From an optimization exercise on the open Yosys and OpenROAD flow, aimed at small area; shortcuts taken in it are not production practice. Only simulation tests tie the RTL to the original design; equivalence was not proved. The series may have gaps, and a smaller design here may also do less where the tests do not look.

Figure 1. Placement by cell class (run 1).
Fill, decap, tap and diode cells in grey.
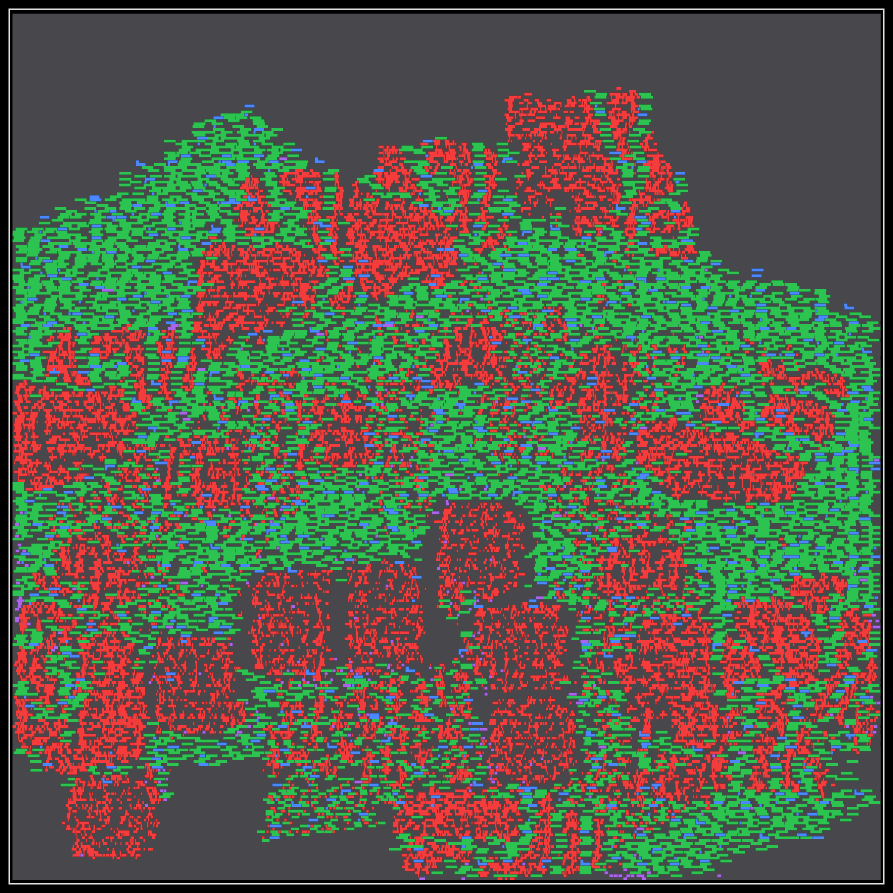
Figure 2. Wires at chosen ports, followed through buffers (run 1).
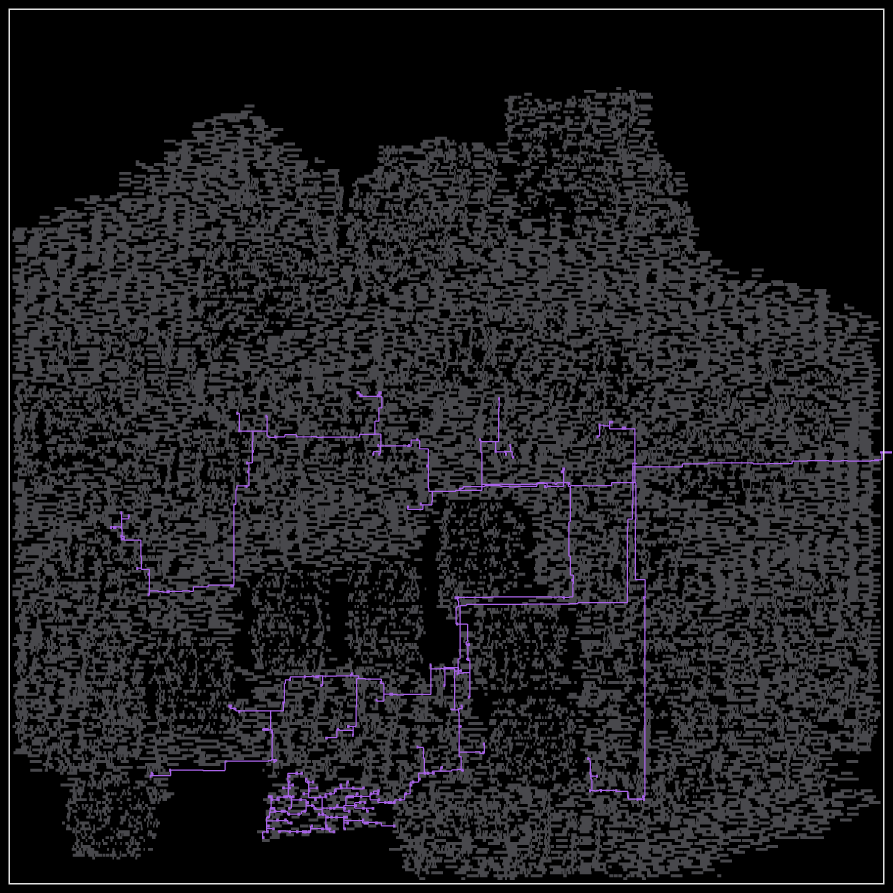
Figure 3. M2 wires (run 1).
Cells faint in the background.
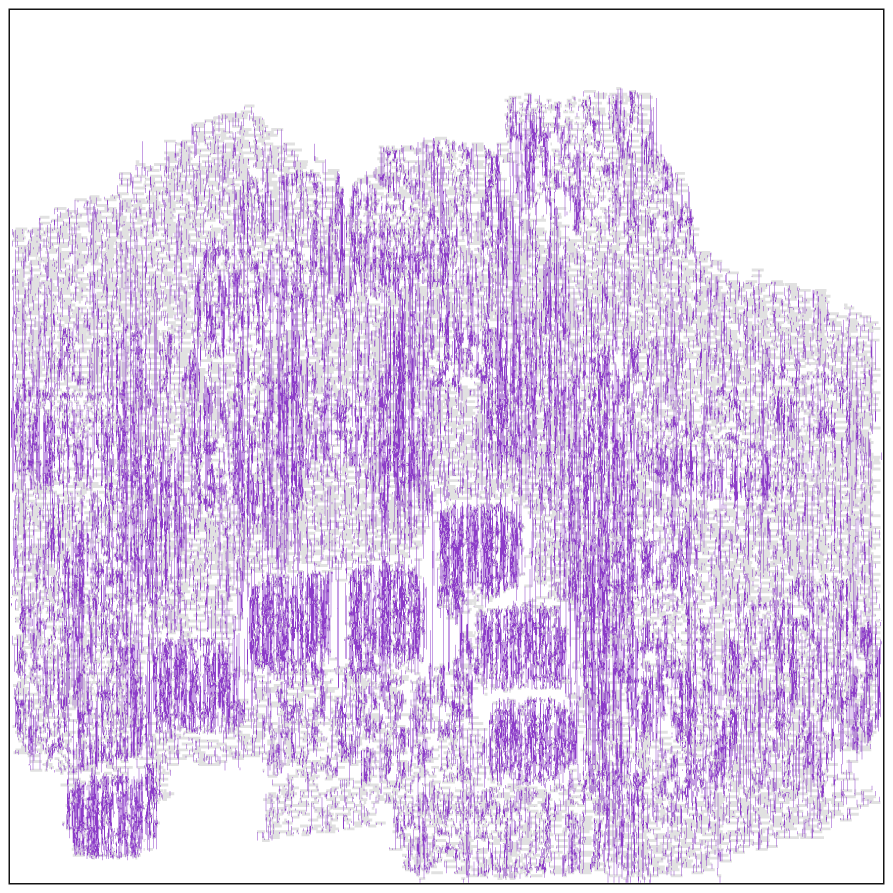
$ cat design/flow/config.mk
export PLATFORM = sky130hd
export DESIGN_NAME = MDC_NTT
export DESIGN_NICKNAME = MDC_NTT
export VERILOG_FILES = /design/flow/design.v
export SDC_FILE = /design/flow/constraint.sdc
export NUM_CORES = 4
export LEC_CHECK = 0
export CAP_MARGIN = 20
export CORE_MARGIN = 2
export CORE_UTILIZATION = 40
export SLEW_MARGIN = 20
$ cat design/flow/constraint.sdc
create_clock -name core_clock -period 8.0 [get_ports {clk}]
set_input_delay 1.6000 -clock core_clock [delete_from_list [all_inputs] [get_ports {clk}]]
set_output_delay 1.6000 -clock core_clock [all_outputs]
set_load 0.01 [all_outputs]
$ cat design/flow/design.v
module MDC_NTT(
    input clk,
    input rst,
    input mode,
    input en,
    input [11:0] i1,
    input [11:0] i2,
    output [11:0] o1,
    output [11:0] o2,
    output done
    );
    integer i;
    reg [119:0] count;
    (* max_fanout = 5 *) reg reg_count111;
    (* max_fanout = 5 *) reg reg_count117;
    always @(posedge clk) begin
        if(!rst) begin
            for (i=0; i<119 ;i=i+1 ) begin
                count[i] <= 0;
            end
            reg_count111 <= 0;
            reg_count117 <= 0;
        end
        else begin
            if(mode==0) begin
                count[0] <= en;
                for (i=0; i<110; i=i+1) begin
                    count[i+1] <= count[i];
                end
                reg_count111 <= count[110];
            end
            else begin
                count[0] <= en;
                for (i=0; i<116; i=i+1) begin
                    count[i+1] <= count[i];
                end
                reg_count117 <= count[116];
            end
        end
    end
    assign done = (mode==0)?reg_count111:reg_count117;
    wire [11:0] pipe0_o1, pipe0_o2;
    PIPE#(32) PIPE0(clk, rst, mode, en|done,i1, i2, pipe0_o1, pipe0_o2);
    wire [11:0] pipe1_i1,pipe1_i2, pipe1_o1, pipe1_o2;
    assign pipe1_i1 = pipe0_o1;
    assign pipe1_i2 = pipe0_o2;
    PIPE#(16) PIPE1(clk, rst, mode, en|done,pipe1_i1, pipe1_i2, pipe1_o1, pipe1_o2);
    wire [11:0] pipe2_i1,pipe2_i2, pipe2_o1, pipe2_o2;
    assign pipe2_i1 = pipe1_o1;
    assign pipe2_i2 = pipe1_o2;
    PIPE#(8) PIPE2(clk, rst, mode, en|done,pipe2_i1, pipe2_i2, pipe2_o1, pipe2_o2);
    wire [11:0] pipe3_i1,pipe3_i2, pipe3_o1, pipe3_o2;
    assign pipe3_i1 = pipe2_o1;
    assign pipe3_i2 = pipe2_o2;
    PIPE#(4) PIPE3(clk, rst, mode,en|done, pipe3_i1, pipe3_i2, pipe3_o1, pipe3_o2);
    wire [11:0] pipe4_i1,pipe4_i2, pipe4_o1, pipe4_o2;
    assign pipe4_i1 = pipe3_o1;
    assign pipe4_i2 = pipe3_o2;
    PIPE#(2) PIPE4(clk, rst, mode,en|done, pipe4_i1, pipe4_i2, pipe4_o1, pipe4_o2);
    wire [11:0] pipe5_i1,pipe5_i2, pipe5_o1, pipe5_o2;
    assign pipe5_i1 = pipe4_o1;
    assign pipe5_i2 = pipe4_o2;
    PIPE#(1) PIPE5(clk, rst, mode,en|done, pipe5_i1, pipe5_i2, pipe5_o1, pipe5_o2);
    wire [11:0] pipeEND_i1, pipeEND_i2;
    assign pipeEND_i1 = pipe5_o1;
    assign pipeEND_i2 = pipe5_o2;
    PIPE_END PIPE_END(clk, rst, mode,en|done, pipeEND_i1, pipeEND_i2, o1, o2);
endmodule
module PIPE#(
    parameter  PARA_D_NUM=32
)(
    input clk,
    input rst,
    input mode,  
    input en,
    input [11:0] i1,
    input [11:0] i2,
    output [11:0] o1,
    output [11:0] o2
    );
    localparam integer PN = (PARA_D_NUM==32)?0:(PARA_D_NUM==16)?1:(PARA_D_NUM==8)?2:
                            (PARA_D_NUM==4)?3:(PARA_D_NUM==2)?4:5;
    localparam [5:0] DN_NTT  = PARA_D_NUM;
    localparam [5:0] DN_INTT = (PN==0)?1:(PN==1)?1:(PN==2)?2:(PN==3)?4:(PN==4)?8:16;
    localparam [6:0] CS_NTT  = (PN==0)?7:(PN==1)?(7+32+7):(PN==2)?(7+32+7+16+7):
                               (PN==3)?(7+32+7+16+7+8+7):(PN==4)?(7+32+7+16+7+8+7+4+7):
                               (7+32+7+16+7+8+7+4+7+2+7);
    localparam [6:0] CS_INTT = (PN==0)?7:(PN==1)?(7+1+7):(PN==2)?(7+1+7+2+7):
                               (PN==3)?(7+1+7+2+7+4+7):(PN==4)?(7+1+7+2+7+4+7+8+7):
                               (7+1+7+2+7+4+7+8+7+16+7);
    localparam [6:0] LO_N = 7'd1 << PN;
    localparam [6:0] HI_N = (7'd2 << PN) - 7'd1;
    localparam [6:0] LO_I = 7'd64 >> PN;
    localparam [6:0] HI_I = (8'd128 >> PN) - 8'd1;
    reg [6:0] w_raddr;
    wire [11:0] BF_w;
    wire [11:0] BF_o1, BF_o2;
    wire [11:0] D_ntt_1i, D_ntt_1o;  
    wire [11:0] D_ntt_2i, D_ntt_2o;
    wire [11:0] D_intt_1i, D_intt_1o;
    wire [11:0] D_intt_2i, D_intt_2o;
    reg C2_mode;
    wire [11:0] C2_i1, C2_i2, C2_o1, C2_o2;
    reg[5:0] D_NUM;
    always @(posedge clk) begin
        if(!rst) begin
            D_NUM <= (mode==0)?DN_NTT:DN_INTT;
        end
    end
    reg[6:0] COUNT_START_C2;
    always @(posedge clk) begin
        if(!rst) begin
            COUNT_START_C2 <= (mode==0)?CS_NTT:CS_INTT;
        end
    end
    reg [6:0] begin_C2;  
    reg [6:0] begin_BF2;  
    reg [6:0] count_C2; 
    reg [5:0] count_BF2;
    always @(posedge clk) begin
        if(!rst) begin
            begin_C2 <= 0;
            count_C2 <= 0;
            C2_mode <= 0;
        end
        else begin
            if(en==1) begin
                if(begin_C2==COUNT_START_C2) begin  
                        begin_C2 <= begin_C2;
                        if(mode==0) begin
                            if(count_C2==D_NUM-1) count_C2<=0;
                            else count_C2 <= count_C2 + 1; 
                            if(count_C2==D_NUM-1) C2_mode <= ~C2_mode;
                            else C2_mode <= C2_mode;
                        end
                        else begin
                            if(PARA_D_NUM==32) C2_mode <= ~C2_mode;
                            else begin
                                if(count_C2==2*D_NUM-1) count_C2<=0;
                                else count_C2 <= count_C2 + 1; 
                                if(count_C2==2*D_NUM-1) C2_mode <= ~C2_mode;
                                else C2_mode <= C2_mode;
                            end
                        end
                end
                else begin_C2 <= begin_C2 + 1;
            end
        end
    end
    assign D_ntt_1i = (mode==0)?BF_o2:0;
    assign D_ntt_2i = (mode==0)?C2_o1:0;
    assign D_intt_1i = (mode==0)?0:BF_o2;
    assign D_intt_2i = (mode==0)?0:C2_o1;
    assign C2_i1 = BF_o1;
    assign C2_i2 = (mode==0)?D_ntt_1o:D_intt_1o;
    assign o1 = (mode==0)?D_ntt_2o:D_intt_2o;
    assign o2 = C2_o2;
    wire cnt_hit = (count_BF2==D_NUM*2-2);
    wire [6:0] w_inc = w_raddr + 7'd1;
    wire [6:0] w_dec = w_raddr - 7'd1;
    wire [6:0] w_next_ntt = (w_raddr==HI_N & cnt_hit) ? LO_N : (cnt_hit ? w_inc : w_raddr);
    wire [6:0] w_next_intt;
    generate
        if (PN==0) begin : g_first
            assign w_next_intt = (w_raddr==7'd64) ? 7'd127 : w_dec;
        end else begin : g_other
            assign w_next_intt = (w_raddr==LO_I & cnt_hit) ? HI_I : (cnt_hit ? w_dec : w_raddr);
        end
    endgenerate
    always @(posedge clk) begin
        if(!rst) begin
            begin_BF2 <= 0;
            count_BF2 <= 0;
            w_raddr <= (mode==0)?LO_N:HI_I;
        end
        else begin
            if(en==1) begin
                if(begin_BF2==(COUNT_START_C2-7)) begin
                    if(count_BF2==D_NUM*2-1) count_BF2 <= 0;
                    else count_BF2 <= count_BF2 + 1;
                    begin_BF2 <= begin_BF2;
                    w_raddr <= (mode==0)?w_next_ntt:w_next_intt;
                end
                else begin 
                    w_raddr <= w_raddr;
                    count_BF2 <= count_BF2;
                    begin_BF2 <= begin_BF2 + 1;
                end
            end
        end
    end
    wire bug;
    assign bug = (mode==1&PARA_D_NUM==32)?1:0;  
    BROM BROM(clk, w_raddr,BF_w);
    BF BF(bug,clk,rst,mode, en,BF_w, i1, i2, BF_o1, BF_o2);
    D#(PARA_D_NUM) ntt_D1(clk, en,D_ntt_1i, D_ntt_1o);
    D#(PARA_D_NUM) ntt_D2(clk, en,D_ntt_2i, D_ntt_2o);
    D#(32/PARA_D_NUM) intt_D1(clk,en, D_intt_1i, D_intt_1o);
    D#(32/PARA_D_NUM) intt_D2(clk, en,D_intt_2i, D_intt_2o);
    C2 C2(C2_mode, C2_i1, C2_i2, C2_o1, C2_o2);
endmodule
`timescale 1ns / 1ps
module PIPE_END(
    input clk,
    input rst,
    input mode,
    input en,
    input [11:0] i1,
    input [11:0] i2,
    output [11:0] o1,
    output [11:0] o2
);
    reg [6:0] w_raddr;
    wire [11:0] BF_w;
    reg [6:0] begin_BF2, count_BF2;
    always @(posedge clk) begin
        if(!rst) begin
            begin_BF2 <= 0;
            count_BF2 <= 0;
            w_raddr <= (mode==0)?64:1;
        end
        else begin
            if(en==1) begin
                if(mode==0) begin
                    if(begin_BF2==(7*6+32+16+8+4+2)) begin
                        begin_BF2 <= begin_BF2;
                        if(w_raddr == 127) w_raddr <= 64;
                        else w_raddr <= w_raddr + 1;
                    end
                    else begin_BF2 <= begin_BF2 + 1;
                end
                else w_raddr <= w_raddr;
            end
        end
    end
    BROM BROM(clk, w_raddr,BF_w);
    wire [11:0] ntt_o1, ntt_o2;
    BF BF(1'b0,clk, rst, mode, en,BF_w, i1, i2, ntt_o1, ntt_o2);
    reg [11:0] intt_i1, intt_i2;
    wire [11:0] intt_o1, intt_o2;
    always @(posedge clk) begin
        if(en==1) begin
            intt_i1 <= ntt_o1;
            intt_i2 <= ntt_o2;
        end
    end
    modmul modmul1(clk, en, 12'd3303, intt_i1, intt_o1);
    modmul modmul2(clk, en, 12'd3303, intt_i2, intt_o2);
    assign o1 = (mode==0)?ntt_o1:intt_o1;
    assign o2 = (mode==0)?ntt_o2:intt_o2;
endmodule
module BF(
    input bug, 
    input clk,
    input rst,
    input mode,  
    input en,
    input [11:0] w,
    input [11:0] i1,
    input [11:0] i2,
    output [11:0] o1,
    output [11:0] o2
    );
    reg [11:0] add_sub1, add_sub2;
    wire [11:0] add_tmp, sub_tmp;
    reg [11:0] mul1,mul2;
    wire [11:0] mul_tmp;
    reg [11:0] tmp_w;
    reg [11:0] tmp0,tmp1,tmp2,tmp3,tmp4,tmp5;
    always @(posedge clk) begin
        if(!rst) begin
        end
        else begin
            if(en==1) begin
                if(mode==0) begin
                    mul1 <= i2;
                    mul2 <= w; 
                    add_sub1 <= tmp5;
                    add_sub2 <= mul_tmp;
                end
                else begin
                    add_sub1 <= i2;
                    add_sub2 <= i1;
                    mul1 <= (bug==1)?w:tmp_w;
                    mul2 <= sub_tmp;
                end
            end
        end
    end
    assign o1 = (mode==0)?add_tmp:tmp5;
    assign o2 = (mode==0)?sub_tmp:mul_tmp;
    always @(posedge clk) begin
        if(!rst) tmp_w <= 0;
        else begin
            if(en==1) tmp_w <= w;
        end
    end
    always @(posedge clk) begin
        if(!rst) begin
            tmp0 <= 0;
            tmp1 <= 0;
            tmp2 <= 0;
            tmp3 <= 0;
            tmp4 <= 0;
            tmp5 <= 0;
        end
        else begin
            if(en==1) begin
                if(mode==0) begin
                    tmp0 <= i1;
                    tmp1 <= tmp0;
                    tmp2 <= tmp1;
                    tmp3 <= tmp2;
                    tmp4 <= tmp3;
                    tmp5 <= tmp4;
                end
                else begin
                    tmp0 <= add_tmp;
                    tmp1 <= tmp0;
                    tmp2 <= tmp1;
                    tmp3 <= tmp2;
                    tmp4 <= tmp3;
                    tmp5 <= tmp4;
                end
            end
        end
    end
    modadd modadd(add_sub1, add_sub2, add_tmp);
    modsub modsub(add_sub1, add_sub2, sub_tmp);
    modmul modmul(clk, en,mul1, mul2, mul_tmp);
endmodule
module BROM(
    input clk,
    input [6:0] raddr,
    output [11:0] w
    );
    (* ram_style="distributed"*) reg [11:0] Mem_w[0:127];
    reg [11:0] reg_w;
    always @(posedge clk) begin
        reg_w <= Mem_w[raddr];
    end
    assign w = reg_w;
    initial $readmemh("twiddle.hex", Mem_w);
endmodule
`timescale 1ns / 1ps
module C2(
    input mode,
    input [11:0] i1,
    input [11:0] i2,
    output [11:0] o1,
    output [11:0] o2
    );
    assign o1 = (mode==0)?i1:i2;
    assign o2 = (mode==0)?i2:i1;
endmodule
`timescale 1ns / 1ps
module D#(
    parameter LEN=32
)(
    input clk,
    input en,
    input [11:0] D_i,
    output [11:0] D_o
    );
    reg [11:0] D_store[0:LEN-1];
    integer i;
    always @(posedge clk) begin
        if(en==1) begin
            D_store[0] <= D_i;
            for (i = 0; i< LEN-1; i=i+1) begin
                D_store[i+1] <= D_store[i];
            end
        end
    end
    assign D_o = D_store[LEN-1];
endmodule
module modadd(input [11:0] A,B,
              output[11:0] C);
wire        [12:0] R;
wire signed [13:0] Rq;
assign R = A + B;
assign Rq= R - 13'd3329;
assign C = (Rq[13] == 0) ? Rq[11:0] : R[11:0];
endmodule
module modsub(input [11:0] A,B,
              output[11:0] C);
wire signed [12:0] R;
wire signed [12:0] Rq;
assign R = A - B;
assign Rq= R + 13'd3329;
assign C = (R[12] == 0) ? R[11:0] : Rq[11:0];
endmodule
module modmul(
    input clk,
    input en,
    input [11:0] a,
    input [11:0] b,
    output [11:0] c
);
    wire [11:0] q;
    wire [23:0] w_tmp;
    reg [23:0] r_tmp;
    always @(posedge clk) begin
        if(en==1) r_tmp <= w_tmp; 
    end
    mul mul(clk, a, b, w_tmp);
    reduc reduc(clk,en, r_tmp, c, q);
endmodule
module reduc(
	input clk,
	input en,
	input [23:0] c,
	output reg [11:0] d,
	output reg [10:0] q
);
wire [11:0] c0;
wire [9:0] c1;
wire [5:0] c2;
wire [3:0] c3;
reg [14:0] c_reg;
reg [12:0] sum;
reg [14:0] p_mux;
reg [14:0] diff;
reg [12:0] diff2;
wire [12:0] diff2p;
reg [10:0] sum_r1, sum_r2, sum_r3;
reg [2:0] delta_r2, delta_r3;
wire [11:0] q_d;
assign c0 = c[23:12];
assign c1 = c[23:14];
assign c2 = c[23:18];
assign c3 = c[23:20];
always @(posedge clk) begin
	if(en==1) begin
		sum <= c0+c1-c2-c3;
		c_reg <= c[14:0];
	end
end
always @(posedge clk) begin
	if(en==1) begin
		diff <= c_reg - sum - {sum[6:0],8'h0} - {sum[4:0],10'h0} - {sum[3:0],11'h0};
		sum_r1 <= sum[10:0];
	end
end
always @* begin
		case(diff[14:12])
			3'h 0 : p_mux = 0;
			3'h 1 : p_mux = 15'h 72ff;
			3'h 5 : p_mux = 15'h 2703;
			3'h 6 : p_mux = 15'h 2703;
			3'h 7 : p_mux = 15'h 1a02;
			default : p_mux = 0;
		endcase
end
always @(posedge clk) begin
	if(en==1) begin
		diff2 <= diff + p_mux;
		sum_r2 <= sum_r1;
		delta_r2 <= {diff[14],diff[13]&diff[12],diff[13]^diff[12]};
	end
end
assign diff2p = diff2 - 12'h d01;
always @(posedge clk) begin
	if(en==1) begin
		if(diff2p[12])
			d <= diff2;
		else
			d <= diff2p;
		sum_r3 <= sum_r2;
		delta_r3 <= delta_r2 + {2'b0,~diff2p[12]};
	end
end
assign q_d = 12'h 680 - d;
always @(posedge clk) begin
	if(en==1)
		q <= sum_r3 + {{9{delta_r3[2]}},delta_r3[1:0]} + q_d[11];
end
endmodule
(*use_dsp="no"*)
module mul(
    input clk,
    input [11:0] a,
    input [11:0] b,
    output [23:0] c
    );
    assign c = a*b;
endmodule
$ cat design/flow/twiddle.hex
001
6c1
a14
cd9
a52
276
769
350
426
77f
0c1
31d
ae2
cbc
239
6d2
128
98f
53b
5c4
be6
038
8c0
535
592
82e
217
b42
959
b3f
7b6
335
121
14b
cb5
6dc
4ad
900
8e5
807
28a
7b9
9d1
278
b31
021
528
77b
90f
59b
327
1c4
59e
b34
5fe
962
a57
a39
5c9
288
9aa
c26
4cb
38e
011
ac9
247
a59
665
2d3
8f0
44c
581
a66
cd1
0e9
2f4
86c
bc7
bea
6a7
673
ae5
6fd
737
3b8
5b5
a7f
3ab
904
985
954
2dd
921
10c
281
630
8fa
7f5
c94
177
9f5
82a
66d
427
13f
ad5
2f5
833
231
9a2
a22
af4
444
193
402
477
866
ad7
376
6ba
4bc
752
405
83e
b77
375
86a
$ cat design/flow/run.sh
#!/bin/bash
# synth_recipe.tcl (not shown) runs the flow's synth.tcl, then flattens the netlist and writes it again
# the make line also repeats each setting of config.mk as NAME=value (left out here)
make -C /OpenROAD-flow-scripts/flow DESIGN_CONFIG=/design/flow/config.mk WORK_HOME=/design/flow/orfs CLKGATE_MAP_FILE= SYNTH_SCRIPT=/design/flow/synth_recipe.tcl finish
==> impl_metrics.tcl, run 1 <==
set metrics [dict create \
    register_area_sq_um 147000 \
    layout_commonest_cell "edfxtp_1" \
    cpMaxStageDelayCell "a221oi_1" \
    drv_slew 0 \
    grtUsageMet1 0.238 \
    cpPeakStageDelay_ns 0.73 \
    run_status "timing/DRC/antenna clean" \
    cp_num_buf_inv 1 \
    clk_latency_ns 1.07 \
    die_h_um 811 \
    crit_required_ns 6.40 \
    nonClkBufAreaFrac 0.00827 \
    busiest_layer "met2" \
    synthXorXnorAreaFrac 0.0349 \
    seq_area_frac 0.510 \
    cp.depth 12 \
    drive_above_1_share 0.0621 \
    rr_endpoint "PIPE_END.BF.modmul.r_tmp[22]$_DFFE_PP_" \
    final_core_util 0.444 \
    cts_tree "yes" \
    instances_no_fill 30100 \
    buffers_excl_clock 248 \
    met3_usage 0.0208 \
    tns_ns 0 \
    hold_path_end "PIPE3.intt_D2.D_store[6][1]$_DFFE_PP_" \
    grt_use_met2 0.301 \
    cts.sinks 5217 \
    holdBufCountCts 0 \
    drv_cap 0 \
    synth_edf_count 4263 \
    drc 0 \
    yosysMostFrequentCell "edfxtp_1" \
    path_class "reg -> out" \
    vias_per_cell 5.20 \
    reg2regPathDepth 20 \
    avgSynthCellArea_sq_um 12.3 \
    ys.flop_type "edfxtp_1" \
    crit_path_end "o1[2]" \
    synth_area_sq_um 261000 \
    cts_inserted_buffers 550 \
    layout_common_cells "edfxtp_1, inv_1, nand2_1" \
    initial_core_util 0.401 \
    gp_congestion 0.901 \
    place_ws_ns 1.69 \
    synth.area.mux_share 0.0170 \
    grt_pass1_wl_mm 925 \
    wl_met1_mm 261 \
    multi_input_area_share 0.354 \
    dp.cells 29100 \
    cp_max_fo 9 \
    fin_crit_sh 0.882 \
]
Notes on Figure 1 above:
[combinational and other logic] red | cells: 14996 | share of their area: 40%
[other buffers and delay cells] purple | cells: 248 | share of their area: 0.86%
[flops] green | cells: 5217 | share of their area: 53%
[clock drivers and dummy loads] blue | cells: 1001 | share of their area: 6.5%

Notes on Figure 2 above:
[rst] purple | direction: input | edge: right | end cells: 207 | wire: 4390 um

Notes on Figure 3 above:
share of all routed wire: 48%
main direction: vertical
nets with wire on the layer: 19637

--- run 2 (changed files replaced; the others as in run 1) ---
removed: design/flow/twiddle.hex
==> design/flow/design.v <==
module MDC_NTT(
    input clk,
    input rst,
    input mode,
    input en,
    input [11:0] i1,
    input [11:0] i2,
    output [11:0] o1,
    output [11:0] o2,
    output done
    );
    reg [6:0] cnt;
    reg       run;
    reg       done_r;
    reg       m;         
    always @(posedge clk) begin
        if (!rst) m <= mode;
    end
    always @(posedge clk) begin
        if (!rst) begin
            cnt    <= 7'd0;
            run    <= 1'b0;
            done_r <= 1'b0;
        end else begin
            if (run | en) cnt <= cnt + 7'd1;
            run <= run | en;
            if (cnt == LAST) done_r <= en;
        end
    end
    assign done = done_r;
    localparam integer LAT = 3;
    function [5:0] s_ntt(input integer L);
        s_ntt = LAT*L + 64 - (64 >> L);
    endfunction
    function [5:0] s_intt(input integer L);
        s_intt = LAT*L + (1 << L) - 1;
    endfunction
    function [5:0] bf_off(input integer k, input m);
        bf_off = m ? s_intt(6 - k) : s_ntt(k);
    endfunction
    function [5:0] c_off(input integer k, input m);
        c_off = m ? s_intt(5 - k) + LAT : s_ntt(k) + LAT;
    endfunction
    localparam [6:0] LAST = 7*LAT + 63 - 1;    
    wire [11:0] bf_i1 [0:6];
    wire [11:0] bf_i2 [0:6];
    wire [11:0] bf_o1 [0:6];
    wire [11:0] bf_o2 [0:6];
    wire [11:0] c_i1 [0:5];
    wire [11:0] c_i2 [0:5];
    wire [11:0] c_o1 [0:5];
    wire [11:0] c_o2 [0:5];
    genvar k;
    generate
        for (k = 0; k < 7; k = k + 1) begin : g_bf
            wire [5:0] ph  = cnt[5:0] - bf_off(k, m);
            wire [5:0] g   = ph >> (6 - k);
            wire [5:0] idx = m ? ~g : g;
            if (k == 0) begin : g_in0
                assign bf_i1[k] = m ? c_o1[0] : i1;
                assign bf_i2[k] = m ? c_o2[0] : i2;
            end else if (k == 6) begin : g_in6
                assign bf_i1[k] = m ? i1 : c_o1[5];
                assign bf_i2[k] = m ? i2 : c_o2[5];
            end else begin : g_in
                assign bf_i1[k] = m ? c_o1[k] : c_o1[k-1];
                assign bf_i2[k] = m ? c_o2[k] : c_o2[k-1];
            end
            BF #(k) bf(.clk(clk), .mode(m), .widx(idx),
                       .a1(bf_i1[k]), .a2(bf_i2[k]), .o1(bf_o1[k]), .o2(bf_o2[k]));
        end
        for (k = 0; k < 6; k = k + 1) begin : g_c
            wire [5:0] ph = cnt[5:0] - c_off(k, m);
            wire sel = ph[5 - k];
            assign c_i1[k] = m ? bf_o1[k+1] : bf_o1[k];
            assign c_i2[k] = m ? bf_o2[k+1] : bf_o2[k];
            C2 #(32 >> k) c(.clk(clk), .sel(sel), .i1(c_i1[k]), .i2(c_i2[k]),
                            .o1(c_o1[k]), .o2(c_o2[k]));
        end
    endgenerate
    assign o1 = m ? bf_o1[0] : bf_o1[6];
    assign o2 = m ? bf_o2[0] : bf_o2[6];
endmodule
module BF #(
    parameter K = 1
)(
    input             clk,
    input             mode,
    input      [5:0]  widx,
    input      [11:0] a1,
    input      [11:0] a2,
    output reg [11:0] o1,
    output reg [11:0] o2
);
    reg  [11:0] x_r, side_r, side2_r;
    reg  [12:0] plo_r;
    reg  [11:0] qe_r;
    wire [11:0] t, s, d;
    modadd add(.h(mode), .a(mode ? a1 : side2_r), .b(mode ? a2 : t), .c(s));
    modsub sub(.h(mode), .a(mode ? a2 : side2_r), .b(mode ? a1 : t), .c(d));
    wire [11:0] w_r;
    generate
        if (K == 0) begin : g_w0
            assign w_r = 12'd1729;
        end else if (K <= 3) begin : g_wi
            reg [K-1:0] i_q;
            always @(posedge clk) i_q <= widx[K-1:0];
            tw_rom #(K) rom(.idx({{(6-K){1'b0}}, i_q}), .w(w_r));
        end else begin : g_w
            reg [11:0] w_q;
            wire [11:0] w;
            tw_rom #(K) rom(.idx(widx), .w(w));
            always @(posedge clk) w_q <= w;
            assign w_r = w_q;
        end
    endgenerate
    always @(posedge clk) begin
        x_r    <= mode ? d : a2;
        side_r <= mode ? s : a1;
    end
    wire [23:0] p = x_r * w_r;
    wire [11:0] qe;
    reduc_q rq(.p(p), .qe(qe));
    always @(posedge clk) begin
        plo_r   <= p[12:0];
        qe_r    <= qe;
        side2_r <= side_r;
    end
    reduc_r rr(.plo(plo_r), .qe(qe_r), .r(t));
    always @(posedge clk) begin
        o1 <= mode ? side2_r : s;
        o2 <= mode ? t : d;
    end
endmodule
module tw_rom #(parameter K = 1) (
    input  [5:0]  idx,
    output reg [11:0] w
);
    generate
        if (K == 1) begin : g_k1
            always @* begin
                case (idx[0:0])
                    1'd0: w = 12'd2580;
                    1'd1: w = 12'd3289;
                    default: w = 12'd0;
                endcase
            end
        end
        else if (K == 2) begin : g_k2
            always @* begin
                case (idx[1:0])
                    2'd0: w = 12'd2642;
                    2'd1: w = 12'd630;
                    2'd2: w = 12'd1897;
                    2'd3: w = 12'd848;
                    default: w = 12'd0;
                endcase
            end
        end
        else if (K == 3) begin : g_k3
            always @* begin
                case (idx[2:0])
                    3'd0: w = 12'd1062;
                    3'd1: w = 12'd1919;
                    3'd2: w = 12'd193;
                    3'd3: w = 12'd797;
                    3'd4: w = 12'd2786;
                    3'd5: w = 12'd3260;
                    3'd6: w = 12'd569;
                    3'd7: w = 12'd1746;
                    default: w = 12'd0;
                endcase
            end
        end
        else if (K == 4) begin : g_k4
            always @* begin
                case (idx[3:0])
                    4'd0: w = 12'd296;
                    4'd1: w = 12'd2447;
                    4'd2: w = 12'd1339;
                    4'd3: w = 12'd1476;
                    4'd4: w = 12'd3046;
                    4'd5: w = 12'd56;
                    4'd6: w = 12'd2240;
                    4'd7: w = 12'd1333;
                    4'd8: w = 12'd1426;
                    4'd9: w = 12'd2094;
                    4'd10: w = 12'd535;
                    4'd11: w = 12'd2882;
                    4'd12: w = 12'd2393;
                    4'd13: w = 12'd2879;
                    4'd14: w = 12'd1974;
                    4'd15: w = 12'd821;
                    default: w = 12'd0;
                endcase
            end
        end
        else if (K == 5) begin : g_k5
            always @* begin
                case (idx[4:0])
                    5'd0: w = 12'd289;
                    5'd1: w = 12'd331;
                    5'd2: w = 12'd3253;
                    5'd3: w = 12'd1756;
                    5'd4: w = 12'd1197;
                    5'd5: w = 12'd2304;
                    5'd6: w = 12'd2277;
                    5'd7: w = 12'd2055;
                    5'd8: w = 12'd650;
                    5'd9: w = 12'd1977;
                    5'd10: w = 12'd2513;
                    5'd11: w = 12'd632;
                    5'd12: w = 12'd2865;
                    5'd13: w = 12'd33;
                    5'd14: w = 12'd1320;
                    5'd15: w = 12'd1915;
                    5'd16: w = 12'd2319;
                    5'd17: w = 12'd1435;
                    5'd18: w = 12'd807;
                    5'd19: w = 12'd452;
                    5'd20: w = 12'd1438;
                    5'd21: w = 12'd2868;
                    5'd22: w = 12'd1534;
                    5'd23: w = 12'd2402;
                    5'd24: w = 12'd2647;
                    5'd25: w = 12'd2617;
                    5'd26: w = 12'd1481;
                    5'd27: w = 12'd648;
                    5'd28: w = 12'd2474;
                    5'd29: w = 12'd3110;
                    5'd30: w = 12'd1227;
                    5'd31: w = 12'd910;
                    default: w = 12'd0;
                endcase
            end
        end
        else if (K == 6) begin : g_k6
            always @* begin
                case (idx[5:0])
                    6'd0: w = 12'd17;
                    6'd1: w = 12'd2761;
                    6'd2: w = 12'd583;
                    6'd3: w = 12'd2649;
                    6'd4: w = 12'd1637;
                    6'd5: w = 12'd723;
                    6'd6: w = 12'd2288;
                    6'd7: w = 12'd1100;
                    6'd8: w = 12'd1409;
                    6'd9: w = 12'd2662;
                    6'd10: w = 12'd3281;
                    6'd11: w = 12'd233;
                    6'd12: w = 12'd756;
                    6'd13: w = 12'd2156;
                    6'd14: w = 12'd3015;
                    6'd15: w = 12'd3050;
                    6'd16: w = 12'd1703;
                    6'd17: w = 12'd1651;
                    6'd18: w = 12'd2789;
                    6'd19: w = 12'd1789;
                    6'd20: w = 12'd1847;
                    6'd21: w = 12'd952;
                    6'd22: w = 12'd1461;
                    6'd23: w = 12'd2687;
                    6'd24: w = 12'd939;
                    6'd25: w = 12'd2308;
                    6'd26: w = 12'd2437;
                    6'd27: w = 12'd2388;
                    6'd28: w = 12'd733;
                    6'd29: w = 12'd2337;
                    6'd30: w = 12'd268;
                    6'd31: w = 12'd641;
                    6'd32: w = 12'd1584;
                    6'd33: w = 12'd2298;
                    6'd34: w = 12'd2037;
                    6'd35: w = 12'd3220;
                    6'd36: w = 12'd375;
                    6'd37: w = 12'd2549;
                    6'd38: w = 12'd2090;
                    6'd39: w = 12'd1645;
                    6'd40: w = 12'd1063;
                    6'd41: w = 12'd319;
                    6'd42: w = 12'd2773;
                    6'd43: w = 12'd757;
                    6'd44: w = 12'd2099;
                    6'd45: w = 12'd561;
                    6'd46: w = 12'd2466;
                    6'd47: w = 12'd2594;
                    6'd48: w = 12'd2804;
                    6'd49: w = 12'd1092;
                    6'd50: w = 12'd403;
                    6'd51: w = 12'd1026;
                    6'd52: w = 12'd1143;
                    6'd53: w = 12'd2150;
                    6'd54: w = 12'd2775;
                    6'd55: w = 12'd886;
                    6'd56: w = 12'd1722;
                    6'd57: w = 12'd1212;
                    6'd58: w = 12'd1874;
                    6'd59: w = 12'd1029;
                    6'd60: w = 12'd2110;
                    6'd61: w = 12'd2935;
                    6'd62: w = 12'd885;
                    6'd63: w = 12'd2154;
                    default: w = 12'd0;
                endcase
            end
        end
    endgenerate
endmodule
module C2 #(
    parameter LEN = 32
)(
    input         clk,
    input         sel,
    input  [11:0] i1,
    input  [11:0] i2,
    output [11:0] o1,
    output [11:0] o2
);
    wire [11:0] u, c1;
    D #(LEN) d1(.clk(clk), .D_i(i2), .D_o(u));
    assign c1 = sel ? u : i1;
    assign o2 = sel ? i1 : u;
    D #(LEN) d2(.clk(clk), .D_i(c1), .D_o(o1));
endmodule
module D #(
    parameter LEN = 32
)(
    input         clk,
    input  [11:0] D_i,
    output [11:0] D_o
);
    reg [11:0] D_store [0:LEN-1];
    integer i;
    always @(posedge clk) begin
        D_store[0] <= D_i;
        for (i = 0; i < LEN-1; i = i + 1)
            D_store[i+1] <= D_store[i];
    end
    assign D_o = D_store[LEN-1];
endmodule
module modadd(
    input         h,
    input  [11:0] a,
    input  [11:0] b,
    output [11:0] c
);
    wire [12:0] s  = a + b;
    wire [13:0] sm = {1'b0, s} - 14'd3329;
    wire [13:0] sp = {1'b0, s} + 14'd3329;
    wire [11:0] cf = sm[13] ? s[11:0] : sm[11:0];
    wire [11:0] ch = !s[0] ? s[12:1] : (sm[13] ? sp[12:1] : sm[12:1]);
    assign c = h ? ch : cf;
endmodule
module modsub(
    input         h,
    input  [11:0] a,
    input  [11:0] b,
    output [11:0] c
);
    wire [12:0] d   = {1'b0, a} - {1'b0, b};
    wire [13:0] dp  = {d[12], d} + 14'd3329;
    wire [13:0] dpp = {d[12], d} + 14'd6658;
    wire [11:0] cf  = d[12] ? dp[11:0] : d[11:0];
    wire [11:0] ch  = d[0] ? dp[12:1] : (d[12] ? dpp[12:1] : d[12:1]);
    assign c = h ? ch : cf;
endmodule
module reduc_q(
    input  [23:0] p,
    output [11:0] qe
);
    wire [14:0] acc = p[23:10] + p[23:12] - p[23:16] - p[23:18] + 15'd1;
    assign qe = acc[13:2];
endmodule
module reduc_r(
    input  [12:0] plo,
    input  [11:0] qe,
    output [11:0] r
);
    wire [12:0] rr = plo - qe - {qe[4:0], 8'd0} - {qe[2:0], 10'd0} - {qe[1:0], 11'd0};
    wire [12:0] rq = rr + 13'd3329;
    assign r = rr[12] ? rq[11:0] : rr[11:0];
endmodule
==> design/flow/config.mk <==
export PLATFORM = sky130hd
export DESIGN_NAME = MDC_NTT
export DESIGN_NICKNAME = MDC_NTT
export VERILOG_FILES = /design/flow/design.v
export SDC_FILE = /design/flow/constraint.sdc
export NUM_CORES = 4
export LEC_CHECK = 0
export CAP_MARGIN = 20
export CORE_MARGIN = 2
export CORE_UTILIZATION = 65
export CTS_BUF_LIST = sky130_fd_sc_hd__clkbuf_8
export PLACE_DENSITY = 0.75
export SETUP_SLACK_MARGIN = 0.3
export SLEW_MARGIN = 20
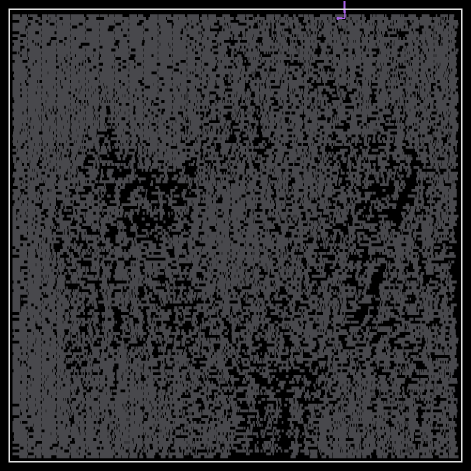
Figure 4: run 2, wires at chosen ports, followed through buffers.
[rst] purple | direction: input | edge: top | end cells: 1 | wire: 19.0 um

==> impl_metrics.tcl, run 2 <==
set metrics [dict create \
    met3_usage 0.0496 \
    clk_latency_ns 1.09 \
    cts_tree "yes" \
    cp.depth 32 \
    drive_above_1_share 0.142 \
    tns_ns -0.656 \
    final_core_util 0.743 \
    drv_slew 0 \
    wl_met1_mm 130 \
    path_class "reg -> reg" \
    cp_num_buf_inv 6 \
    synth.area.mux_share 0.0416 \
    busiest_layer "met2" \
    cts_inserted_buffers 338 \
    nonClkBufAreaFrac 0.0378 \
    drv_cap 0 \
    seq_area_frac 0.328 \
    yosysMostFrequentCell "dfxtp_1" \
    place_ws_ns -0.419 \
    initial_core_util 0.655 \
    multi_input_area_share 0.518 \
    cpPeakStageDelay_ns 0.60 \
    avgSynthCellArea_sq_um 9.75 \
    cp_max_fo 26 \
    buffers_excl_clock 614 \
    num_rows 155 \
    check.faults "negative setup slack" \
    die_h_um 428 \
    layout_common_cells "dfxtp_1, inv_1, nand2_1" \
    gp_congestion 0.969 \
    synth_area_sq_um 117000 \
    wl_met2_mm 151 \
    maxSlewHeadroom 0.291 \
    synthXorXnorAreaFrac 0.0590 \
    run_status "failed layout checks" \
    crit_path_end "g_bf[1].bf.qe_r[11]$_DFF_P_" \
    crit_required_ns 8.99 \
    fmax_mhz 122 \
    grt_pass1_wl_mm 492 \
    synth_edf_count 1 \
    register_area_sq_um 43500 \
    drc 0 \
    grtUsageMet1 0.434 \
    vias_per_cell 5.71 \
    rr_endpoint "g_bf[1].bf.qe_r[11]$_DFF_P_" \
    reg2regPathDepth 32 \
    setup_viol 11 \
    cpMaxStageDelayCell "fa_1" \
    hold_path_end "g_c[1].c.d1.D_store[15][3]$_DFF_P_" \
    grt_use_met2 0.568 \
    setup_slack_ns -0.171 \
]
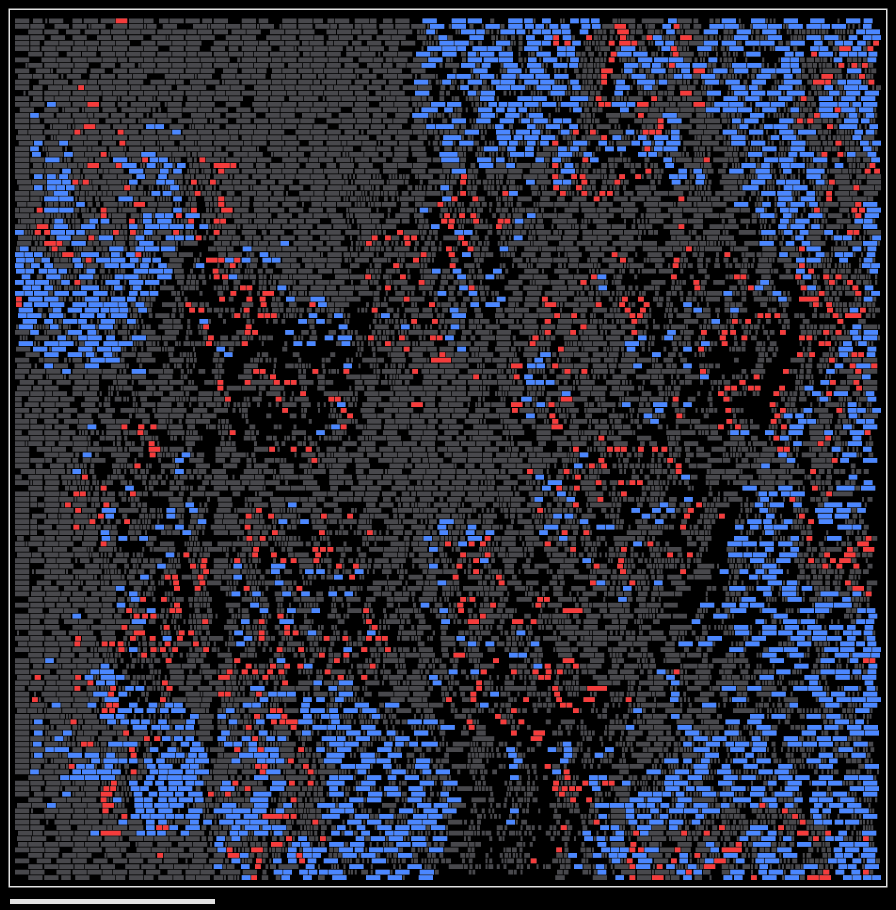
Figure 5: run 2, gate families picked out.
The bar under the picture is 100 um long.
[adder and majority cells] blue | cells: 1762 | most used: ha_1 | where: all over the die
[XOR/XNOR gates] red | cells: 783 | most used: xnor2_1 | where: all over the die

Figure 6. Register map, names as in the netlist (run 2).
The bar under the picture is 100 um long. Other sequential cells in the stronger grey, the rest of the logic in the fainter grey.
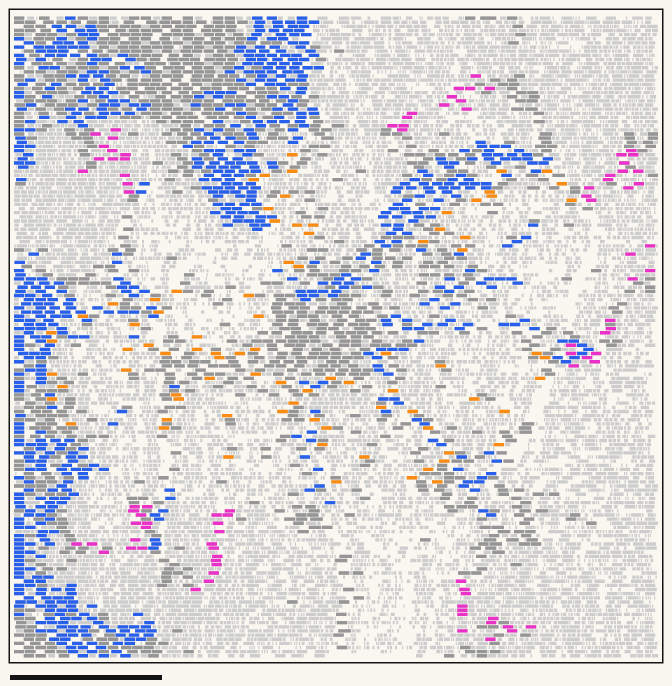

## Run 3: what changed since run 2
--- a/design/flow/config.mk
+++ b/design/flow/config.mk
@@ -7,8 +7,6 @@
 export LEC_CHECK = 0
 export CAP_MARGIN = 20
 export CORE_MARGIN = 2
-export CORE_UTILIZATION = 65
-export CTS_BUF_LIST = sky130_fd_sc_hd__clkbuf_8
-export PLACE_DENSITY = 0.75
+export CORE_UTILIZATION = 50
 export SETUP_SLACK_MARGIN = 0.3
 export SLEW_MARGIN = 20
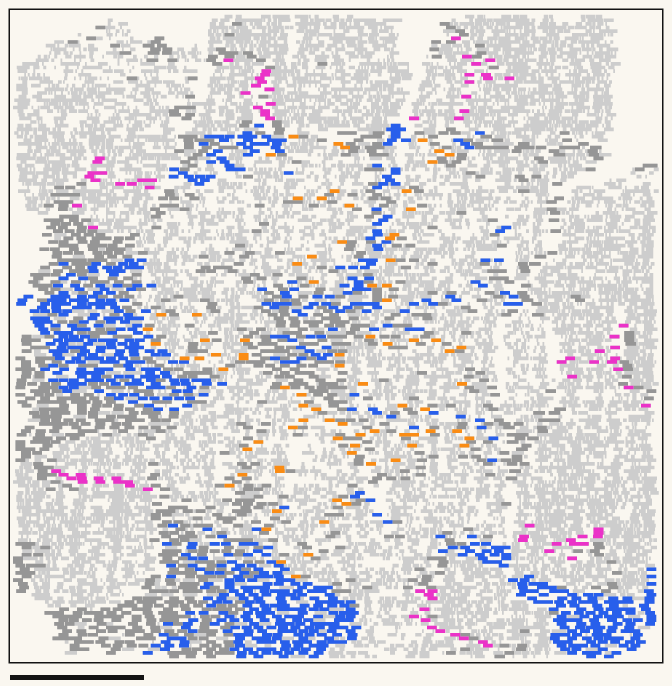
Figure 7: run 3, register map, names as in the netlist.
The bar under the picture is 100 um long. Other sequential cells in the stronger grey, the rest of the logic in the fainter grey.
[g_bf.bf.side_r] orange | flops: 84
[g_c.c.d2.D_store] blue | flops: 756
[g_bf.bf.plo_r] magenta | flops: 91 | where: all over the die
not coloured: 1237

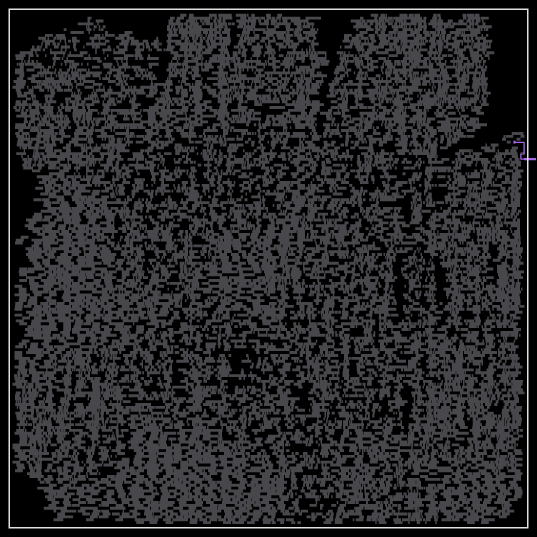
Figure 8: run 3, wires at chosen ports, followed through buffers.
[rst] purple | direction: input | edge: right | end cells: 1 | wire: 31.1 um

==> impl_metrics.tcl, run 3 <==
set metrics [dict create \
    register_area_sq_um 43600 \
    initial_core_util 0.503 \
    cp_max_fo 3 \
    seq_area_frac 0.322 \
    nonClkBufAreaFrac 0.0422 \
    busiest_layer "met2" \
    buffers_excl_clock 701 \
    synth.area.mux_share 0.0416 \
    synthXorXnorAreaFrac 0.0590 \
    final_core_util 0.582 \
    gp_congestion 0.933 \
    grt_pass1_wl_mm 477 \
    cts_tree "yes" \
    setup_slack_ns -0.0669 \
    rr_endpoint "g_bf[3].bf.qe_r[11]$_DFF_P_" \
    met3_usage 0.0343 \
    check.faults "negative setup slack" \
    vias_per_cell 5.32 \
    run_status "failed layout checks" \
    setup_viol 2 \
    cp.depth 33 \
    yosysMostFrequentCell "dfxtp_1" \
    tns_ns -0.116 \
    wl_met2_mm 141 \
    drive_above_1_share 0.144 \
    path_class "reg -> reg" \
]
Figure 9. Placement by cell class (run 3).
Fill, decap, tap and diode cells in grey.
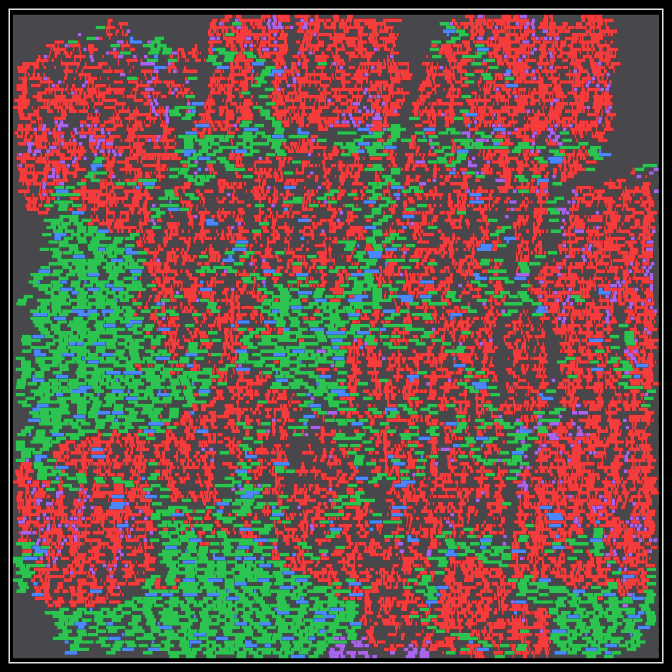

## Run 4: what changed since run 3
--- a/design/flow/design.v
+++ b/design/flow/design.v
@@ -28,7 +28,7 @@
         end
     end
     assign done = done_r;
-    localparam integer LAT = 3;
+    localparam integer LAT = 4;
     function [5:0] s_ntt(input integer L);
         s_ntt = LAT*L + 64 - (64 >> L);
     endfunction
@@ -92,43 +92,62 @@
     output reg [11:0] o1,
     output reg [11:0] o2
 );
-    reg  [11:0] x_r, side_r, side2_r;
-    reg  [12:0] plo_r;
-    reg  [11:0] qe_r;
+    reg  [11:0] x_r, side_r, side2_r, side3_r;
+    reg  [23:0] p_r;
+    reg  [12:0] rr_r;
     wire [11:0] t, s, d;
-    modadd add(.h(mode), .a(mode ? a1 : side2_r), .b(mode ? a2 : t), .c(s));
-    modsub sub(.h(mode), .a(mode ? a2 : side2_r), .b(mode ? a1 : t), .c(d));
-    wire [11:0] w_r;
+    modadd add(.a(mode ? a1 : side3_r), .b(mode ? a2 : t), .c(s));
+    modsub sub(.a(mode ? a2 : side3_r), .b(mode ? a1 : t), .c(d));
+    wire [11:0] w;
     generate
         if (K == 0) begin : g_w0
-            assign w_r = 12'd1729;
-        end else if (K <= 3) begin : g_wi
+            reg m_q;                         
+            always @(posedge clk) m_q <= mode;
+            assign w = m_q ? 12'd1652 : 12'd1729;
+        end else begin : g_wi
             reg [K-1:0] i_q;
             always @(posedge clk) i_q <= widx[K-1:0];
-            tw_rom #(K) rom(.idx({{(6-K){1'b0}}, i_q}), .w(w_r));
-        end else begin : g_w
-            reg [11:0] w_q;
-            wire [11:0] w;
-            tw_rom #(K) rom(.idx(widx), .w(w));
-            always @(posedge clk) w_q <= w;
-            assign w_r = w_q;
+            tw_rom #(K) rom(.idx({{(6-K){1'b0}}, i_q}), .w(w));
         end
     endgenerate
     always @(posedge clk) begin
         x_r    <= mode ? d : a2;
         side_r <= mode ? s : a1;
     end
-    wire [23:0] p = x_r * w_r;
-    wire [11:0] qe;
-    reduc_q rq(.p(p), .qe(qe));
     always @(posedge clk) begin
-        plo_r   <= p[12:0];
-        qe_r    <= qe;
+        p_r     <= x_r * w;
         side2_r <= side_r;
     end
-    reduc_r rr(.plo(plo_r), .qe(qe_r), .r(t));
+    wire [11:0] qe;
+    wire [12:0] rr;
+    reduc_q rq(.p(p_r), .qe(qe));
+    reduc_d rd(.plo(p_r[12:0]), .qe(qe), .rr(rr));
+    always @(posedge clk) begin
+        rr_r    <= rr;
+        side3_r <= side2_r;
+    end
+    reduc_c rc(.rr(rr_r), .r(t));
+    wire [11:0] o1_intt;
+    generate
+        if (K == 0) begin : g_sc
+            wire [23:0] v = 24'd86554 - {side2_r, 4'd0} - {side2_r, 3'd0} - {side2_r, 1'b0};
+            wire [11:0] qv;
+            reduc_q rqv(.p(v), .qe(qv));
+            reg  [12:0] vlo_r;
+            reg  [4:0]  qv_r;
+            always @(posedge clk) begin
+                vlo_r <= v[12:0];
+                qv_r  <= qv[4:0];
+            end
+            wire [12:0] rv;
+            reduc_d rdv(.plo(vlo_r), .qe({7'd0, qv_r}), .rr(rv));
+            reduc_c rcv(.rr(rv), .r(o1_intt));
+        end else begin : g_nsc
+            assign o1_intt = side3_r;
+        end
+    endgenerate
     always @(posedge clk) begin
-        o1 <= mode ? side2_r : s;
+        o1 <= mode ? o1_intt : s;
         o2 <= mode ? t : d;
     end
 endmodule
@@ -340,30 +359,22 @@
     assign D_o = D_store[LEN-1];
 endmodule
 module modadd(
-    input         h,
     input  [11:0] a,
     input  [11:0] b,
     output [11:0] c
 );
     wire [12:0] s  = a + b;
-    wire [13:0] sm = {1'b0, s} - 14'd3329;
-    wire [13:0] sp = {1'b0, s} + 14'd3329;
-    wire [11:0] cf = sm[13] ? s[11:0] : sm[11:0];
-    wire [11:0] ch = !s[0] ? s[12:1] : (sm[13] ? sp[12:1] : sm[12:1]);
-    assign c = h ? ch : cf;
+    wire [13:0] sq = {1'b0, s} - 14'd3329;
+    assign c = sq[13] ? s[11:0] : sq[11:0];
 endmodule
 module modsub(
-    input         h,
     input  [11:0] a,
     input  [11:0] b,
     output [11:0] c
 );
-    wire [12:0] d   = {1'b0, a} - {1'b0, b};
-    wire [13:0] dp  = {d[12], d} + 14'd3329;
-    wire [13:0] dpp = {d[12], d} + 14'd6658;
-    wire [11:0] cf  = d[12] ? dp[11:0] : d[11:0];
-    wire [11:0] ch  = d[0] ? dp[12:1] : (d[12] ? dpp[12:1] : d[12:1]);
-    assign c = h ? ch : cf;
+    wire [12:0] d  = {1'b0, a} - {1'b0, b};
+    wire [12:0] dq = d + 13'd3329;
+    assign c = d[12] ? dq[11:0] : d[11:0];
 endmodule
 module reduc_q(
     input  [23:0] p,
@@ -372,12 +383,17 @@
     wire [14:0] acc = p[23:10] + p[23:12] - p[23:16] - p[23:18] + 15'd1;
     assign qe = acc[13:2];
 endmodule
-module reduc_r(
+module reduc_d(
     input  [12:0] plo,
     input  [11:0] qe,
+    output [12:0] rr
+);
+    assign rr = plo - qe - {qe[4:0], 8'd0} - {qe[2:0], 10'd0} - {qe[1:0], 11'd0};
+endmodule
+module reduc_c(
+    input  [12:0] rr,
     output [11:0] r
 );
-    wire [12:0] rr = plo - qe - {qe[4:0], 8'd0} - {qe[2:0], 10'd0} - {qe[1:0], 11'd0};
     wire [12:0] rq = rr + 13'd3329;
     assign r = rr[12] ? rq[11:0] : rr[11:0];
 endmodule
--- a/design/flow/config.mk
+++ b/design/flow/config.mk
@@ -7,6 +7,7 @@
 export LEC_CHECK = 0
 export CAP_MARGIN = 20
 export CORE_MARGIN = 2
-export CORE_UTILIZATION = 50
-export SETUP_SLACK_MARGIN = 0.3
+export CORE_UTILIZATION = 65
+export CTS_BUF_LIST = sky130_fd_sc_hd__clkbuf_8
+export PLACE_DENSITY = 0.75
 export SLEW_MARGIN = 20
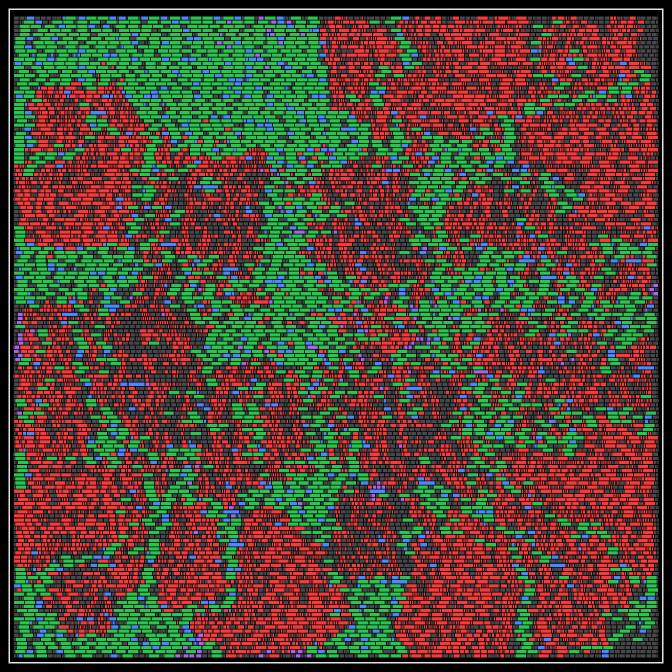
Figure 10: run 4, placement by cell class.
Fill, decap, tap and diode cells in grey.
[flops] green | cells: 2353 | share of their area: 37%
[clock drivers and dummy loads] blue | cells: 649 | share of their area: 6.2%
[combinational and other logic] red | cells: 9117 | share of their area: 56%
[other buffers and delay cells] purple | cells: 103 | share of their area: 0.75%

==> impl_metrics.tcl, run 4 <==
set metrics [dict create \
    setup_slack_ns 1.38 \
    wl_met2_mm 134 \
    buffers_excl_clock 103 \
    die_area_sq_um 186000 \
    nonClkBufAreaFrac 0.00734 \
    period_minus_slack_ns 6.62 \
    rr_endpoint "g_bf[1].bf.o2[11]$_DFF_P_" \
    run_status "timing/DRC/antenna clean" \
    cp_max_fo 69 \
    grt_pass1_wl_mm 458 \
    met3_usage 0.0479 \
    vias_per_cell 5.56 \
    drive_above_1_share 0.0812 \
    path_class "reg -> reg" \
    busiest_layer "met2" \
    final_core_util 0.714 \
    nFlopsAndLatches 2353 \
    cts_tree "yes" \
    synth.area.mux_share 0.0348 \
    initial_core_util 0.655 \
    synthXorXnorAreaFrac 0.0535 \
    tns_ns 0 \
    min_path_type "reg -> reg" \
    seq_area_frac 0.365 \
    postPlaceCellArea_sq_um 121000 \
    cpMaxStageDelayCell "buf_4" \
]
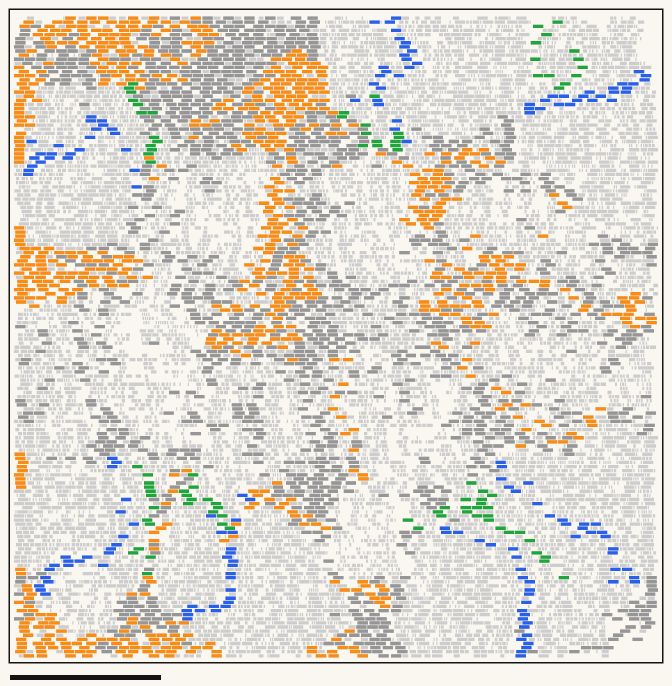
Figure 11: run 4, register map, names as in the netlist.
The bar under the picture is 100 um long. Other sequential cells in the stronger grey, the rest of the logic in the fainter grey.
[g_bf.bf.rr_r] green | flops: 91 | where: all over the die
[g_bf.bf.p_r] blue | flops: 167 | where: all over the die
[g_c.c.d2.D_store] orange | flops: 756 | where: all over the die

Figure 12. Gate families picked out (run 4).
The bar under the picture is 100 um long.
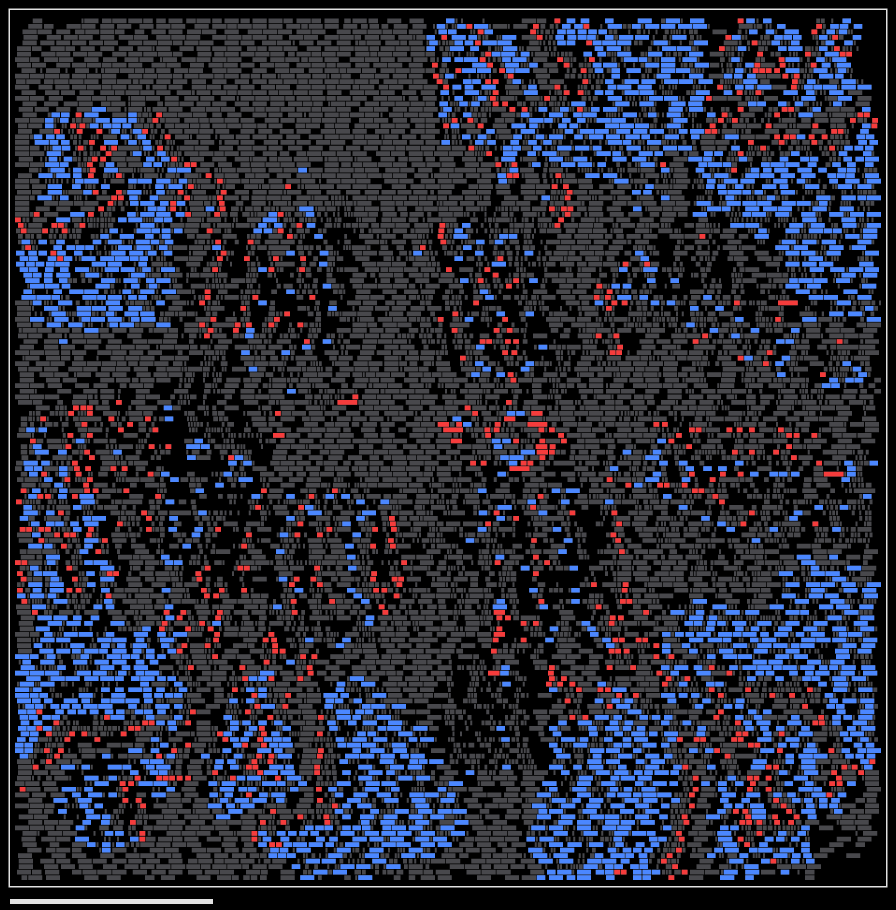

## Run 5: what changed since run 4
--- a/design/flow/config.mk
+++ b/design/flow/config.mk
@@ -7,7 +7,7 @@
 export LEC_CHECK = 0
 export CAP_MARGIN = 20
 export CORE_MARGIN = 2
-export CORE_UTILIZATION = 65
+export CORE_UTILIZATION = 75
 export CTS_BUF_LIST = sky130_fd_sc_hd__clkbuf_8
-export PLACE_DENSITY = 0.75
+export PLACE_DENSITY = 0.85
 export SLEW_MARGIN = 20
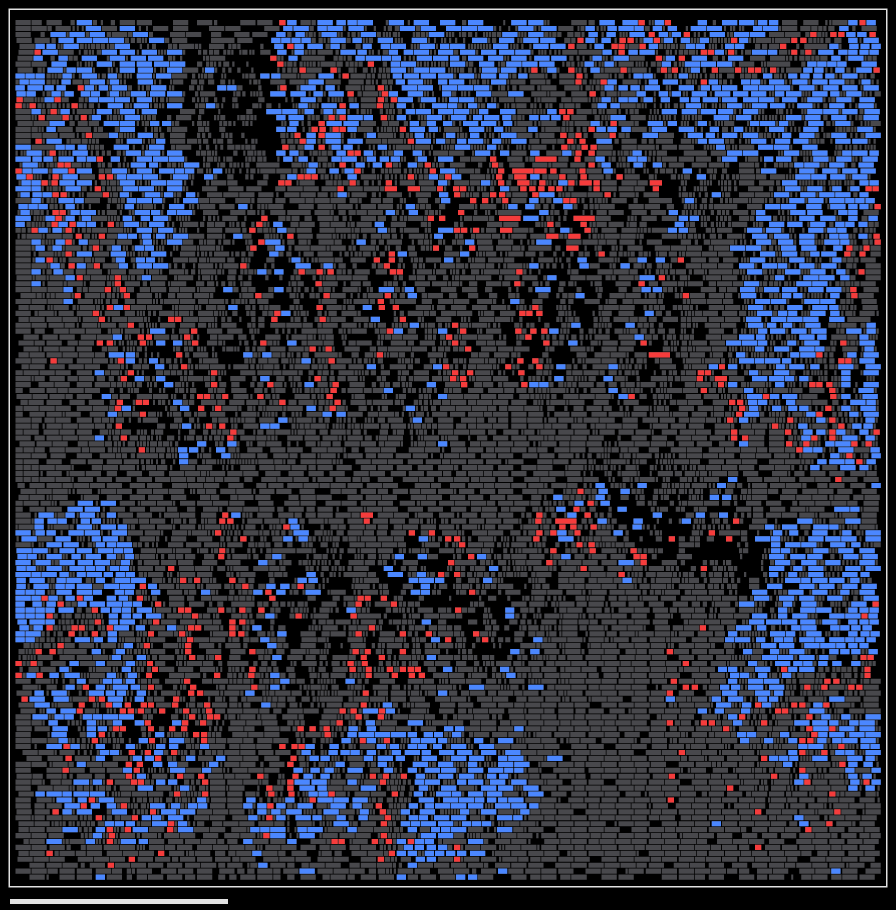
Figure 13: run 5, gate families picked out.
The bar under the picture is 100 um long.
[XOR/XNOR gates] red | cells: 722 | most used: xnor2_1 | where: all over the die
[adder and majority cells] blue | cells: 1870 | most used: ha_1 | where: all over the die

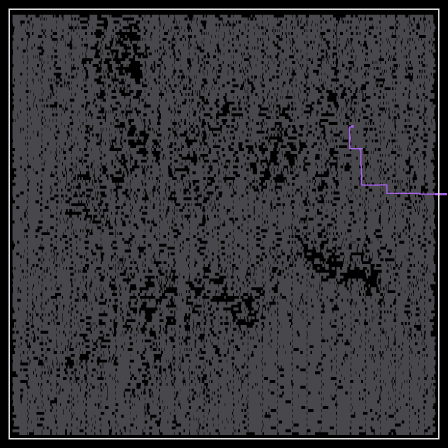
Figure 14: run 5, wires at chosen ports, followed through buffers.
[rst] purple | direction: input | edge: right | end cells: 2 | wire: 152 um

==> impl_metrics.tcl, run 5 <==
set metrics [dict create \
    drive_above_1_share 0.0784 \
    busiest_layer "met2" \
    final_core_util 0.821 \
    setup_slack_ns 1.13 \
    synth.area.mux_share 0.0348 \
    hold_path_end "g_c[1].c.d2.D_store[13][11]$_DFF_P_" \
    cts_tree "yes" \
    cpMaxStageDelayCell "a21oi_1" \
    grt_pass1_wl_mm 478 \
    wl_met2_mm 140 \
    buffers_excl_clock 87 \
    ios 53 \
    synthXorXnorAreaFrac 0.0535 \
    run_status "timing/DRC/antenna clean" \
    min_path_type "reg -> reg" \
    fin_crit_sh 0.859 \
    die_area_sq_um 161000 \
    met3_usage 0.0795 \
    period_minus_slack_ns 6.87 \
    cp_max_fo 108 \
    path_class "reg -> reg" \
    vias_per_cell 5.94 \
    nonClkBufAreaFrac 0.00638 \
]
Figure 15. Placement by cell class (run 5).
Fill, decap, tap and diode cells in grey.
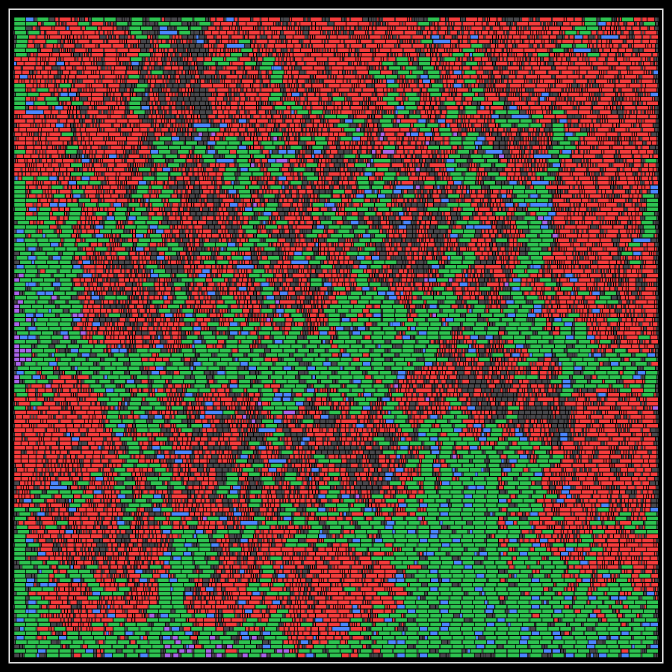

## Run 6: what changed since run 5
--- a/design/flow/config.mk
+++ b/design/flow/config.mk
@@ -7,7 +7,9 @@
 export LEC_CHECK = 0
 export CAP_MARGIN = 20
 export CORE_MARGIN = 2
-export CORE_UTILIZATION = 75
-export CTS_BUF_LIST = sky130_fd_sc_hd__clkbuf_8
-export PLACE_DENSITY = 0.85
+export CORE_UTILIZATION = 70
+export CTS_BUF_LIST = sky130_fd_sc_hd__clkbuf_16
+export CTS_CLUSTER_DIAMETER = 100
+export CTS_CLUSTER_SIZE = 30
+export PLACE_DENSITY = 0.8
 export SLEW_MARGIN = 20
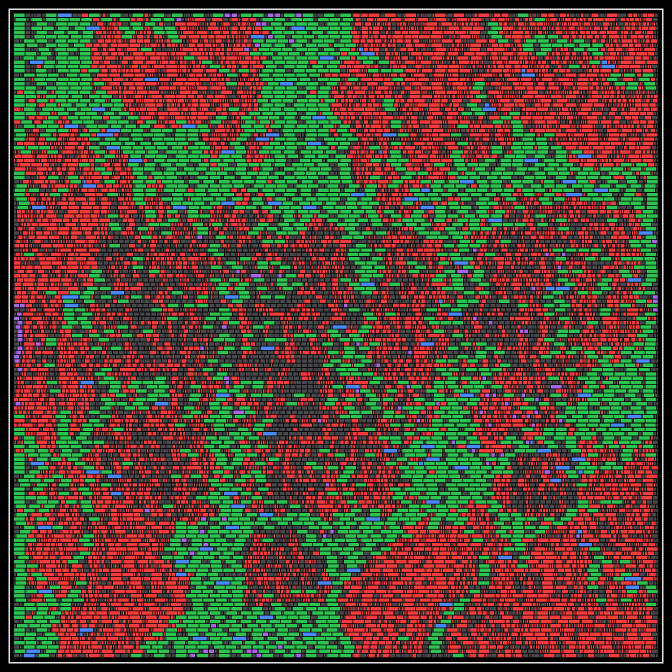
Figure 16: run 6, placement by cell class.
Fill, decap, tap and diode cells in grey.
[flops] green | cells: 2353 | share of their area: 39%
[clock drivers and dummy loads] blue | cells: 119 | share of their area: 2.2%
[other buffers and delay cells] purple | cells: 103 | share of their area: 0.79%
[combinational and other logic] red | cells: 9117 | share of their area: 58%

==> impl_metrics.tcl, run 6 <==
set metrics [dict create \
    synth_compound_area_frac 0.0977 \
    run_status "timing/DRC/antenna clean" \
    hp-start "g_c[0].c.d1.D_store[12][6]$_DFF_P_" \
    ios 53 \
    setup_slack_ns 1.09 \
    final_core_util 0.734 \
    nonClkBufAreaFrac 0.00772 \
    cts_tree "yes" \
    hold_path_end "g_c[0].c.d1.D_store[13][6]$_DFF_P_" \
    fin_crit_sh 0.863 \
    grt_pass1_wl_mm 464 \
    period_minus_slack_ns 6.91 \
    buffers_excl_clock 103 \
    synthXorXnorAreaFrac 0.0535 \
    wl_met2_mm 140 \
    vias_per_cell 5.82 \
    die_area_sq_um 173000 \
    cp_max_fo 7 \
    busiest_layer "met2" \
    die_width_um 415 \
    met3_usage 0.0437 \
    synthTopCellsByCount "dfxtp_1, inv_1, nand2_1, ha_1, fa_1" \
    cpMaxStageDelayCell "a2111oi_0" \
]
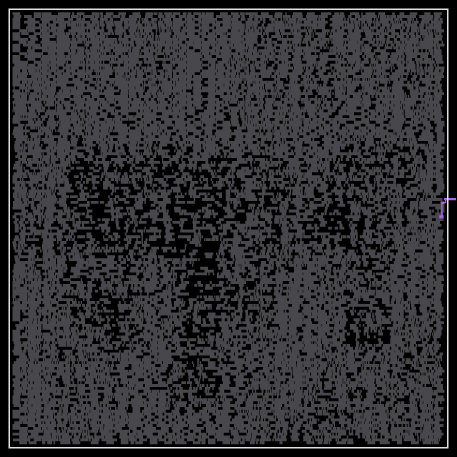
Figure 17: run 6, wires at chosen ports, followed through buffers.
[rst] purple | direction: input | edge: right | end cells: 2 | wire: 25.4 um

Figure 18. Gate families picked out (run 6).
The bar under the picture is 100 um long.
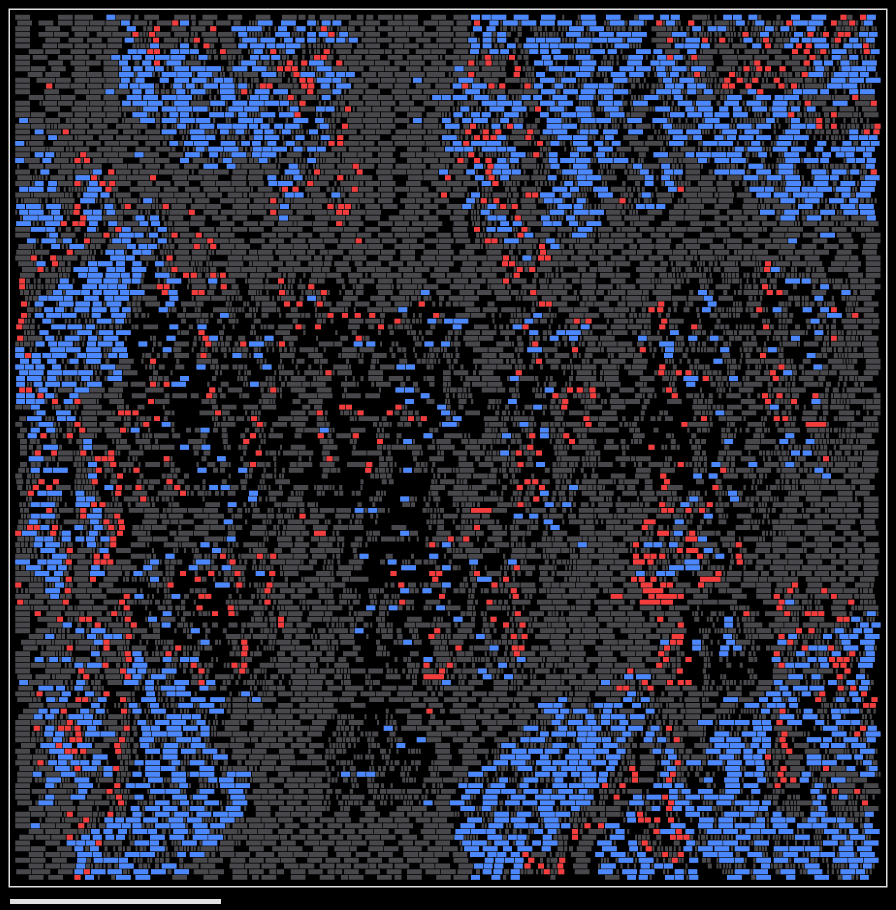

## Run 7: what changed since run 6
--- a/design/flow/config.mk
+++ b/design/flow/config.mk
@@ -10,6 +10,6 @@
 export CORE_UTILIZATION = 70
 export CTS_BUF_LIST = sky130_fd_sc_hd__clkbuf_16
 export CTS_CLUSTER_DIAMETER = 100
-export CTS_CLUSTER_SIZE = 30
+export CTS_CLUSTER_SIZE = 24
 export PLACE_DENSITY = 0.8
 export SLEW_MARGIN = 20
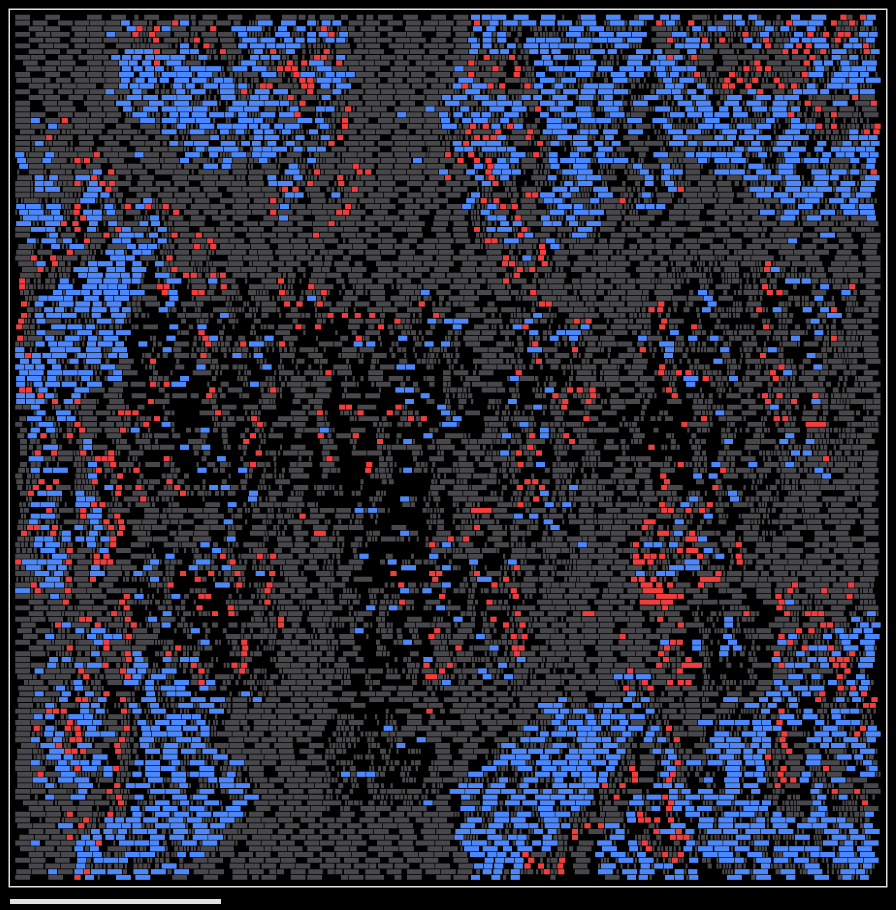
Figure 19: run 7, gate families picked out.
The bar under the picture is 100 um long.
[XOR/XNOR gates] red | cells: 722 | most used: xnor2_1 | where: all over the die
[adder and majority cells] blue | cells: 1870 | most used: ha_1 | where: all over the die

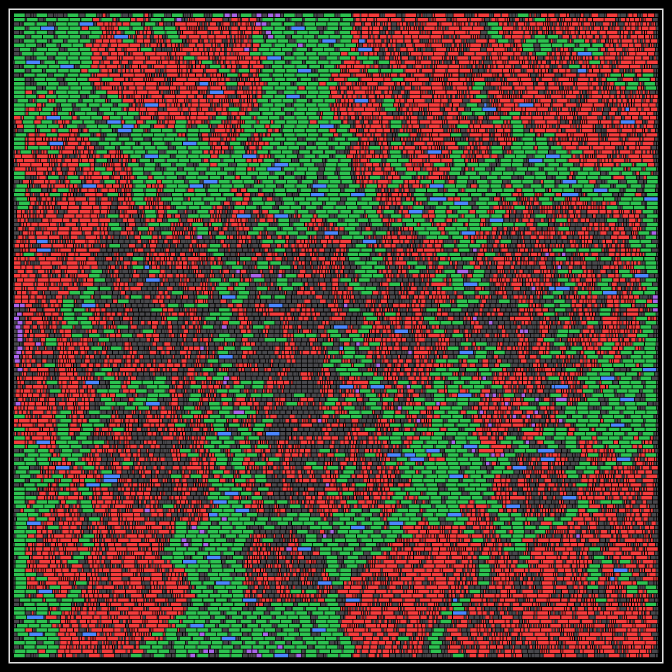
Figure 20: run 7, placement by cell class.
Fill, decap, tap and diode cells in grey.
[flops] green | cells: 2353 | share of their area: 39%
[other buffers and delay cells] purple | cells: 103 | share of their area: 0.79%
[clock drivers and dummy loads] blue | cells: 131 | share of their area: 2.6%
[combinational and other logic] red | cells: 9117 | share of their area: 58%

==> impl_metrics.tcl, run 7 <==
set metrics [dict create \
    wl_met2_mm 140 \
    cpMaxStageDelayCell "a2111oi_0" \
    cts_tree "yes" \
    synthTopCellsByCount "dfxtp_1, inv_1, nand2_1, ha_1, fa_1" \
    synth_compound_area_frac 0.0977 \
    final_core_util 0.737 \
    period_minus_slack_ns 6.87 \
    vias_per_cell 5.83 \
    nonClkBufAreaFrac 0.00770 \
    synthXorXnorAreaFrac 0.0535 \
    crit_path_end "g_bf[0].bf.rr_r[12]$_DFF_P_" \
    fin_crit_sh 0.859 \
    grt_pass1_wl_mm 463 \
    run_status "timing/DRC/antenna clean" \
    die_width_um 415 \
    hp-start "g_c[1].c.d2.D_store[5][0]$_DFF_P_" \
    ios 53 \
    met3_usage 0.0458 \
    hold_path_end "g_c[1].c.d2.D_store[6][0]$_DFF_P_" \
    nets 13600 \
    nMultiInputCombCells 7589 \
    cp_max_fo 7 \
    setup_slack_ns 1.13 \
    yosys.cell_types.count 111 \
]
Figure 21. Wires at chosen ports, followed through buffers (run 7).
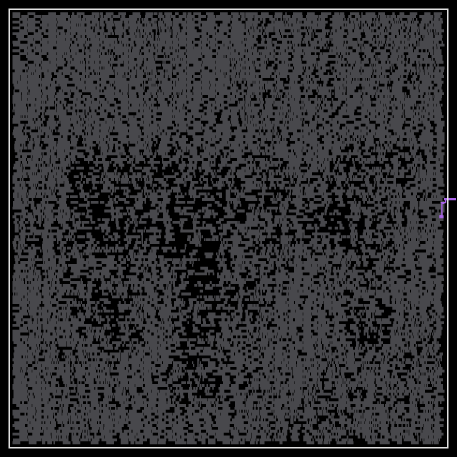

==> run 8: too many edits to list; what changed since run 7 <==
design/flow/design.v: 399 -> 1324 lines; modules unchanged: 8
  MDC_NTT: edited, 83 -> 97 lines
  BF: edited, 70 -> 76 lines
  mul12: new, 790 lines
  bk24: new, 115 lines
==> module bk24 as of run 8 <==
module bk24(input [23:0] a, input [23:0] b, input ci, output [23:0] s, output co);
  wire [23:0] p = a ^ b;
  wire [23:0] g0 = a & b;
  wire gc0 = g0[0] | (p[0] & ci);
  wire G1 = g0[1] | (p[1] & gc0);
  wire P1 = p[1] & p[0];
  wire G2 = g0[3] | (p[3] & g0[2]);
  wire P2 = p[3] & p[2];
  wire G3 = g0[5] | (p[5] & g0[4]);
  wire P3 = p[5] & p[4];
  wire G4 = g0[7] | (p[7] & g0[6]);
  wire P4 = p[7] & p[6];
  wire G5 = g0[9] | (p[9] & g0[8]);
  wire P5 = p[9] & p[8];
  wire G6 = g0[11] | (p[11] & g0[10]);
  wire P6 = p[11] & p[10];
  wire G7 = g0[13] | (p[13] & g0[12]);
  wire P7 = p[13] & p[12];
  wire G8 = g0[15] | (p[15] & g0[14]);
  wire P8 = p[15] & p[14];
  wire G9 = g0[17] | (p[17] & g0[16]);
  wire P9 = p[17] & p[16];
  wire G10 = g0[19] | (p[19] & g0[18]);
  wire P10 = p[19] & p[18];
  wire G11 = g0[21] | (p[21] & g0[20]);
  wire P11 = p[21] & p[20];
  wire G12 = g0[23] | (p[23] & g0[22]);
  wire P12 = p[23] & p[22];
  wire G13 = G2 | (P2 & G1);
  wire P13 = P2 & P1;
  wire G14 = G4 | (P4 & G3);
  wire P14 = P4 & P3;
  wire G15 = G6 | (P6 & G5);
  wire P15 = P6 & P5;
  wire G16 = G8 | (P8 & G7);
  wire P16 = P8 & P7;
  wire G17 = G10 | (P10 & G9);
  wire P17 = P10 & P9;
  wire G18 = G12 | (P12 & G11);
  wire P18 = P12 & P11;
  wire G19 = G14 | (P14 & G13);
  wire P19 = P14 & P13;
  wire G20 = G16 | (P16 & G15);
  wire P20 = P16 & P15;
  wire G21 = G18 | (P18 & G17);
  wire P21 = P18 & P17;
  wire G22 = G20 | (P20 & G19);
  wire P22 = P20 & P19;
  wire G23 = g0[2] | (p[2] & G1);
  wire P23 = p[2] & P1;
  wire G24 = g0[4] | (p[4] & G13);
  wire P24 = p[4] & P13;
  wire G25 = G3 | (P3 & G13);
  wire P25 = P3 & P13;
  wire G26 = g0[6] | (p[6] & G25);
  wire P26 = p[6] & P25;
  wire G27 = g0[8] | (p[8] & G19);
  wire P27 = p[8] & P19;
  wire G28 = G5 | (P5 & G19);
  wire P28 = P5 & P19;
  wire G29 = g0[10] | (p[10] & G28);
  wire P29 = p[10] & P28;
  wire G30 = G15 | (P15 & G19);
  wire P30 = P15 & P19;
  wire G31 = g0[12] | (p[12] & G30);
  wire P31 = p[12] & P30;
  wire G32 = G7 | (P7 & G30);
  wire P32 = P7 & P30;
  wire G33 = g0[14] | (p[14] & G32);
  wire P33 = p[14] & P32;
  wire G34 = g0[16] | (p[16] & G22);
  wire P34 = p[16] & P22;
  wire G35 = G9 | (P9 & G22);
  wire P35 = P9 & P22;
  wire G36 = g0[18] | (p[18] & G35);
  wire P36 = p[18] & P35;
  wire G37 = G17 | (P17 & G22);
  wire P37 = P17 & P22;
  wire G38 = g0[20] | (p[20] & G37);
  wire P38 = p[20] & P37;
  wire G39 = G11 | (P11 & G37);
  wire P39 = P11 & P37;
  wire G40 = g0[22] | (p[22] & G39);
  wire P40 = p[22] & P39;
  wire G41 = G21 | (P21 & G22);
  wire P41 = P21 & P22;
  wire [24:0] c;
  assign c[0] = ci;
  assign c[1] = gc0;
  assign c[2] = G1;
  assign c[3] = G23;
  assign c[4] = G13;
  assign c[5] = G24;
  assign c[6] = G25;
  assign c[7] = G26;
  assign c[8] = G19;
  assign c[9] = G27;
  assign c[10] = G28;
  assign c[11] = G29;
  assign c[12] = G30;
  assign c[13] = G31;
  assign c[14] = G32;
  assign c[15] = G33;
  assign c[16] = G22;
  assign c[17] = G34;
  assign c[18] = G35;
  assign c[19] = G36;
  assign c[20] = G37;
  assign c[21] = G38;
  assign c[22] = G39;
  assign c[23] = G40;
  assign c[24] = G41;
  assign s = p ^ c[23:0];
  assign co = c[24];
endmodule
==> module MDC_NTT as of run 8 <==
module MDC_NTT(
    input clk,
    input rst,
    input mode,
    input en,
    input [11:0] i1,
    input [11:0] i2,
    output [11:0] o1,
    output [11:0] o2,
    output done
    );
    reg [6:0] cnt;
    reg       run;
    reg       done_r;
    reg       m;         
    always @(posedge clk) begin
        if (!rst) m <= mode;
    end
    always @(posedge clk) begin
        if (!rst) begin
            cnt    <= 7'd0;
            run    <= 1'b0;
            done_r <= 1'b0;
        end else begin
            if (run | en) cnt <= cnt + 7'd1;
            run <= run | en;
            if (cnt == LAST) done_r <= en;
        end
    end
    assign done = done_r;
    wire [6:0] cnt_nx = !rst ? 7'd0 : ((run | en) ? cnt + 7'd1 : cnt);
    localparam integer LAT = 4;
    function [5:0] s_ntt(input integer L);
        s_ntt = LAT*L + 64 - (64 >> L);
    endfunction
    function [5:0] s_intt(input integer L);
        s_intt = LAT*L + (1 << L) - 1;
    endfunction
    function [5:0] bf_off(input integer k, input m);
        bf_off = m ? s_intt(6 - k) : s_ntt(k);
    endfunction
    function [5:0] c_off(input integer k, input m);
        c_off = m ? s_intt(5 - k) + LAT : s_ntt(k) + LAT;
    endfunction
    localparam [6:0] LAST = 7*LAT + 63 - 1;    
    wire [11:0] bf_n1 [0:6];
    wire [11:0] bf_n2 [0:6];
    wire [11:0] bf_i1 [0:6];
    wire [11:0] bf_i2 [0:6];
    wire [11:0] c_o1 [0:5];
    wire [11:0] c_o2 [0:5];
    genvar k;
    generate
        for (k = 0; k < 7; k = k + 1) begin : g_bf
            wire [5:0] ph  = cnt[5:0] - bf_off(k, m);
            wire [5:0] g   = ph >> (6 - k);
            wire [5:0] idx = m ? ~g : g;
            wire [11:0] a1n, a2n, a1i, a2i;
            if (k == 0) begin : g_in0
                assign a1n = i1;
                assign a2n = i2;
            end else begin : g_inn
                assign a1n = c_o1[k-1];
                assign a2n = c_o2[k-1];
            end
            if (k == 6) begin : g_in6
                assign a1i = i1;
                assign a2i = i2;
            end else begin : g_ini
                assign a1i = c_o1[k];
                assign a2i = c_o2[k];
            end
            BF #(k) bf(.clk(clk), .mode(m), .widx(idx),
                       .a1n(a1n), .a2n(a2n), .a1i(a1i), .a2i(a2i),
                       .n1(bf_n1[k]), .n2(bf_n2[k]), .i1(bf_i1[k]), .i2(bf_i2[k]));
        end
        for (k = 0; k < 6; k = k + 1) begin : g_c
            wire [5:0] ph = cnt_nx[5:0] - c_off(k, m);
            reg sel;
            always @(posedge clk) sel <= ph[5 - k];
            reg [11:0] y1, y2;
            always @(posedge clk) begin
                y1 <= m ? bf_i1[k+1] : bf_n1[k];
                y2 <= m ? bf_i2[k+1] : bf_n2[k];
            end
            C2 #(32 >> k) c(.clk(clk), .sel(sel), .i1(y1), .i2(y2),
                            .o1(c_o1[k]), .o2(c_o2[k]));
        end
    endgenerate
    reg [11:0] r1, r2;
    always @(posedge clk) begin
        r1 <= m ? bf_i1[0] : bf_n1[6];
        r2 <= m ? bf_i2[0] : bf_n2[6];
    end
    assign o1 = r1;
    assign o2 = r2;
endmodule
==> module BF as of run 8 <==
module BF #(
    parameter K = 1
)(
    input             clk,
    input             mode,
    input      [5:0]  widx,
    input      [11:0] a1n,
    input      [11:0] a2n,
    input      [11:0] a1i,
    input      [11:0] a2i,
    output     [11:0] n1,
    output     [11:0] n2,
    output     [11:0] i1,
    output     [11:0] i2
);
    reg mb;
    always @(posedge clk) mb <= mode;
    reg  [11:0] x_r, side_r, side2_r, side3_r;
    reg  [23:0] p_r;
    reg  [12:0] rr_r;
    wire [11:0] t, s, d;
    modadd add(.a(mb ? a1i : side3_r), .b(mb ? a2i : t), .c(s));
    modsub sub(.a(mb ? a2i : side3_r), .b(mb ? a1i : t), .c(d));
    wire [11:0] w;
    generate
        if (K == 0) begin : g_w0
            assign w = mb ? 12'd1652 : 12'd1729;
        end else begin : g_wi
            reg [K-1:0] i_q;
            always @(posedge clk) i_q <= widx[K-1:0];
            tw_rom #(K) rom(.idx({{(6-K){1'b0}}, i_q}), .w(w));
        end
    endgenerate
    always @(posedge clk) begin
        x_r    <= mb ? d : a2n;
        side_r <= mb ? s : a1n;
    end
    wire [23:0] p;
    mul12 mul(.a(x_r), .b(w), .p(p));
    always @(posedge clk) begin
        p_r     <= p;
        side2_r <= side_r;
    end
    wire [11:0] qe;
    wire [12:0] rr;
    reduc_q rq(.p(p_r), .qe(qe));
    reduc_d rd(.plo(p_r[12:0]), .qe(qe), .rr(rr));
    always @(posedge clk) begin
        rr_r    <= rr;
        side3_r <= side2_r;
    end
    reduc_c rc(.rr(rr_r), .r(t));
    wire [11:0] o1_intt;
    generate
        if (K == 0) begin : g_sc
            wire [23:0] v = 24'd86554 - {side2_r, 4'd0} - {side2_r, 3'd0} - {side2_r, 1'b0};
            wire [11:0] qv;
            reduc_q rqv(.p(v), .qe(qv));
            reg  [12:0] vlo_r;
            reg  [4:0]  qv_r;
            always @(posedge clk) begin
                vlo_r <= v[12:0];
                qv_r  <= qv[4:0];
            end
            wire [12:0] rv;
            reduc_d rdv(.plo(vlo_r), .qe({7'd0, qv_r}), .rr(rv));
            reduc_c rcv(.rr(rv), .r(o1_intt));
        end else begin : g_nsc
            assign o1_intt = side3_r;
        end
    endgenerate
    assign n1 = s;
    assign n2 = d;
    assign i1 = o1_intt;
    assign i2 = t;
endmodule
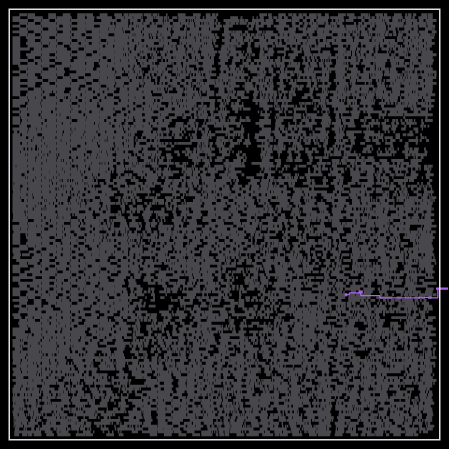
Figure 22: run 8, wires at chosen ports, followed through buffers.
[rst] purple | direction: input | edge: right | end cells: 3 | wire: 109 um

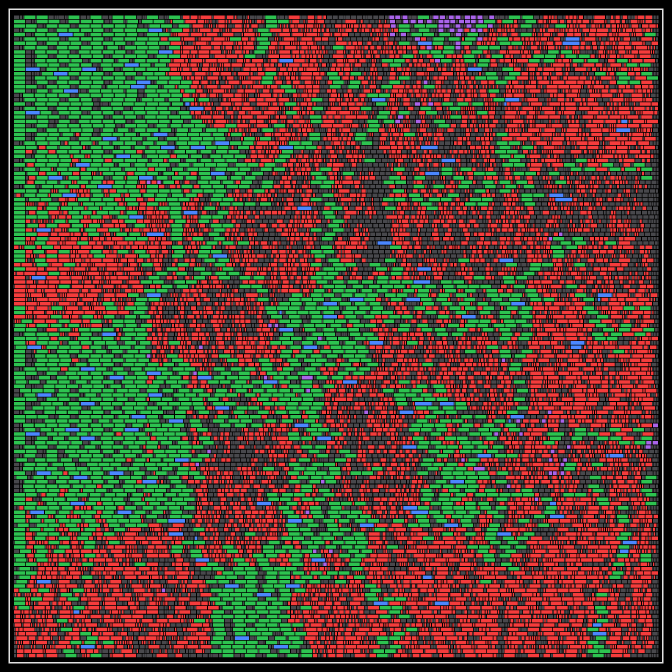
Figure 23: run 8, placement by cell class.
Fill, decap, tap and diode cells in grey.
[combinational and other logic] red | cells: 8278 | share of their area: 56%
[other buffers and delay cells] purple | cells: 94 | share of their area: 0.73%
[clock drivers and dummy loads] blue | cells: 134 | share of their area: 2.7%
[flops] green | cells: 2359 | share of their area: 40%

==> impl_metrics.tcl, run 8 <==
set metrics [dict create \
    run_status "timing/DRC/antenna clean" \
    hp-start "g_c[1].c.d2.D_store[10][2]$_DFF_P_" \
    reg2reg_slack_ns 0.99 \
    grt_pass1_wl_mm 426 \
    fin_crit_sh 0.877 \
    nFlopsAndLatches 2359 \
    cp-end-kind "flip-flop" \
    drc 0 \
    crit_path_end "g_bf[1].bf.p_r[23]$_DFF_P_" \
    synthTopCellsByCount "dfxtp_1, inv_1, ha_1, fa_1, nand2_1" \
    hold_path_end "g_c[1].c.d2.D_store[11][2]$_DFF_P_" \
    setup_slack_ns 0.987 \
    hpwlAfterDp_mm 204 \
    nets 12600 \
    min_path_type "reg -> reg" \
    synth_compound_area_frac 0.0843 \
    n_antenna_cell 5 \
    nMultiInputCombCells 6705 \
    vias_per_cell 5.68 \
    cpPeakStageDelay_ns 0.84 \
    cp_max_fo 17 \
    busiest_layer "met2" \
    register_area_sq_um 47200 \
    cts_tree "yes" \
    nonClkBufAreaFrac 0.00716 \
    tightest_slew_ns 1.13 \
    cpMaxStageDelayCell "a2111oi_0" \
    final_core_util 0.740 \
    postLayoutCellArea_sq_um 120000 \
    yosys.cell_types.count 96 \
    wirelength_mm 270 \
    wl_met2_mm 132 \
    ios 53 \
    clkbuf_count 112 \
    period_minus_slack_ns 7.01 \
    ant_nets 0 \
    met3_usage 0.0370 \
    synthXorXnorAreaFrac 0.0516 \
    die_width_um 408 \
    crit_start "g_bf[1].bf.g_wi.i_q$_DFF_P_" \
    multi_input_area_sq_um 60400 \
    die_area_sq_um 167000 \
    synth_top_family_by_area "adder cells" \
]
Figure 24. Gate families picked out (run 8).
The bar under the picture is 100 um long.
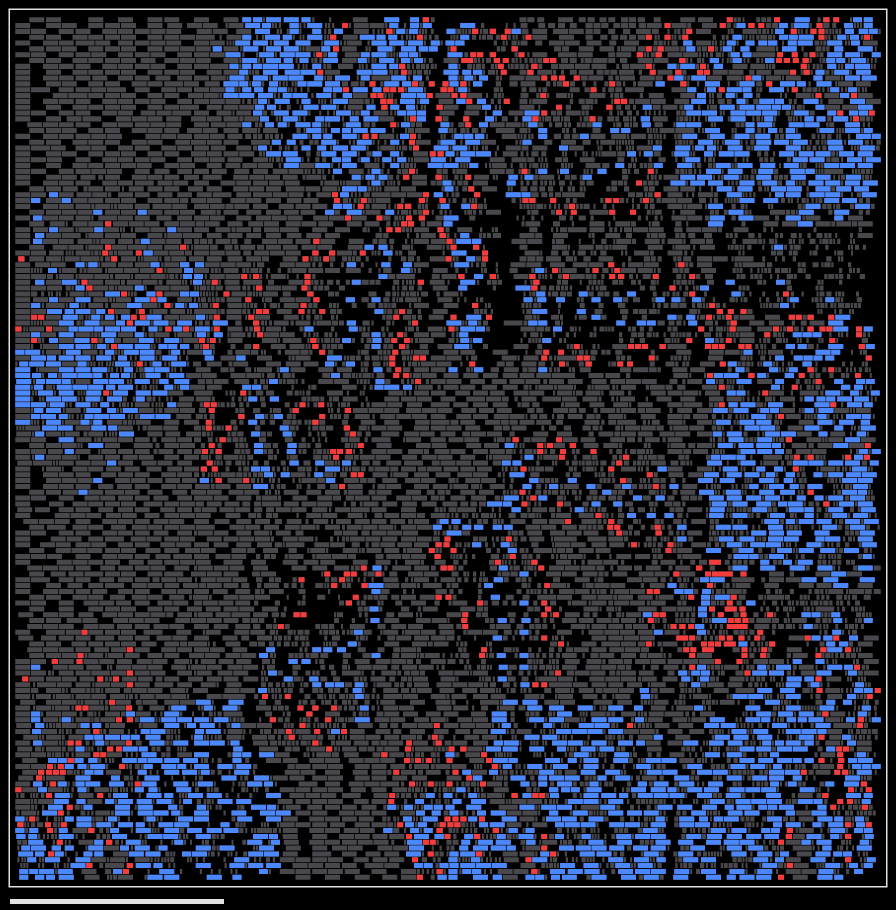

## Run 9: what changed since run 8
--- a/design/flow/config.mk
+++ b/design/flow/config.mk
@@ -10,6 +10,6 @@
 export CORE_UTILIZATION = 70
 export CTS_BUF_LIST = sky130_fd_sc_hd__clkbuf_16
 export CTS_CLUSTER_DIAMETER = 100
-export CTS_CLUSTER_SIZE = 24
+export CTS_CLUSTER_SIZE = 27
 export PLACE_DENSITY = 0.8
 export SLEW_MARGIN = 20
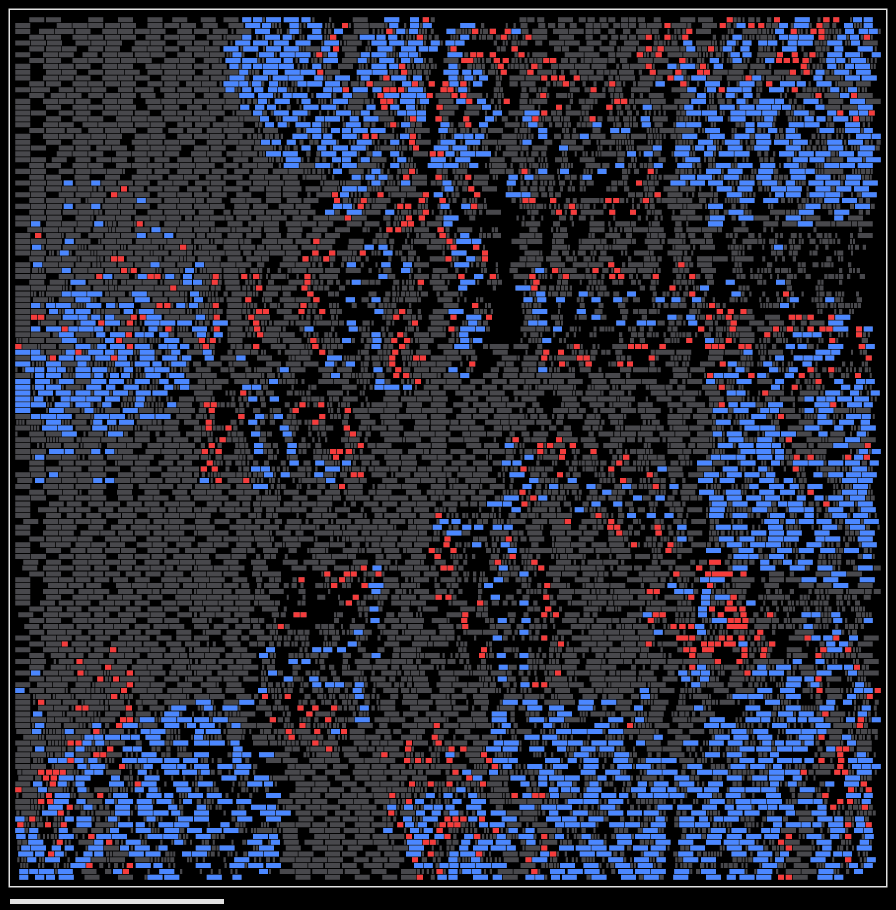
Figure 25: run 9, gate families picked out.
The bar under the picture is 100 um long.
[XOR/XNOR gates] red | cells: 675 | most used: xnor2_1 | where: all over the die
[adder and majority cells] blue | cells: 1775 | most used: ha_1 | where: all over the die

==> impl_metrics.tcl, run 9 <==
set metrics [dict create \
    yosys.cell_types.count 96 \
    vias_per_cell 5.66 \
    drc 0 \
    postLayoutCellArea_sq_um 120000 \
    grt_pass1_wl_mm 425 \
    synthTopCellsByCount "dfxtp_1, inv_1, ha_1, fa_1, nand2_1" \
    fin_crit_sh 0.920 \
    busiest_layer "met2" \
    cp-end-kind "flip-flop" \
    die_width_um 408 \
    nFlopsAndLatches 2359 \
    final_core_util 0.739 \
    wl_met2_mm 131 \
    crit_path_end "g_bf[1].bf.rr_r[12]$_DFF_P_" \
    n_antenna_cell 3 \
    ant_nets 0 \
    ios 53 \
    period_minus_slack_ns 7.36 \
    tightest_slew_ns 1.16 \
    nonClkBufAreaFrac 0.00717 \
    nets 12600 \
    wirelength_mm 269 \
    hp-start "g_c[2].c.d2.D_store[5][4]$_DFF_P_" \
    hpwlAfterDp_mm 204 \
    reg2reg_slack_ns 0.64 \
    met3_usage 0.0383 \
    clkbuf_count 103 \
    synth_compound_area_frac 0.0843 \
    cpPeakStageDelay_ns 0.76 \
    run_status "timing/DRC/antenna clean" \
    cpMaxStageDelayCell "a2111oi_0" \
]
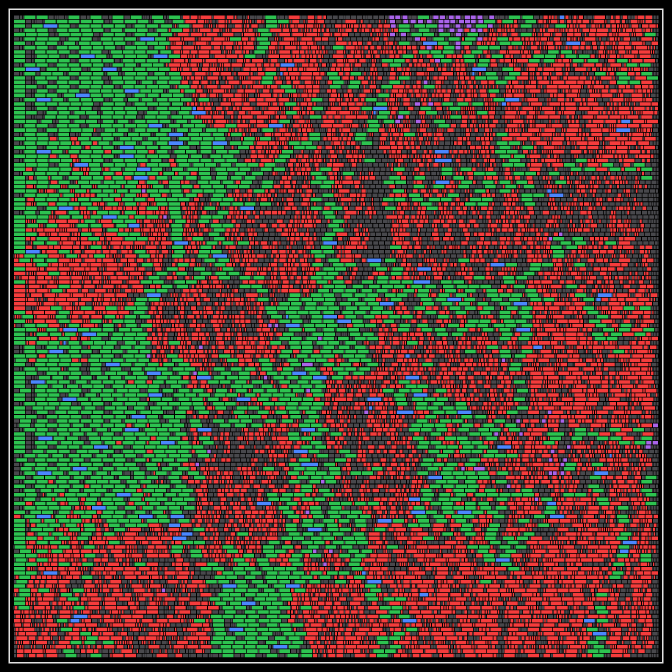
Figure 26: run 9, placement by cell class.
Fill, decap, tap and diode cells in grey.
[clock drivers and dummy loads] blue | cells: 132 | share of their area: 2.5%
[flops] green | cells: 2359 | share of their area: 40%
[combinational and other logic] red | cells: 8278 | share of their area: 56%
[other buffers and delay cells] purple | cells: 94 | share of their area: 0.73%

Figure 27. Wires at chosen ports, followed through buffers (run 9).
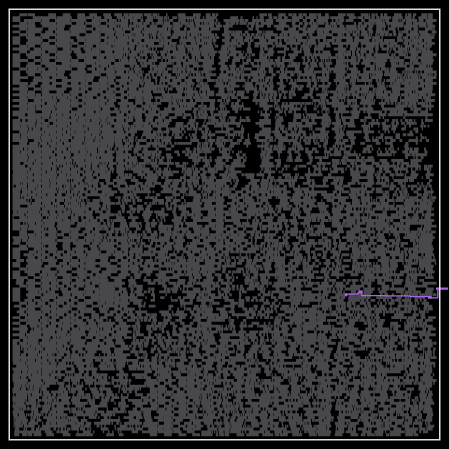

## Run 10: what changed since run 9
--- a/design/flow/design.v
+++ b/design/flow/design.v
@@ -384,8 +384,9 @@
     output [11:0] c
 );
     wire [12:0] s  = a + b;
-    wire [13:0] sq = {1'b0, s} - 14'd3329;
-    assign c = sq[13] ? s[11:0] : sq[11:0];
+    wire [12:0] sq = s + 13'd4863;                   
+    wire        ge = s[12] | (s[11:0] >= 12'd3329);
+    assign c = ge ? sq[11:0] : s[11:0];
 endmodule
 module modsub(
     input  [11:0] a,
@@ -400,7 +401,9 @@
     input  [23:0] p,
     output [11:0] qe
 );
-    wire [14:0] acc = p[23:10] + p[23:12] - p[23:16] - p[23:18] + 15'd1;
+    wire [14:0] a   = p[23:10] + p[23:12];
+    wire [14:0] b   = p[23:16] + p[23:18];
+    wire [14:0] acc = a + ~b + 15'd2;
     assign qe = acc[13:2];
 endmodule
 module reduc_d(
@@ -408,7 +411,8 @@
     input  [11:0] qe,
     output [12:0] rr
 );
-    assign rr = plo - qe - {qe[4:0], 8'd0} - {qe[2:0], 10'd0} - {qe[1:0], 11'd0};
+    wire [12:0] m = qe + {qe[4:0], 8'd0} + {qe[2:0], 10'd0} + {qe[1:0], 11'd0};
+    assign rr = plo + ~m + 13'd1;
 endmodule
 module reduc_c(
     input  [12:0] rr,
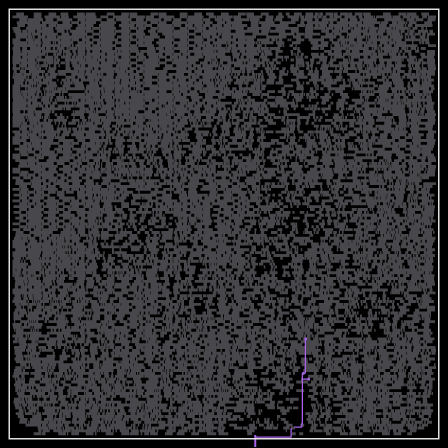
Figure 28: run 10, wires at chosen ports, followed through buffers.
[rst] purple | direction: input | edge: bottom | end cells: 3 | wire: 142 um

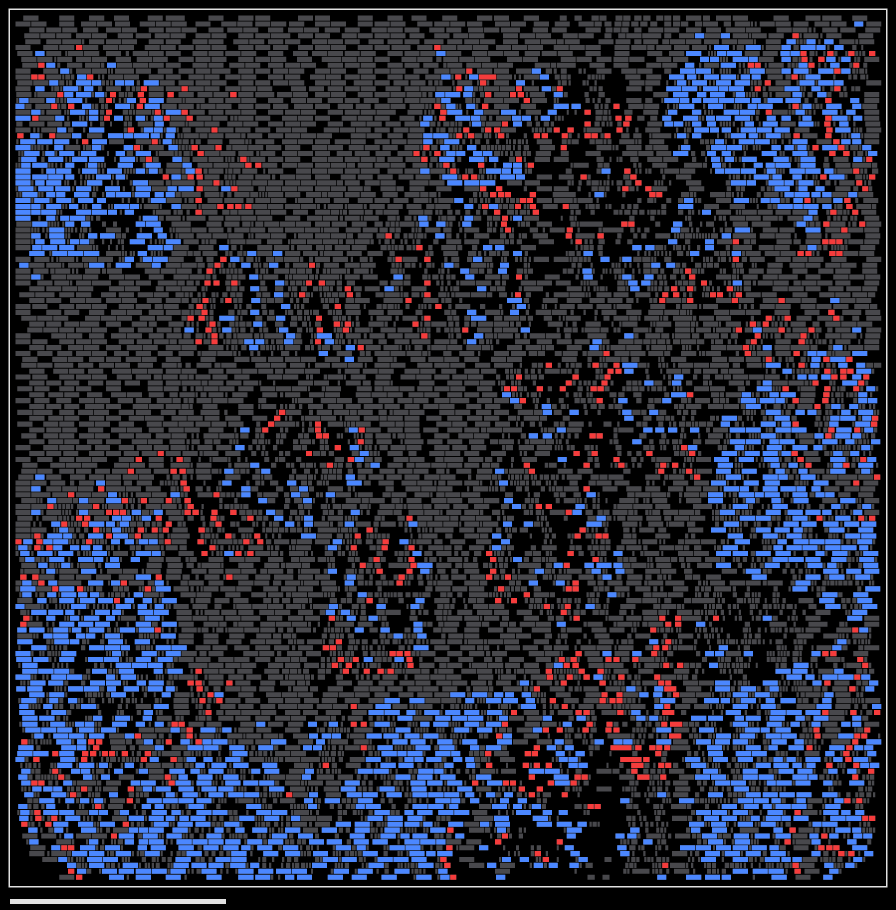
Figure 29: run 10, gate families picked out.
The bar under the picture is 100 um long.
[XOR/XNOR gates] red | cells: 682 | most used: xnor2_1 | where: all over the die
[adder and majority cells] blue | cells: 1680 | most used: ha_1 | where: all over the die

==> impl_metrics.tcl, run 10 <==
set metrics [dict create \
    wirelength_mm 260 \
    cpMaxStageDelayCell "o41ai_1" \
    ios 53 \
    synth_compound_area_frac 0.0945 \
    vias_per_cell 5.72 \
    n_antenna_cell 2 \
    cpPeakStageDelay_ns 0.60 \
    busiest_layer "met2" \
    cp-end-kind "flip-flop" \
    fin_crit_sh 0.823 \
    die_width_um 405 \
    hp-start "g_c[2].c.d2.D_store[4][1]$_DFF_P_" \
    yosys.cell_types.count 90 \
    ant_nets 0 \
    post_cts_buffers 0 \
    run_status "timing/DRC/antenna clean" \
    rsz0062_at_grt "false" \
    grt_pass1_wl_mm 409 \
    nonClkBufAreaFrac 0.00754 \
    final_core_util 0.738 \
    nFlopsAndLatches 2359 \
    period_minus_slack_ns 6.58 \
    crit_path_end "g_bf[2].bf.p_r[19]$_DFF_P_" \
    clkbuf_count 103 \
    tightest_slew_ns 1.14 \
    drc 0 \
    wl_per_cell_um 20.3 \
    gr-total-overflow 0 \
    met3_usage 0.0444 \
    hpwlAfterDp_mm 200 \
    wl_met2_mm 121 \
]
Figure 30. Placement by cell class (run 10).
Fill, decap, tap and diode cells in grey.
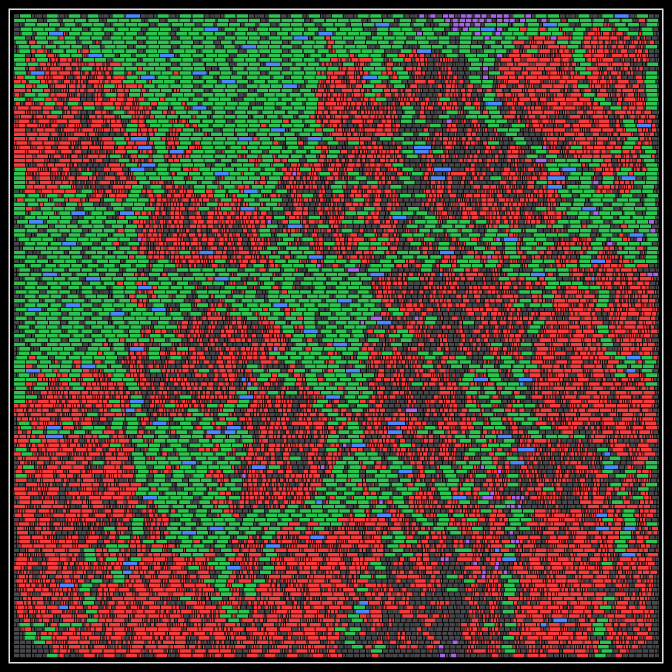

--- run 11: outline of the changes from run 10 ---
design/flow/design.v: 1328 -> 1241 lines; modules unchanged: 10
  mul12: edited, 790 -> 741 lines
  bk16: new, 77 lines
  removed: bk24
==> module bk16 as of run 11 <==
module bk16(input [15:0] a, input [15:0] b, input ci, output [15:0] s, output co);
  wire [15:0] p = a ^ b;
  wire [15:0] g0 = a & b;
  wire gc0 = g0[0] | (p[0] & ci);
  wire G1 = g0[1] | (p[1] & gc0);
  wire P1 = p[1] & p[0];
  wire G2 = g0[3] | (p[3] & g0[2]);
  wire P2 = p[3] & p[2];
  wire G3 = g0[5] | (p[5] & g0[4]);
  wire P3 = p[5] & p[4];
  wire G4 = g0[7] | (p[7] & g0[6]);
  wire P4 = p[7] & p[6];
  wire G5 = g0[9] | (p[9] & g0[8]);
  wire P5 = p[9] & p[8];
  wire G6 = g0[11] | (p[11] & g0[10]);
  wire P6 = p[11] & p[10];
  wire G7 = g0[13] | (p[13] & g0[12]);
  wire P7 = p[13] & p[12];
  wire G8 = g0[15] | (p[15] & g0[14]);
  wire P8 = p[15] & p[14];
  wire G9 = G2 | (P2 & G1);
  wire P9 = P2 & P1;
  wire G10 = G4 | (P4 & G3);
  wire P10 = P4 & P3;
  wire G11 = G6 | (P6 & G5);
  wire P11 = P6 & P5;
  wire G12 = G8 | (P8 & G7);
  wire P12 = P8 & P7;
  wire G13 = G10 | (P10 & G9);
  wire P13 = P10 & P9;
  wire G14 = G12 | (P12 & G11);
  wire P14 = P12 & P11;
  wire G15 = G14 | (P14 & G13);
  wire P15 = P14 & P13;
  wire G16 = g0[2] | (p[2] & G1);
  wire P16 = p[2] & P1;
  wire G17 = g0[4] | (p[4] & G9);
  wire P17 = p[4] & P9;
  wire G18 = G3 | (P3 & G9);
  wire P18 = P3 & P9;
  wire G19 = g0[6] | (p[6] & G18);
  wire P19 = p[6] & P18;
  wire G20 = g0[8] | (p[8] & G13);
  wire P20 = p[8] & P13;
  wire G21 = G5 | (P5 & G13);
  wire P21 = P5 & P13;
  wire G22 = g0[10] | (p[10] & G21);
  wire P22 = p[10] & P21;
  wire G23 = G11 | (P11 & G13);
  wire P23 = P11 & P13;
  wire G24 = g0[12] | (p[12] & G23);
  wire P24 = p[12] & P23;
  wire G25 = G7 | (P7 & G23);
  wire P25 = P7 & P23;
  wire G26 = g0[14] | (p[14] & G25);
  wire P26 = p[14] & P25;
  wire [16:0] c;
  assign c[0] = ci;
  assign c[1] = gc0;
  assign c[2] = G1;
  assign c[3] = G16;
  assign c[4] = G9;
  assign c[5] = G17;
  assign c[6] = G18;
  assign c[7] = G19;
  assign c[8] = G13;
  assign c[9] = G20;
  assign c[10] = G21;
  assign c[11] = G22;
  assign c[12] = G23;
  assign c[13] = G24;
  assign c[14] = G25;
  assign c[15] = G26;
  assign c[16] = G15;
  assign s = p ^ c[15:0];
  assign co = c[16];
endmodule
--- a/design/flow/config.mk
+++ b/design/flow/config.mk
@@ -10,6 +10,6 @@
 export CORE_UTILIZATION = 70
 export CTS_BUF_LIST = sky130_fd_sc_hd__clkbuf_16
-export CTS_CLUSTER_DIAMETER = 100
-export CTS_CLUSTER_SIZE = 27
+export CTS_CLUSTER_DIAMETER = 60
+export CTS_CLUSTER_SIZE = 32
 export PLACE_DENSITY = 0.8
 export SLEW_MARGIN = 20
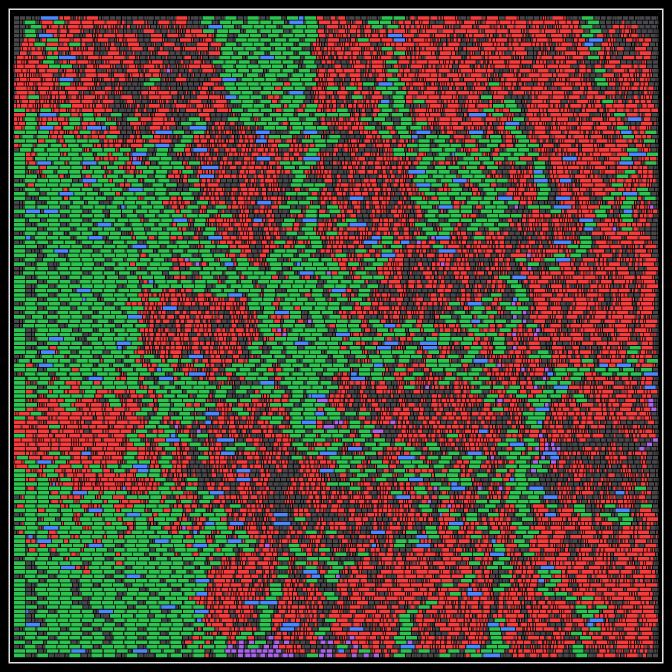
Figure 31: run 11, placement by cell class.
Fill, decap, tap and diode cells in grey.
[flops] green | cells: 2359 | share of their area: 41%
[combinational and other logic] red | cells: 7842 | share of their area: 54%
[clock drivers and dummy loads] blue | cells: 225 | share of their area: 4.2%
[other buffers and delay cells] purple | cells: 106 | share of their area: 0.83%

==> impl_metrics.tcl, run 11 <==
set metrics [dict create \
    yosysMostFrequentCell "dfxtp_1" \
    busiest_layer "met2" \
    dp.cells 12400 \
    met3_usage 0.0474 \
    clkCellAreaFrac 0.0414 \
    nFlopsAndLatches 2359 \
    hold_path_end "g_c[0].c.d2.D_store[20][10]$_DFF_P_" \
    wl_per_cell_um 21.4 \
    drc 0 \
    synth_top_family_by_area "adder cells" \
    cpMaxStageDelayCell "fa_1" \
    run_status "timing/DRC/antenna clean" \
    wl_met2_mm 129 \
    instances_no_fill 12600 \
    register_area_sq_um 47200 \
    clk_latency_ns 0.83 \
    gr-total-overflow 0 \
    gp_congestion 0.951 \
    post_cts_buffers 0 \
    finalHoldViolCount 0 \
    fin_worst_skew_ns 0.0632 \
    clkbuf_count 136 \
    synth-simple-area-share 0.100 \
    final_core_util 0.753 \
    tightest_slew_ns 1.09 \
    n_antenna_cell 7 \
    synth_compound_area_frac 0.0966 \
    die_width_um 403 \
    place_ws_ns 1.08 \
    firstDrtPassIters 8 \
    hp-start "g_c[0].c.d2.D_store[19][10]$_DFF_P_" \
    grt_use_met2 0.556 \
    rsz0062_at_grt "false" \
    wirelength_mm 270 \
    ant_nets 0 \
    cpPeakStageDelay_ns 0.61 \
    cp-end-kind "flip-flop" \
    crit_path_end "g_bf[1].bf.rr_r[12]$_DFF_P_" \
    nonClkBufAreaFrac 0.00808 \
    hpwlAfterDp_mm 203 \
    grt_pass1_wl_mm 421 \
    period_minus_slack_ns 7.55 \
    vias_per_cell 5.79 \
    yosys.cell_types.count 92 \
    ios 53 \
    fin_crit_sh 0.944 \
]
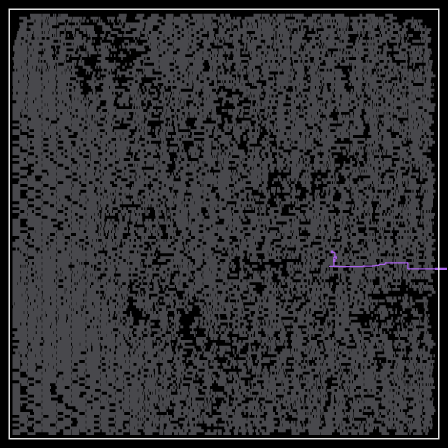
Figure 32: run 11, wires at chosen ports, followed through buffers.
[rst] purple | direction: input | edge: right | end cells: 3 | wire: 130 um

Figure 33. Register map, names as in the netlist (run 11).
The bar under the picture is 100 um long. Other sequential cells in the stronger grey, the rest of the logic in the fainter grey.
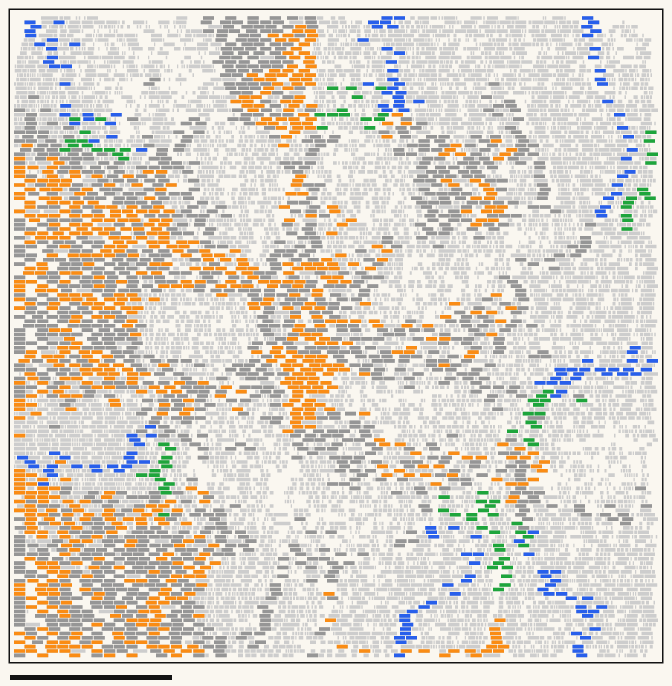

## Run 12: what changed since run 11
--- a/design/flow/config.mk
+++ b/design/flow/config.mk
@@ -9,7 +9,7 @@
 export CORE_MARGIN = 2
 export CORE_UTILIZATION = 70
 export CTS_BUF_LIST = sky130_fd_sc_hd__clkbuf_16
-export CTS_CLUSTER_DIAMETER = 60
-export CTS_CLUSTER_SIZE = 32
+export CTS_CLUSTER_DIAMETER = 100
+export CTS_CLUSTER_SIZE = 27
 export PLACE_DENSITY = 0.8
 export SLEW_MARGIN = 20
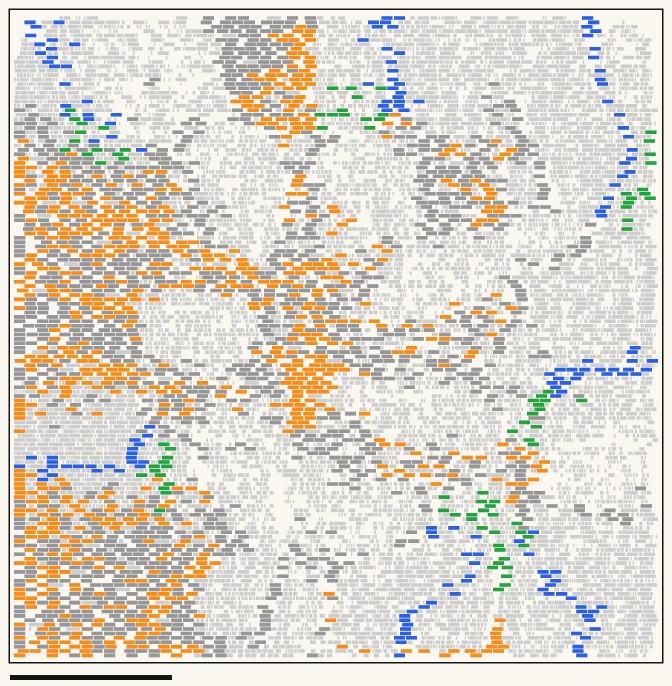
Figure 34: run 12, register map, names as in the netlist.
The bar under the picture is 100 um long. Other sequential cells in the stronger grey, the rest of the logic in the fainter grey.
[g_bf.bf.rr_r] green | flops: 91 | where: all over the die
[g_bf.bf.p_r] blue | flops: 168 | where: all over the die
[g_c.c.d2.D_store] orange | flops: 756

==> impl_metrics.tcl, run 12 <==
set metrics [dict create \
    cpPeakStageDelay_ns 0.58 \
    synth.area.mux_share 0.0383 \
    grt_pass1_wl_mm 418 \
    wirelength_mm 268 \
    yosysMostFrequentCell "dfxtp_1" \
    instances_no_fill 12500 \
    wl_met2_mm 128 \
    hp-start "g_bf[3].bf.side2_r[7]$_DFF_P_" \
    post_cts_buffers 0 \
    run_status "timing/DRC/antenna clean" \
    gr-total-overflow 0 \
    clkbuf_count 103 \
    clk_latency_ns 0.81 \
    ant_nets 0 \
    place_ws_ns 1.08 \
    ios 53 \
    period_minus_slack_ns 7.71 \
    fin_worst_skew_ns 0.0783 \
    fillCellCount 10700 \
    tightest_slew_ns 1.13 \
    buffers_excl_clock 106 \
    grt_use_met2 0.552 \
    synth_top_family_by_area "adder cells" \
    die_width_um 403 \
    rr_startpoint "g_bf[1].bf.p_r[19]$_DFF_P_" \
    crit_path_end "g_bf[1].bf.rr_r[12]$_DFF_P_" \
    final_core_util 0.740 \
    fin_crit_sh 0.964 \
    synth_compound_area_frac 0.0966 \
    drc 0 \
    multi_input_area_sq_um 58600 \
    cp-end-kind "flip-flop" \
    clkCellAreaFrac 0.0256 \
    nFlopsAndLatches 2359 \
    synthXorXnorAreaFrac 0.0510 \
    cpMaxStageDelayCell "fa_1" \
    maxSlewHeadroom 0.247 \
    dp.cells 12400 \
    hpwlAfterDp_mm 203 \
    hold_path_end "g_bf[3].bf.side3_r[7]$_DFF_P_" \
    yosys.cell_types.count 92 \
    synth-simple-area-share 0.100 \
    nonClkBufAreaFrac 0.00822 \
    n_antenna_cell 1 \
    vias_per_cell 5.80 \
    drv_cap 0 \
    rsz0062_at_grt "false" \
    gp_congestion 0.951 \
    register_area_sq_um 47200 \
]
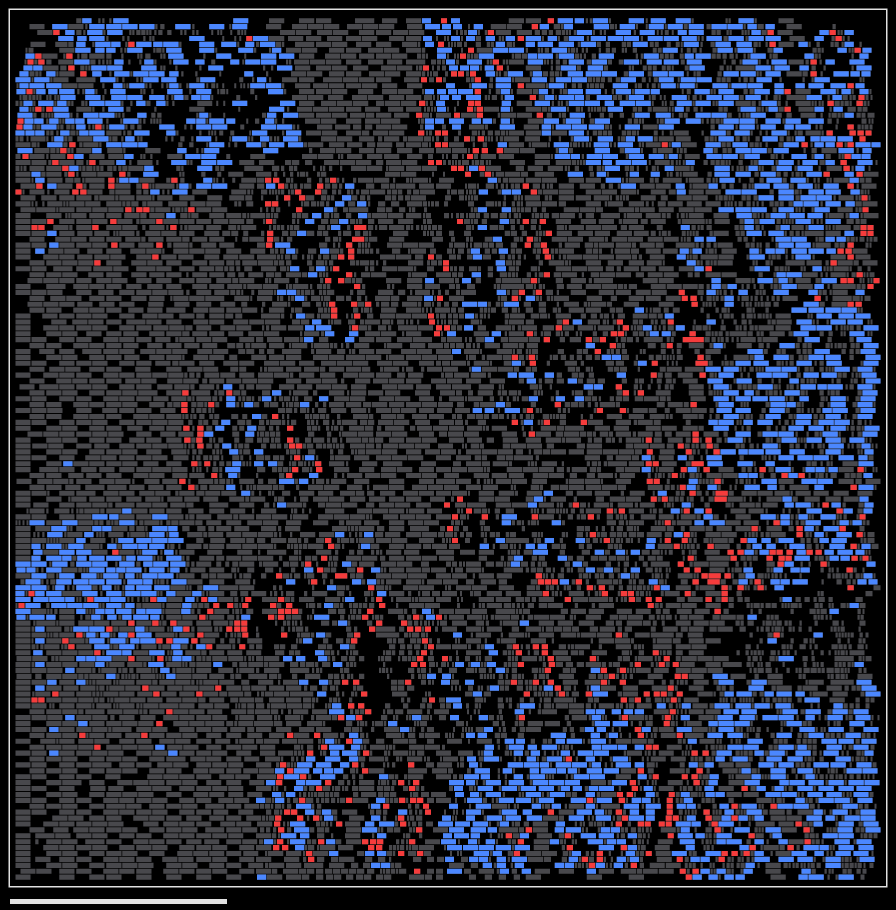
Figure 35: run 12, gate families picked out.
The bar under the picture is 100 um long.
[adder and majority cells] blue | cells: 1624 | most used: fa_1 | where: all over the die
[XOR/XNOR gates] red | cells: 648 | most used: xnor2_1 | where: all over the die

[port drivers added, routing unchanged]
Ports are ideal in the flow. The routed layouts listed here were re-timed in OpenROAD.
Step 1: set_driving_cell puts a clkbuf_16 on clk and a buf_2 on each other input, an assumption about the parent block.
Step 2, shift: input delay + t, output delay - t, t = (earliest + latest rising clock arrival at the registers) / 2. This alone moves slack from input paths to output paths.
Slacks: no drivers / after step 1 / after step 2; pairs: no drivers / after step 1.
| run | t, ns | setup WS [ns] | latest minus earliest clock arrival (ns) | slew at the worst register clock pin (ns) | worst data-port slew with drivers (ns) |
|---|---|---|---|---|---|
| run 1 | 1.179 | 0.947 / 0.805 / 1.688 | 0.076 / 0.076 | 0.07 / 0.07 | 0.13 |
| run 2 | 1.123 | -0.171 / -0.171 / -0.171 | 0.135 / 0.135 | 0.08 / 0.08 | 0.19 |
| run 3 | 0.939 | -0.067 / -0.067 / -0.067 | 0.108 / 0.108 | 0.08 / 0.08 | 0.10 |
| run 4 | 1.128 | 1.376 / 1.295 / 1.376 | 0.152 / 0.152 | 0.08 / 0.08 | 0.21 |
| run 5 | 1.136 | 1.131 / 1.131 / 1.131 | 0.107 / 0.107 | 0.08 / 0.08 | 0.12 |
| run 6 | 0.871 | 1.095 / 1.095 / 1.095 | 0.052 / 0.052 | 0.12 / 0.12 | 0.25 |
| run 7 | 0.893 | 1.131 / 1.131 / 1.131 | 0.078 / 0.079 | 0.11 / 0.11 | 0.22 |
| run 8 | 0.848 | 0.987 / 0.987 / 0.987 | 0.082 / 0.082 | 0.12 / 0.12 | 0.09 |
| run 9 | 0.852 | 0.639 / 0.639 / 0.639 | 0.072 / 0.072 | 0.11 / 0.11 | 0.09 |
| run 10 | 0.841 | 1.419 / 1.419 / 1.419 | 0.086 / 0.086 | 0.11 / 0.11 | 0.10 |
| run 11 | 0.884 | 0.450 / 0.450 / 0.450 | 0.066 / 0.066 | 0.12 / 0.12 | 0.17 |
| run 12 | 0.856 | 0.287 / 0.287 / 0.287 | 0.084 / 0.084 | 0.11 / 0.11 | 0.17 |
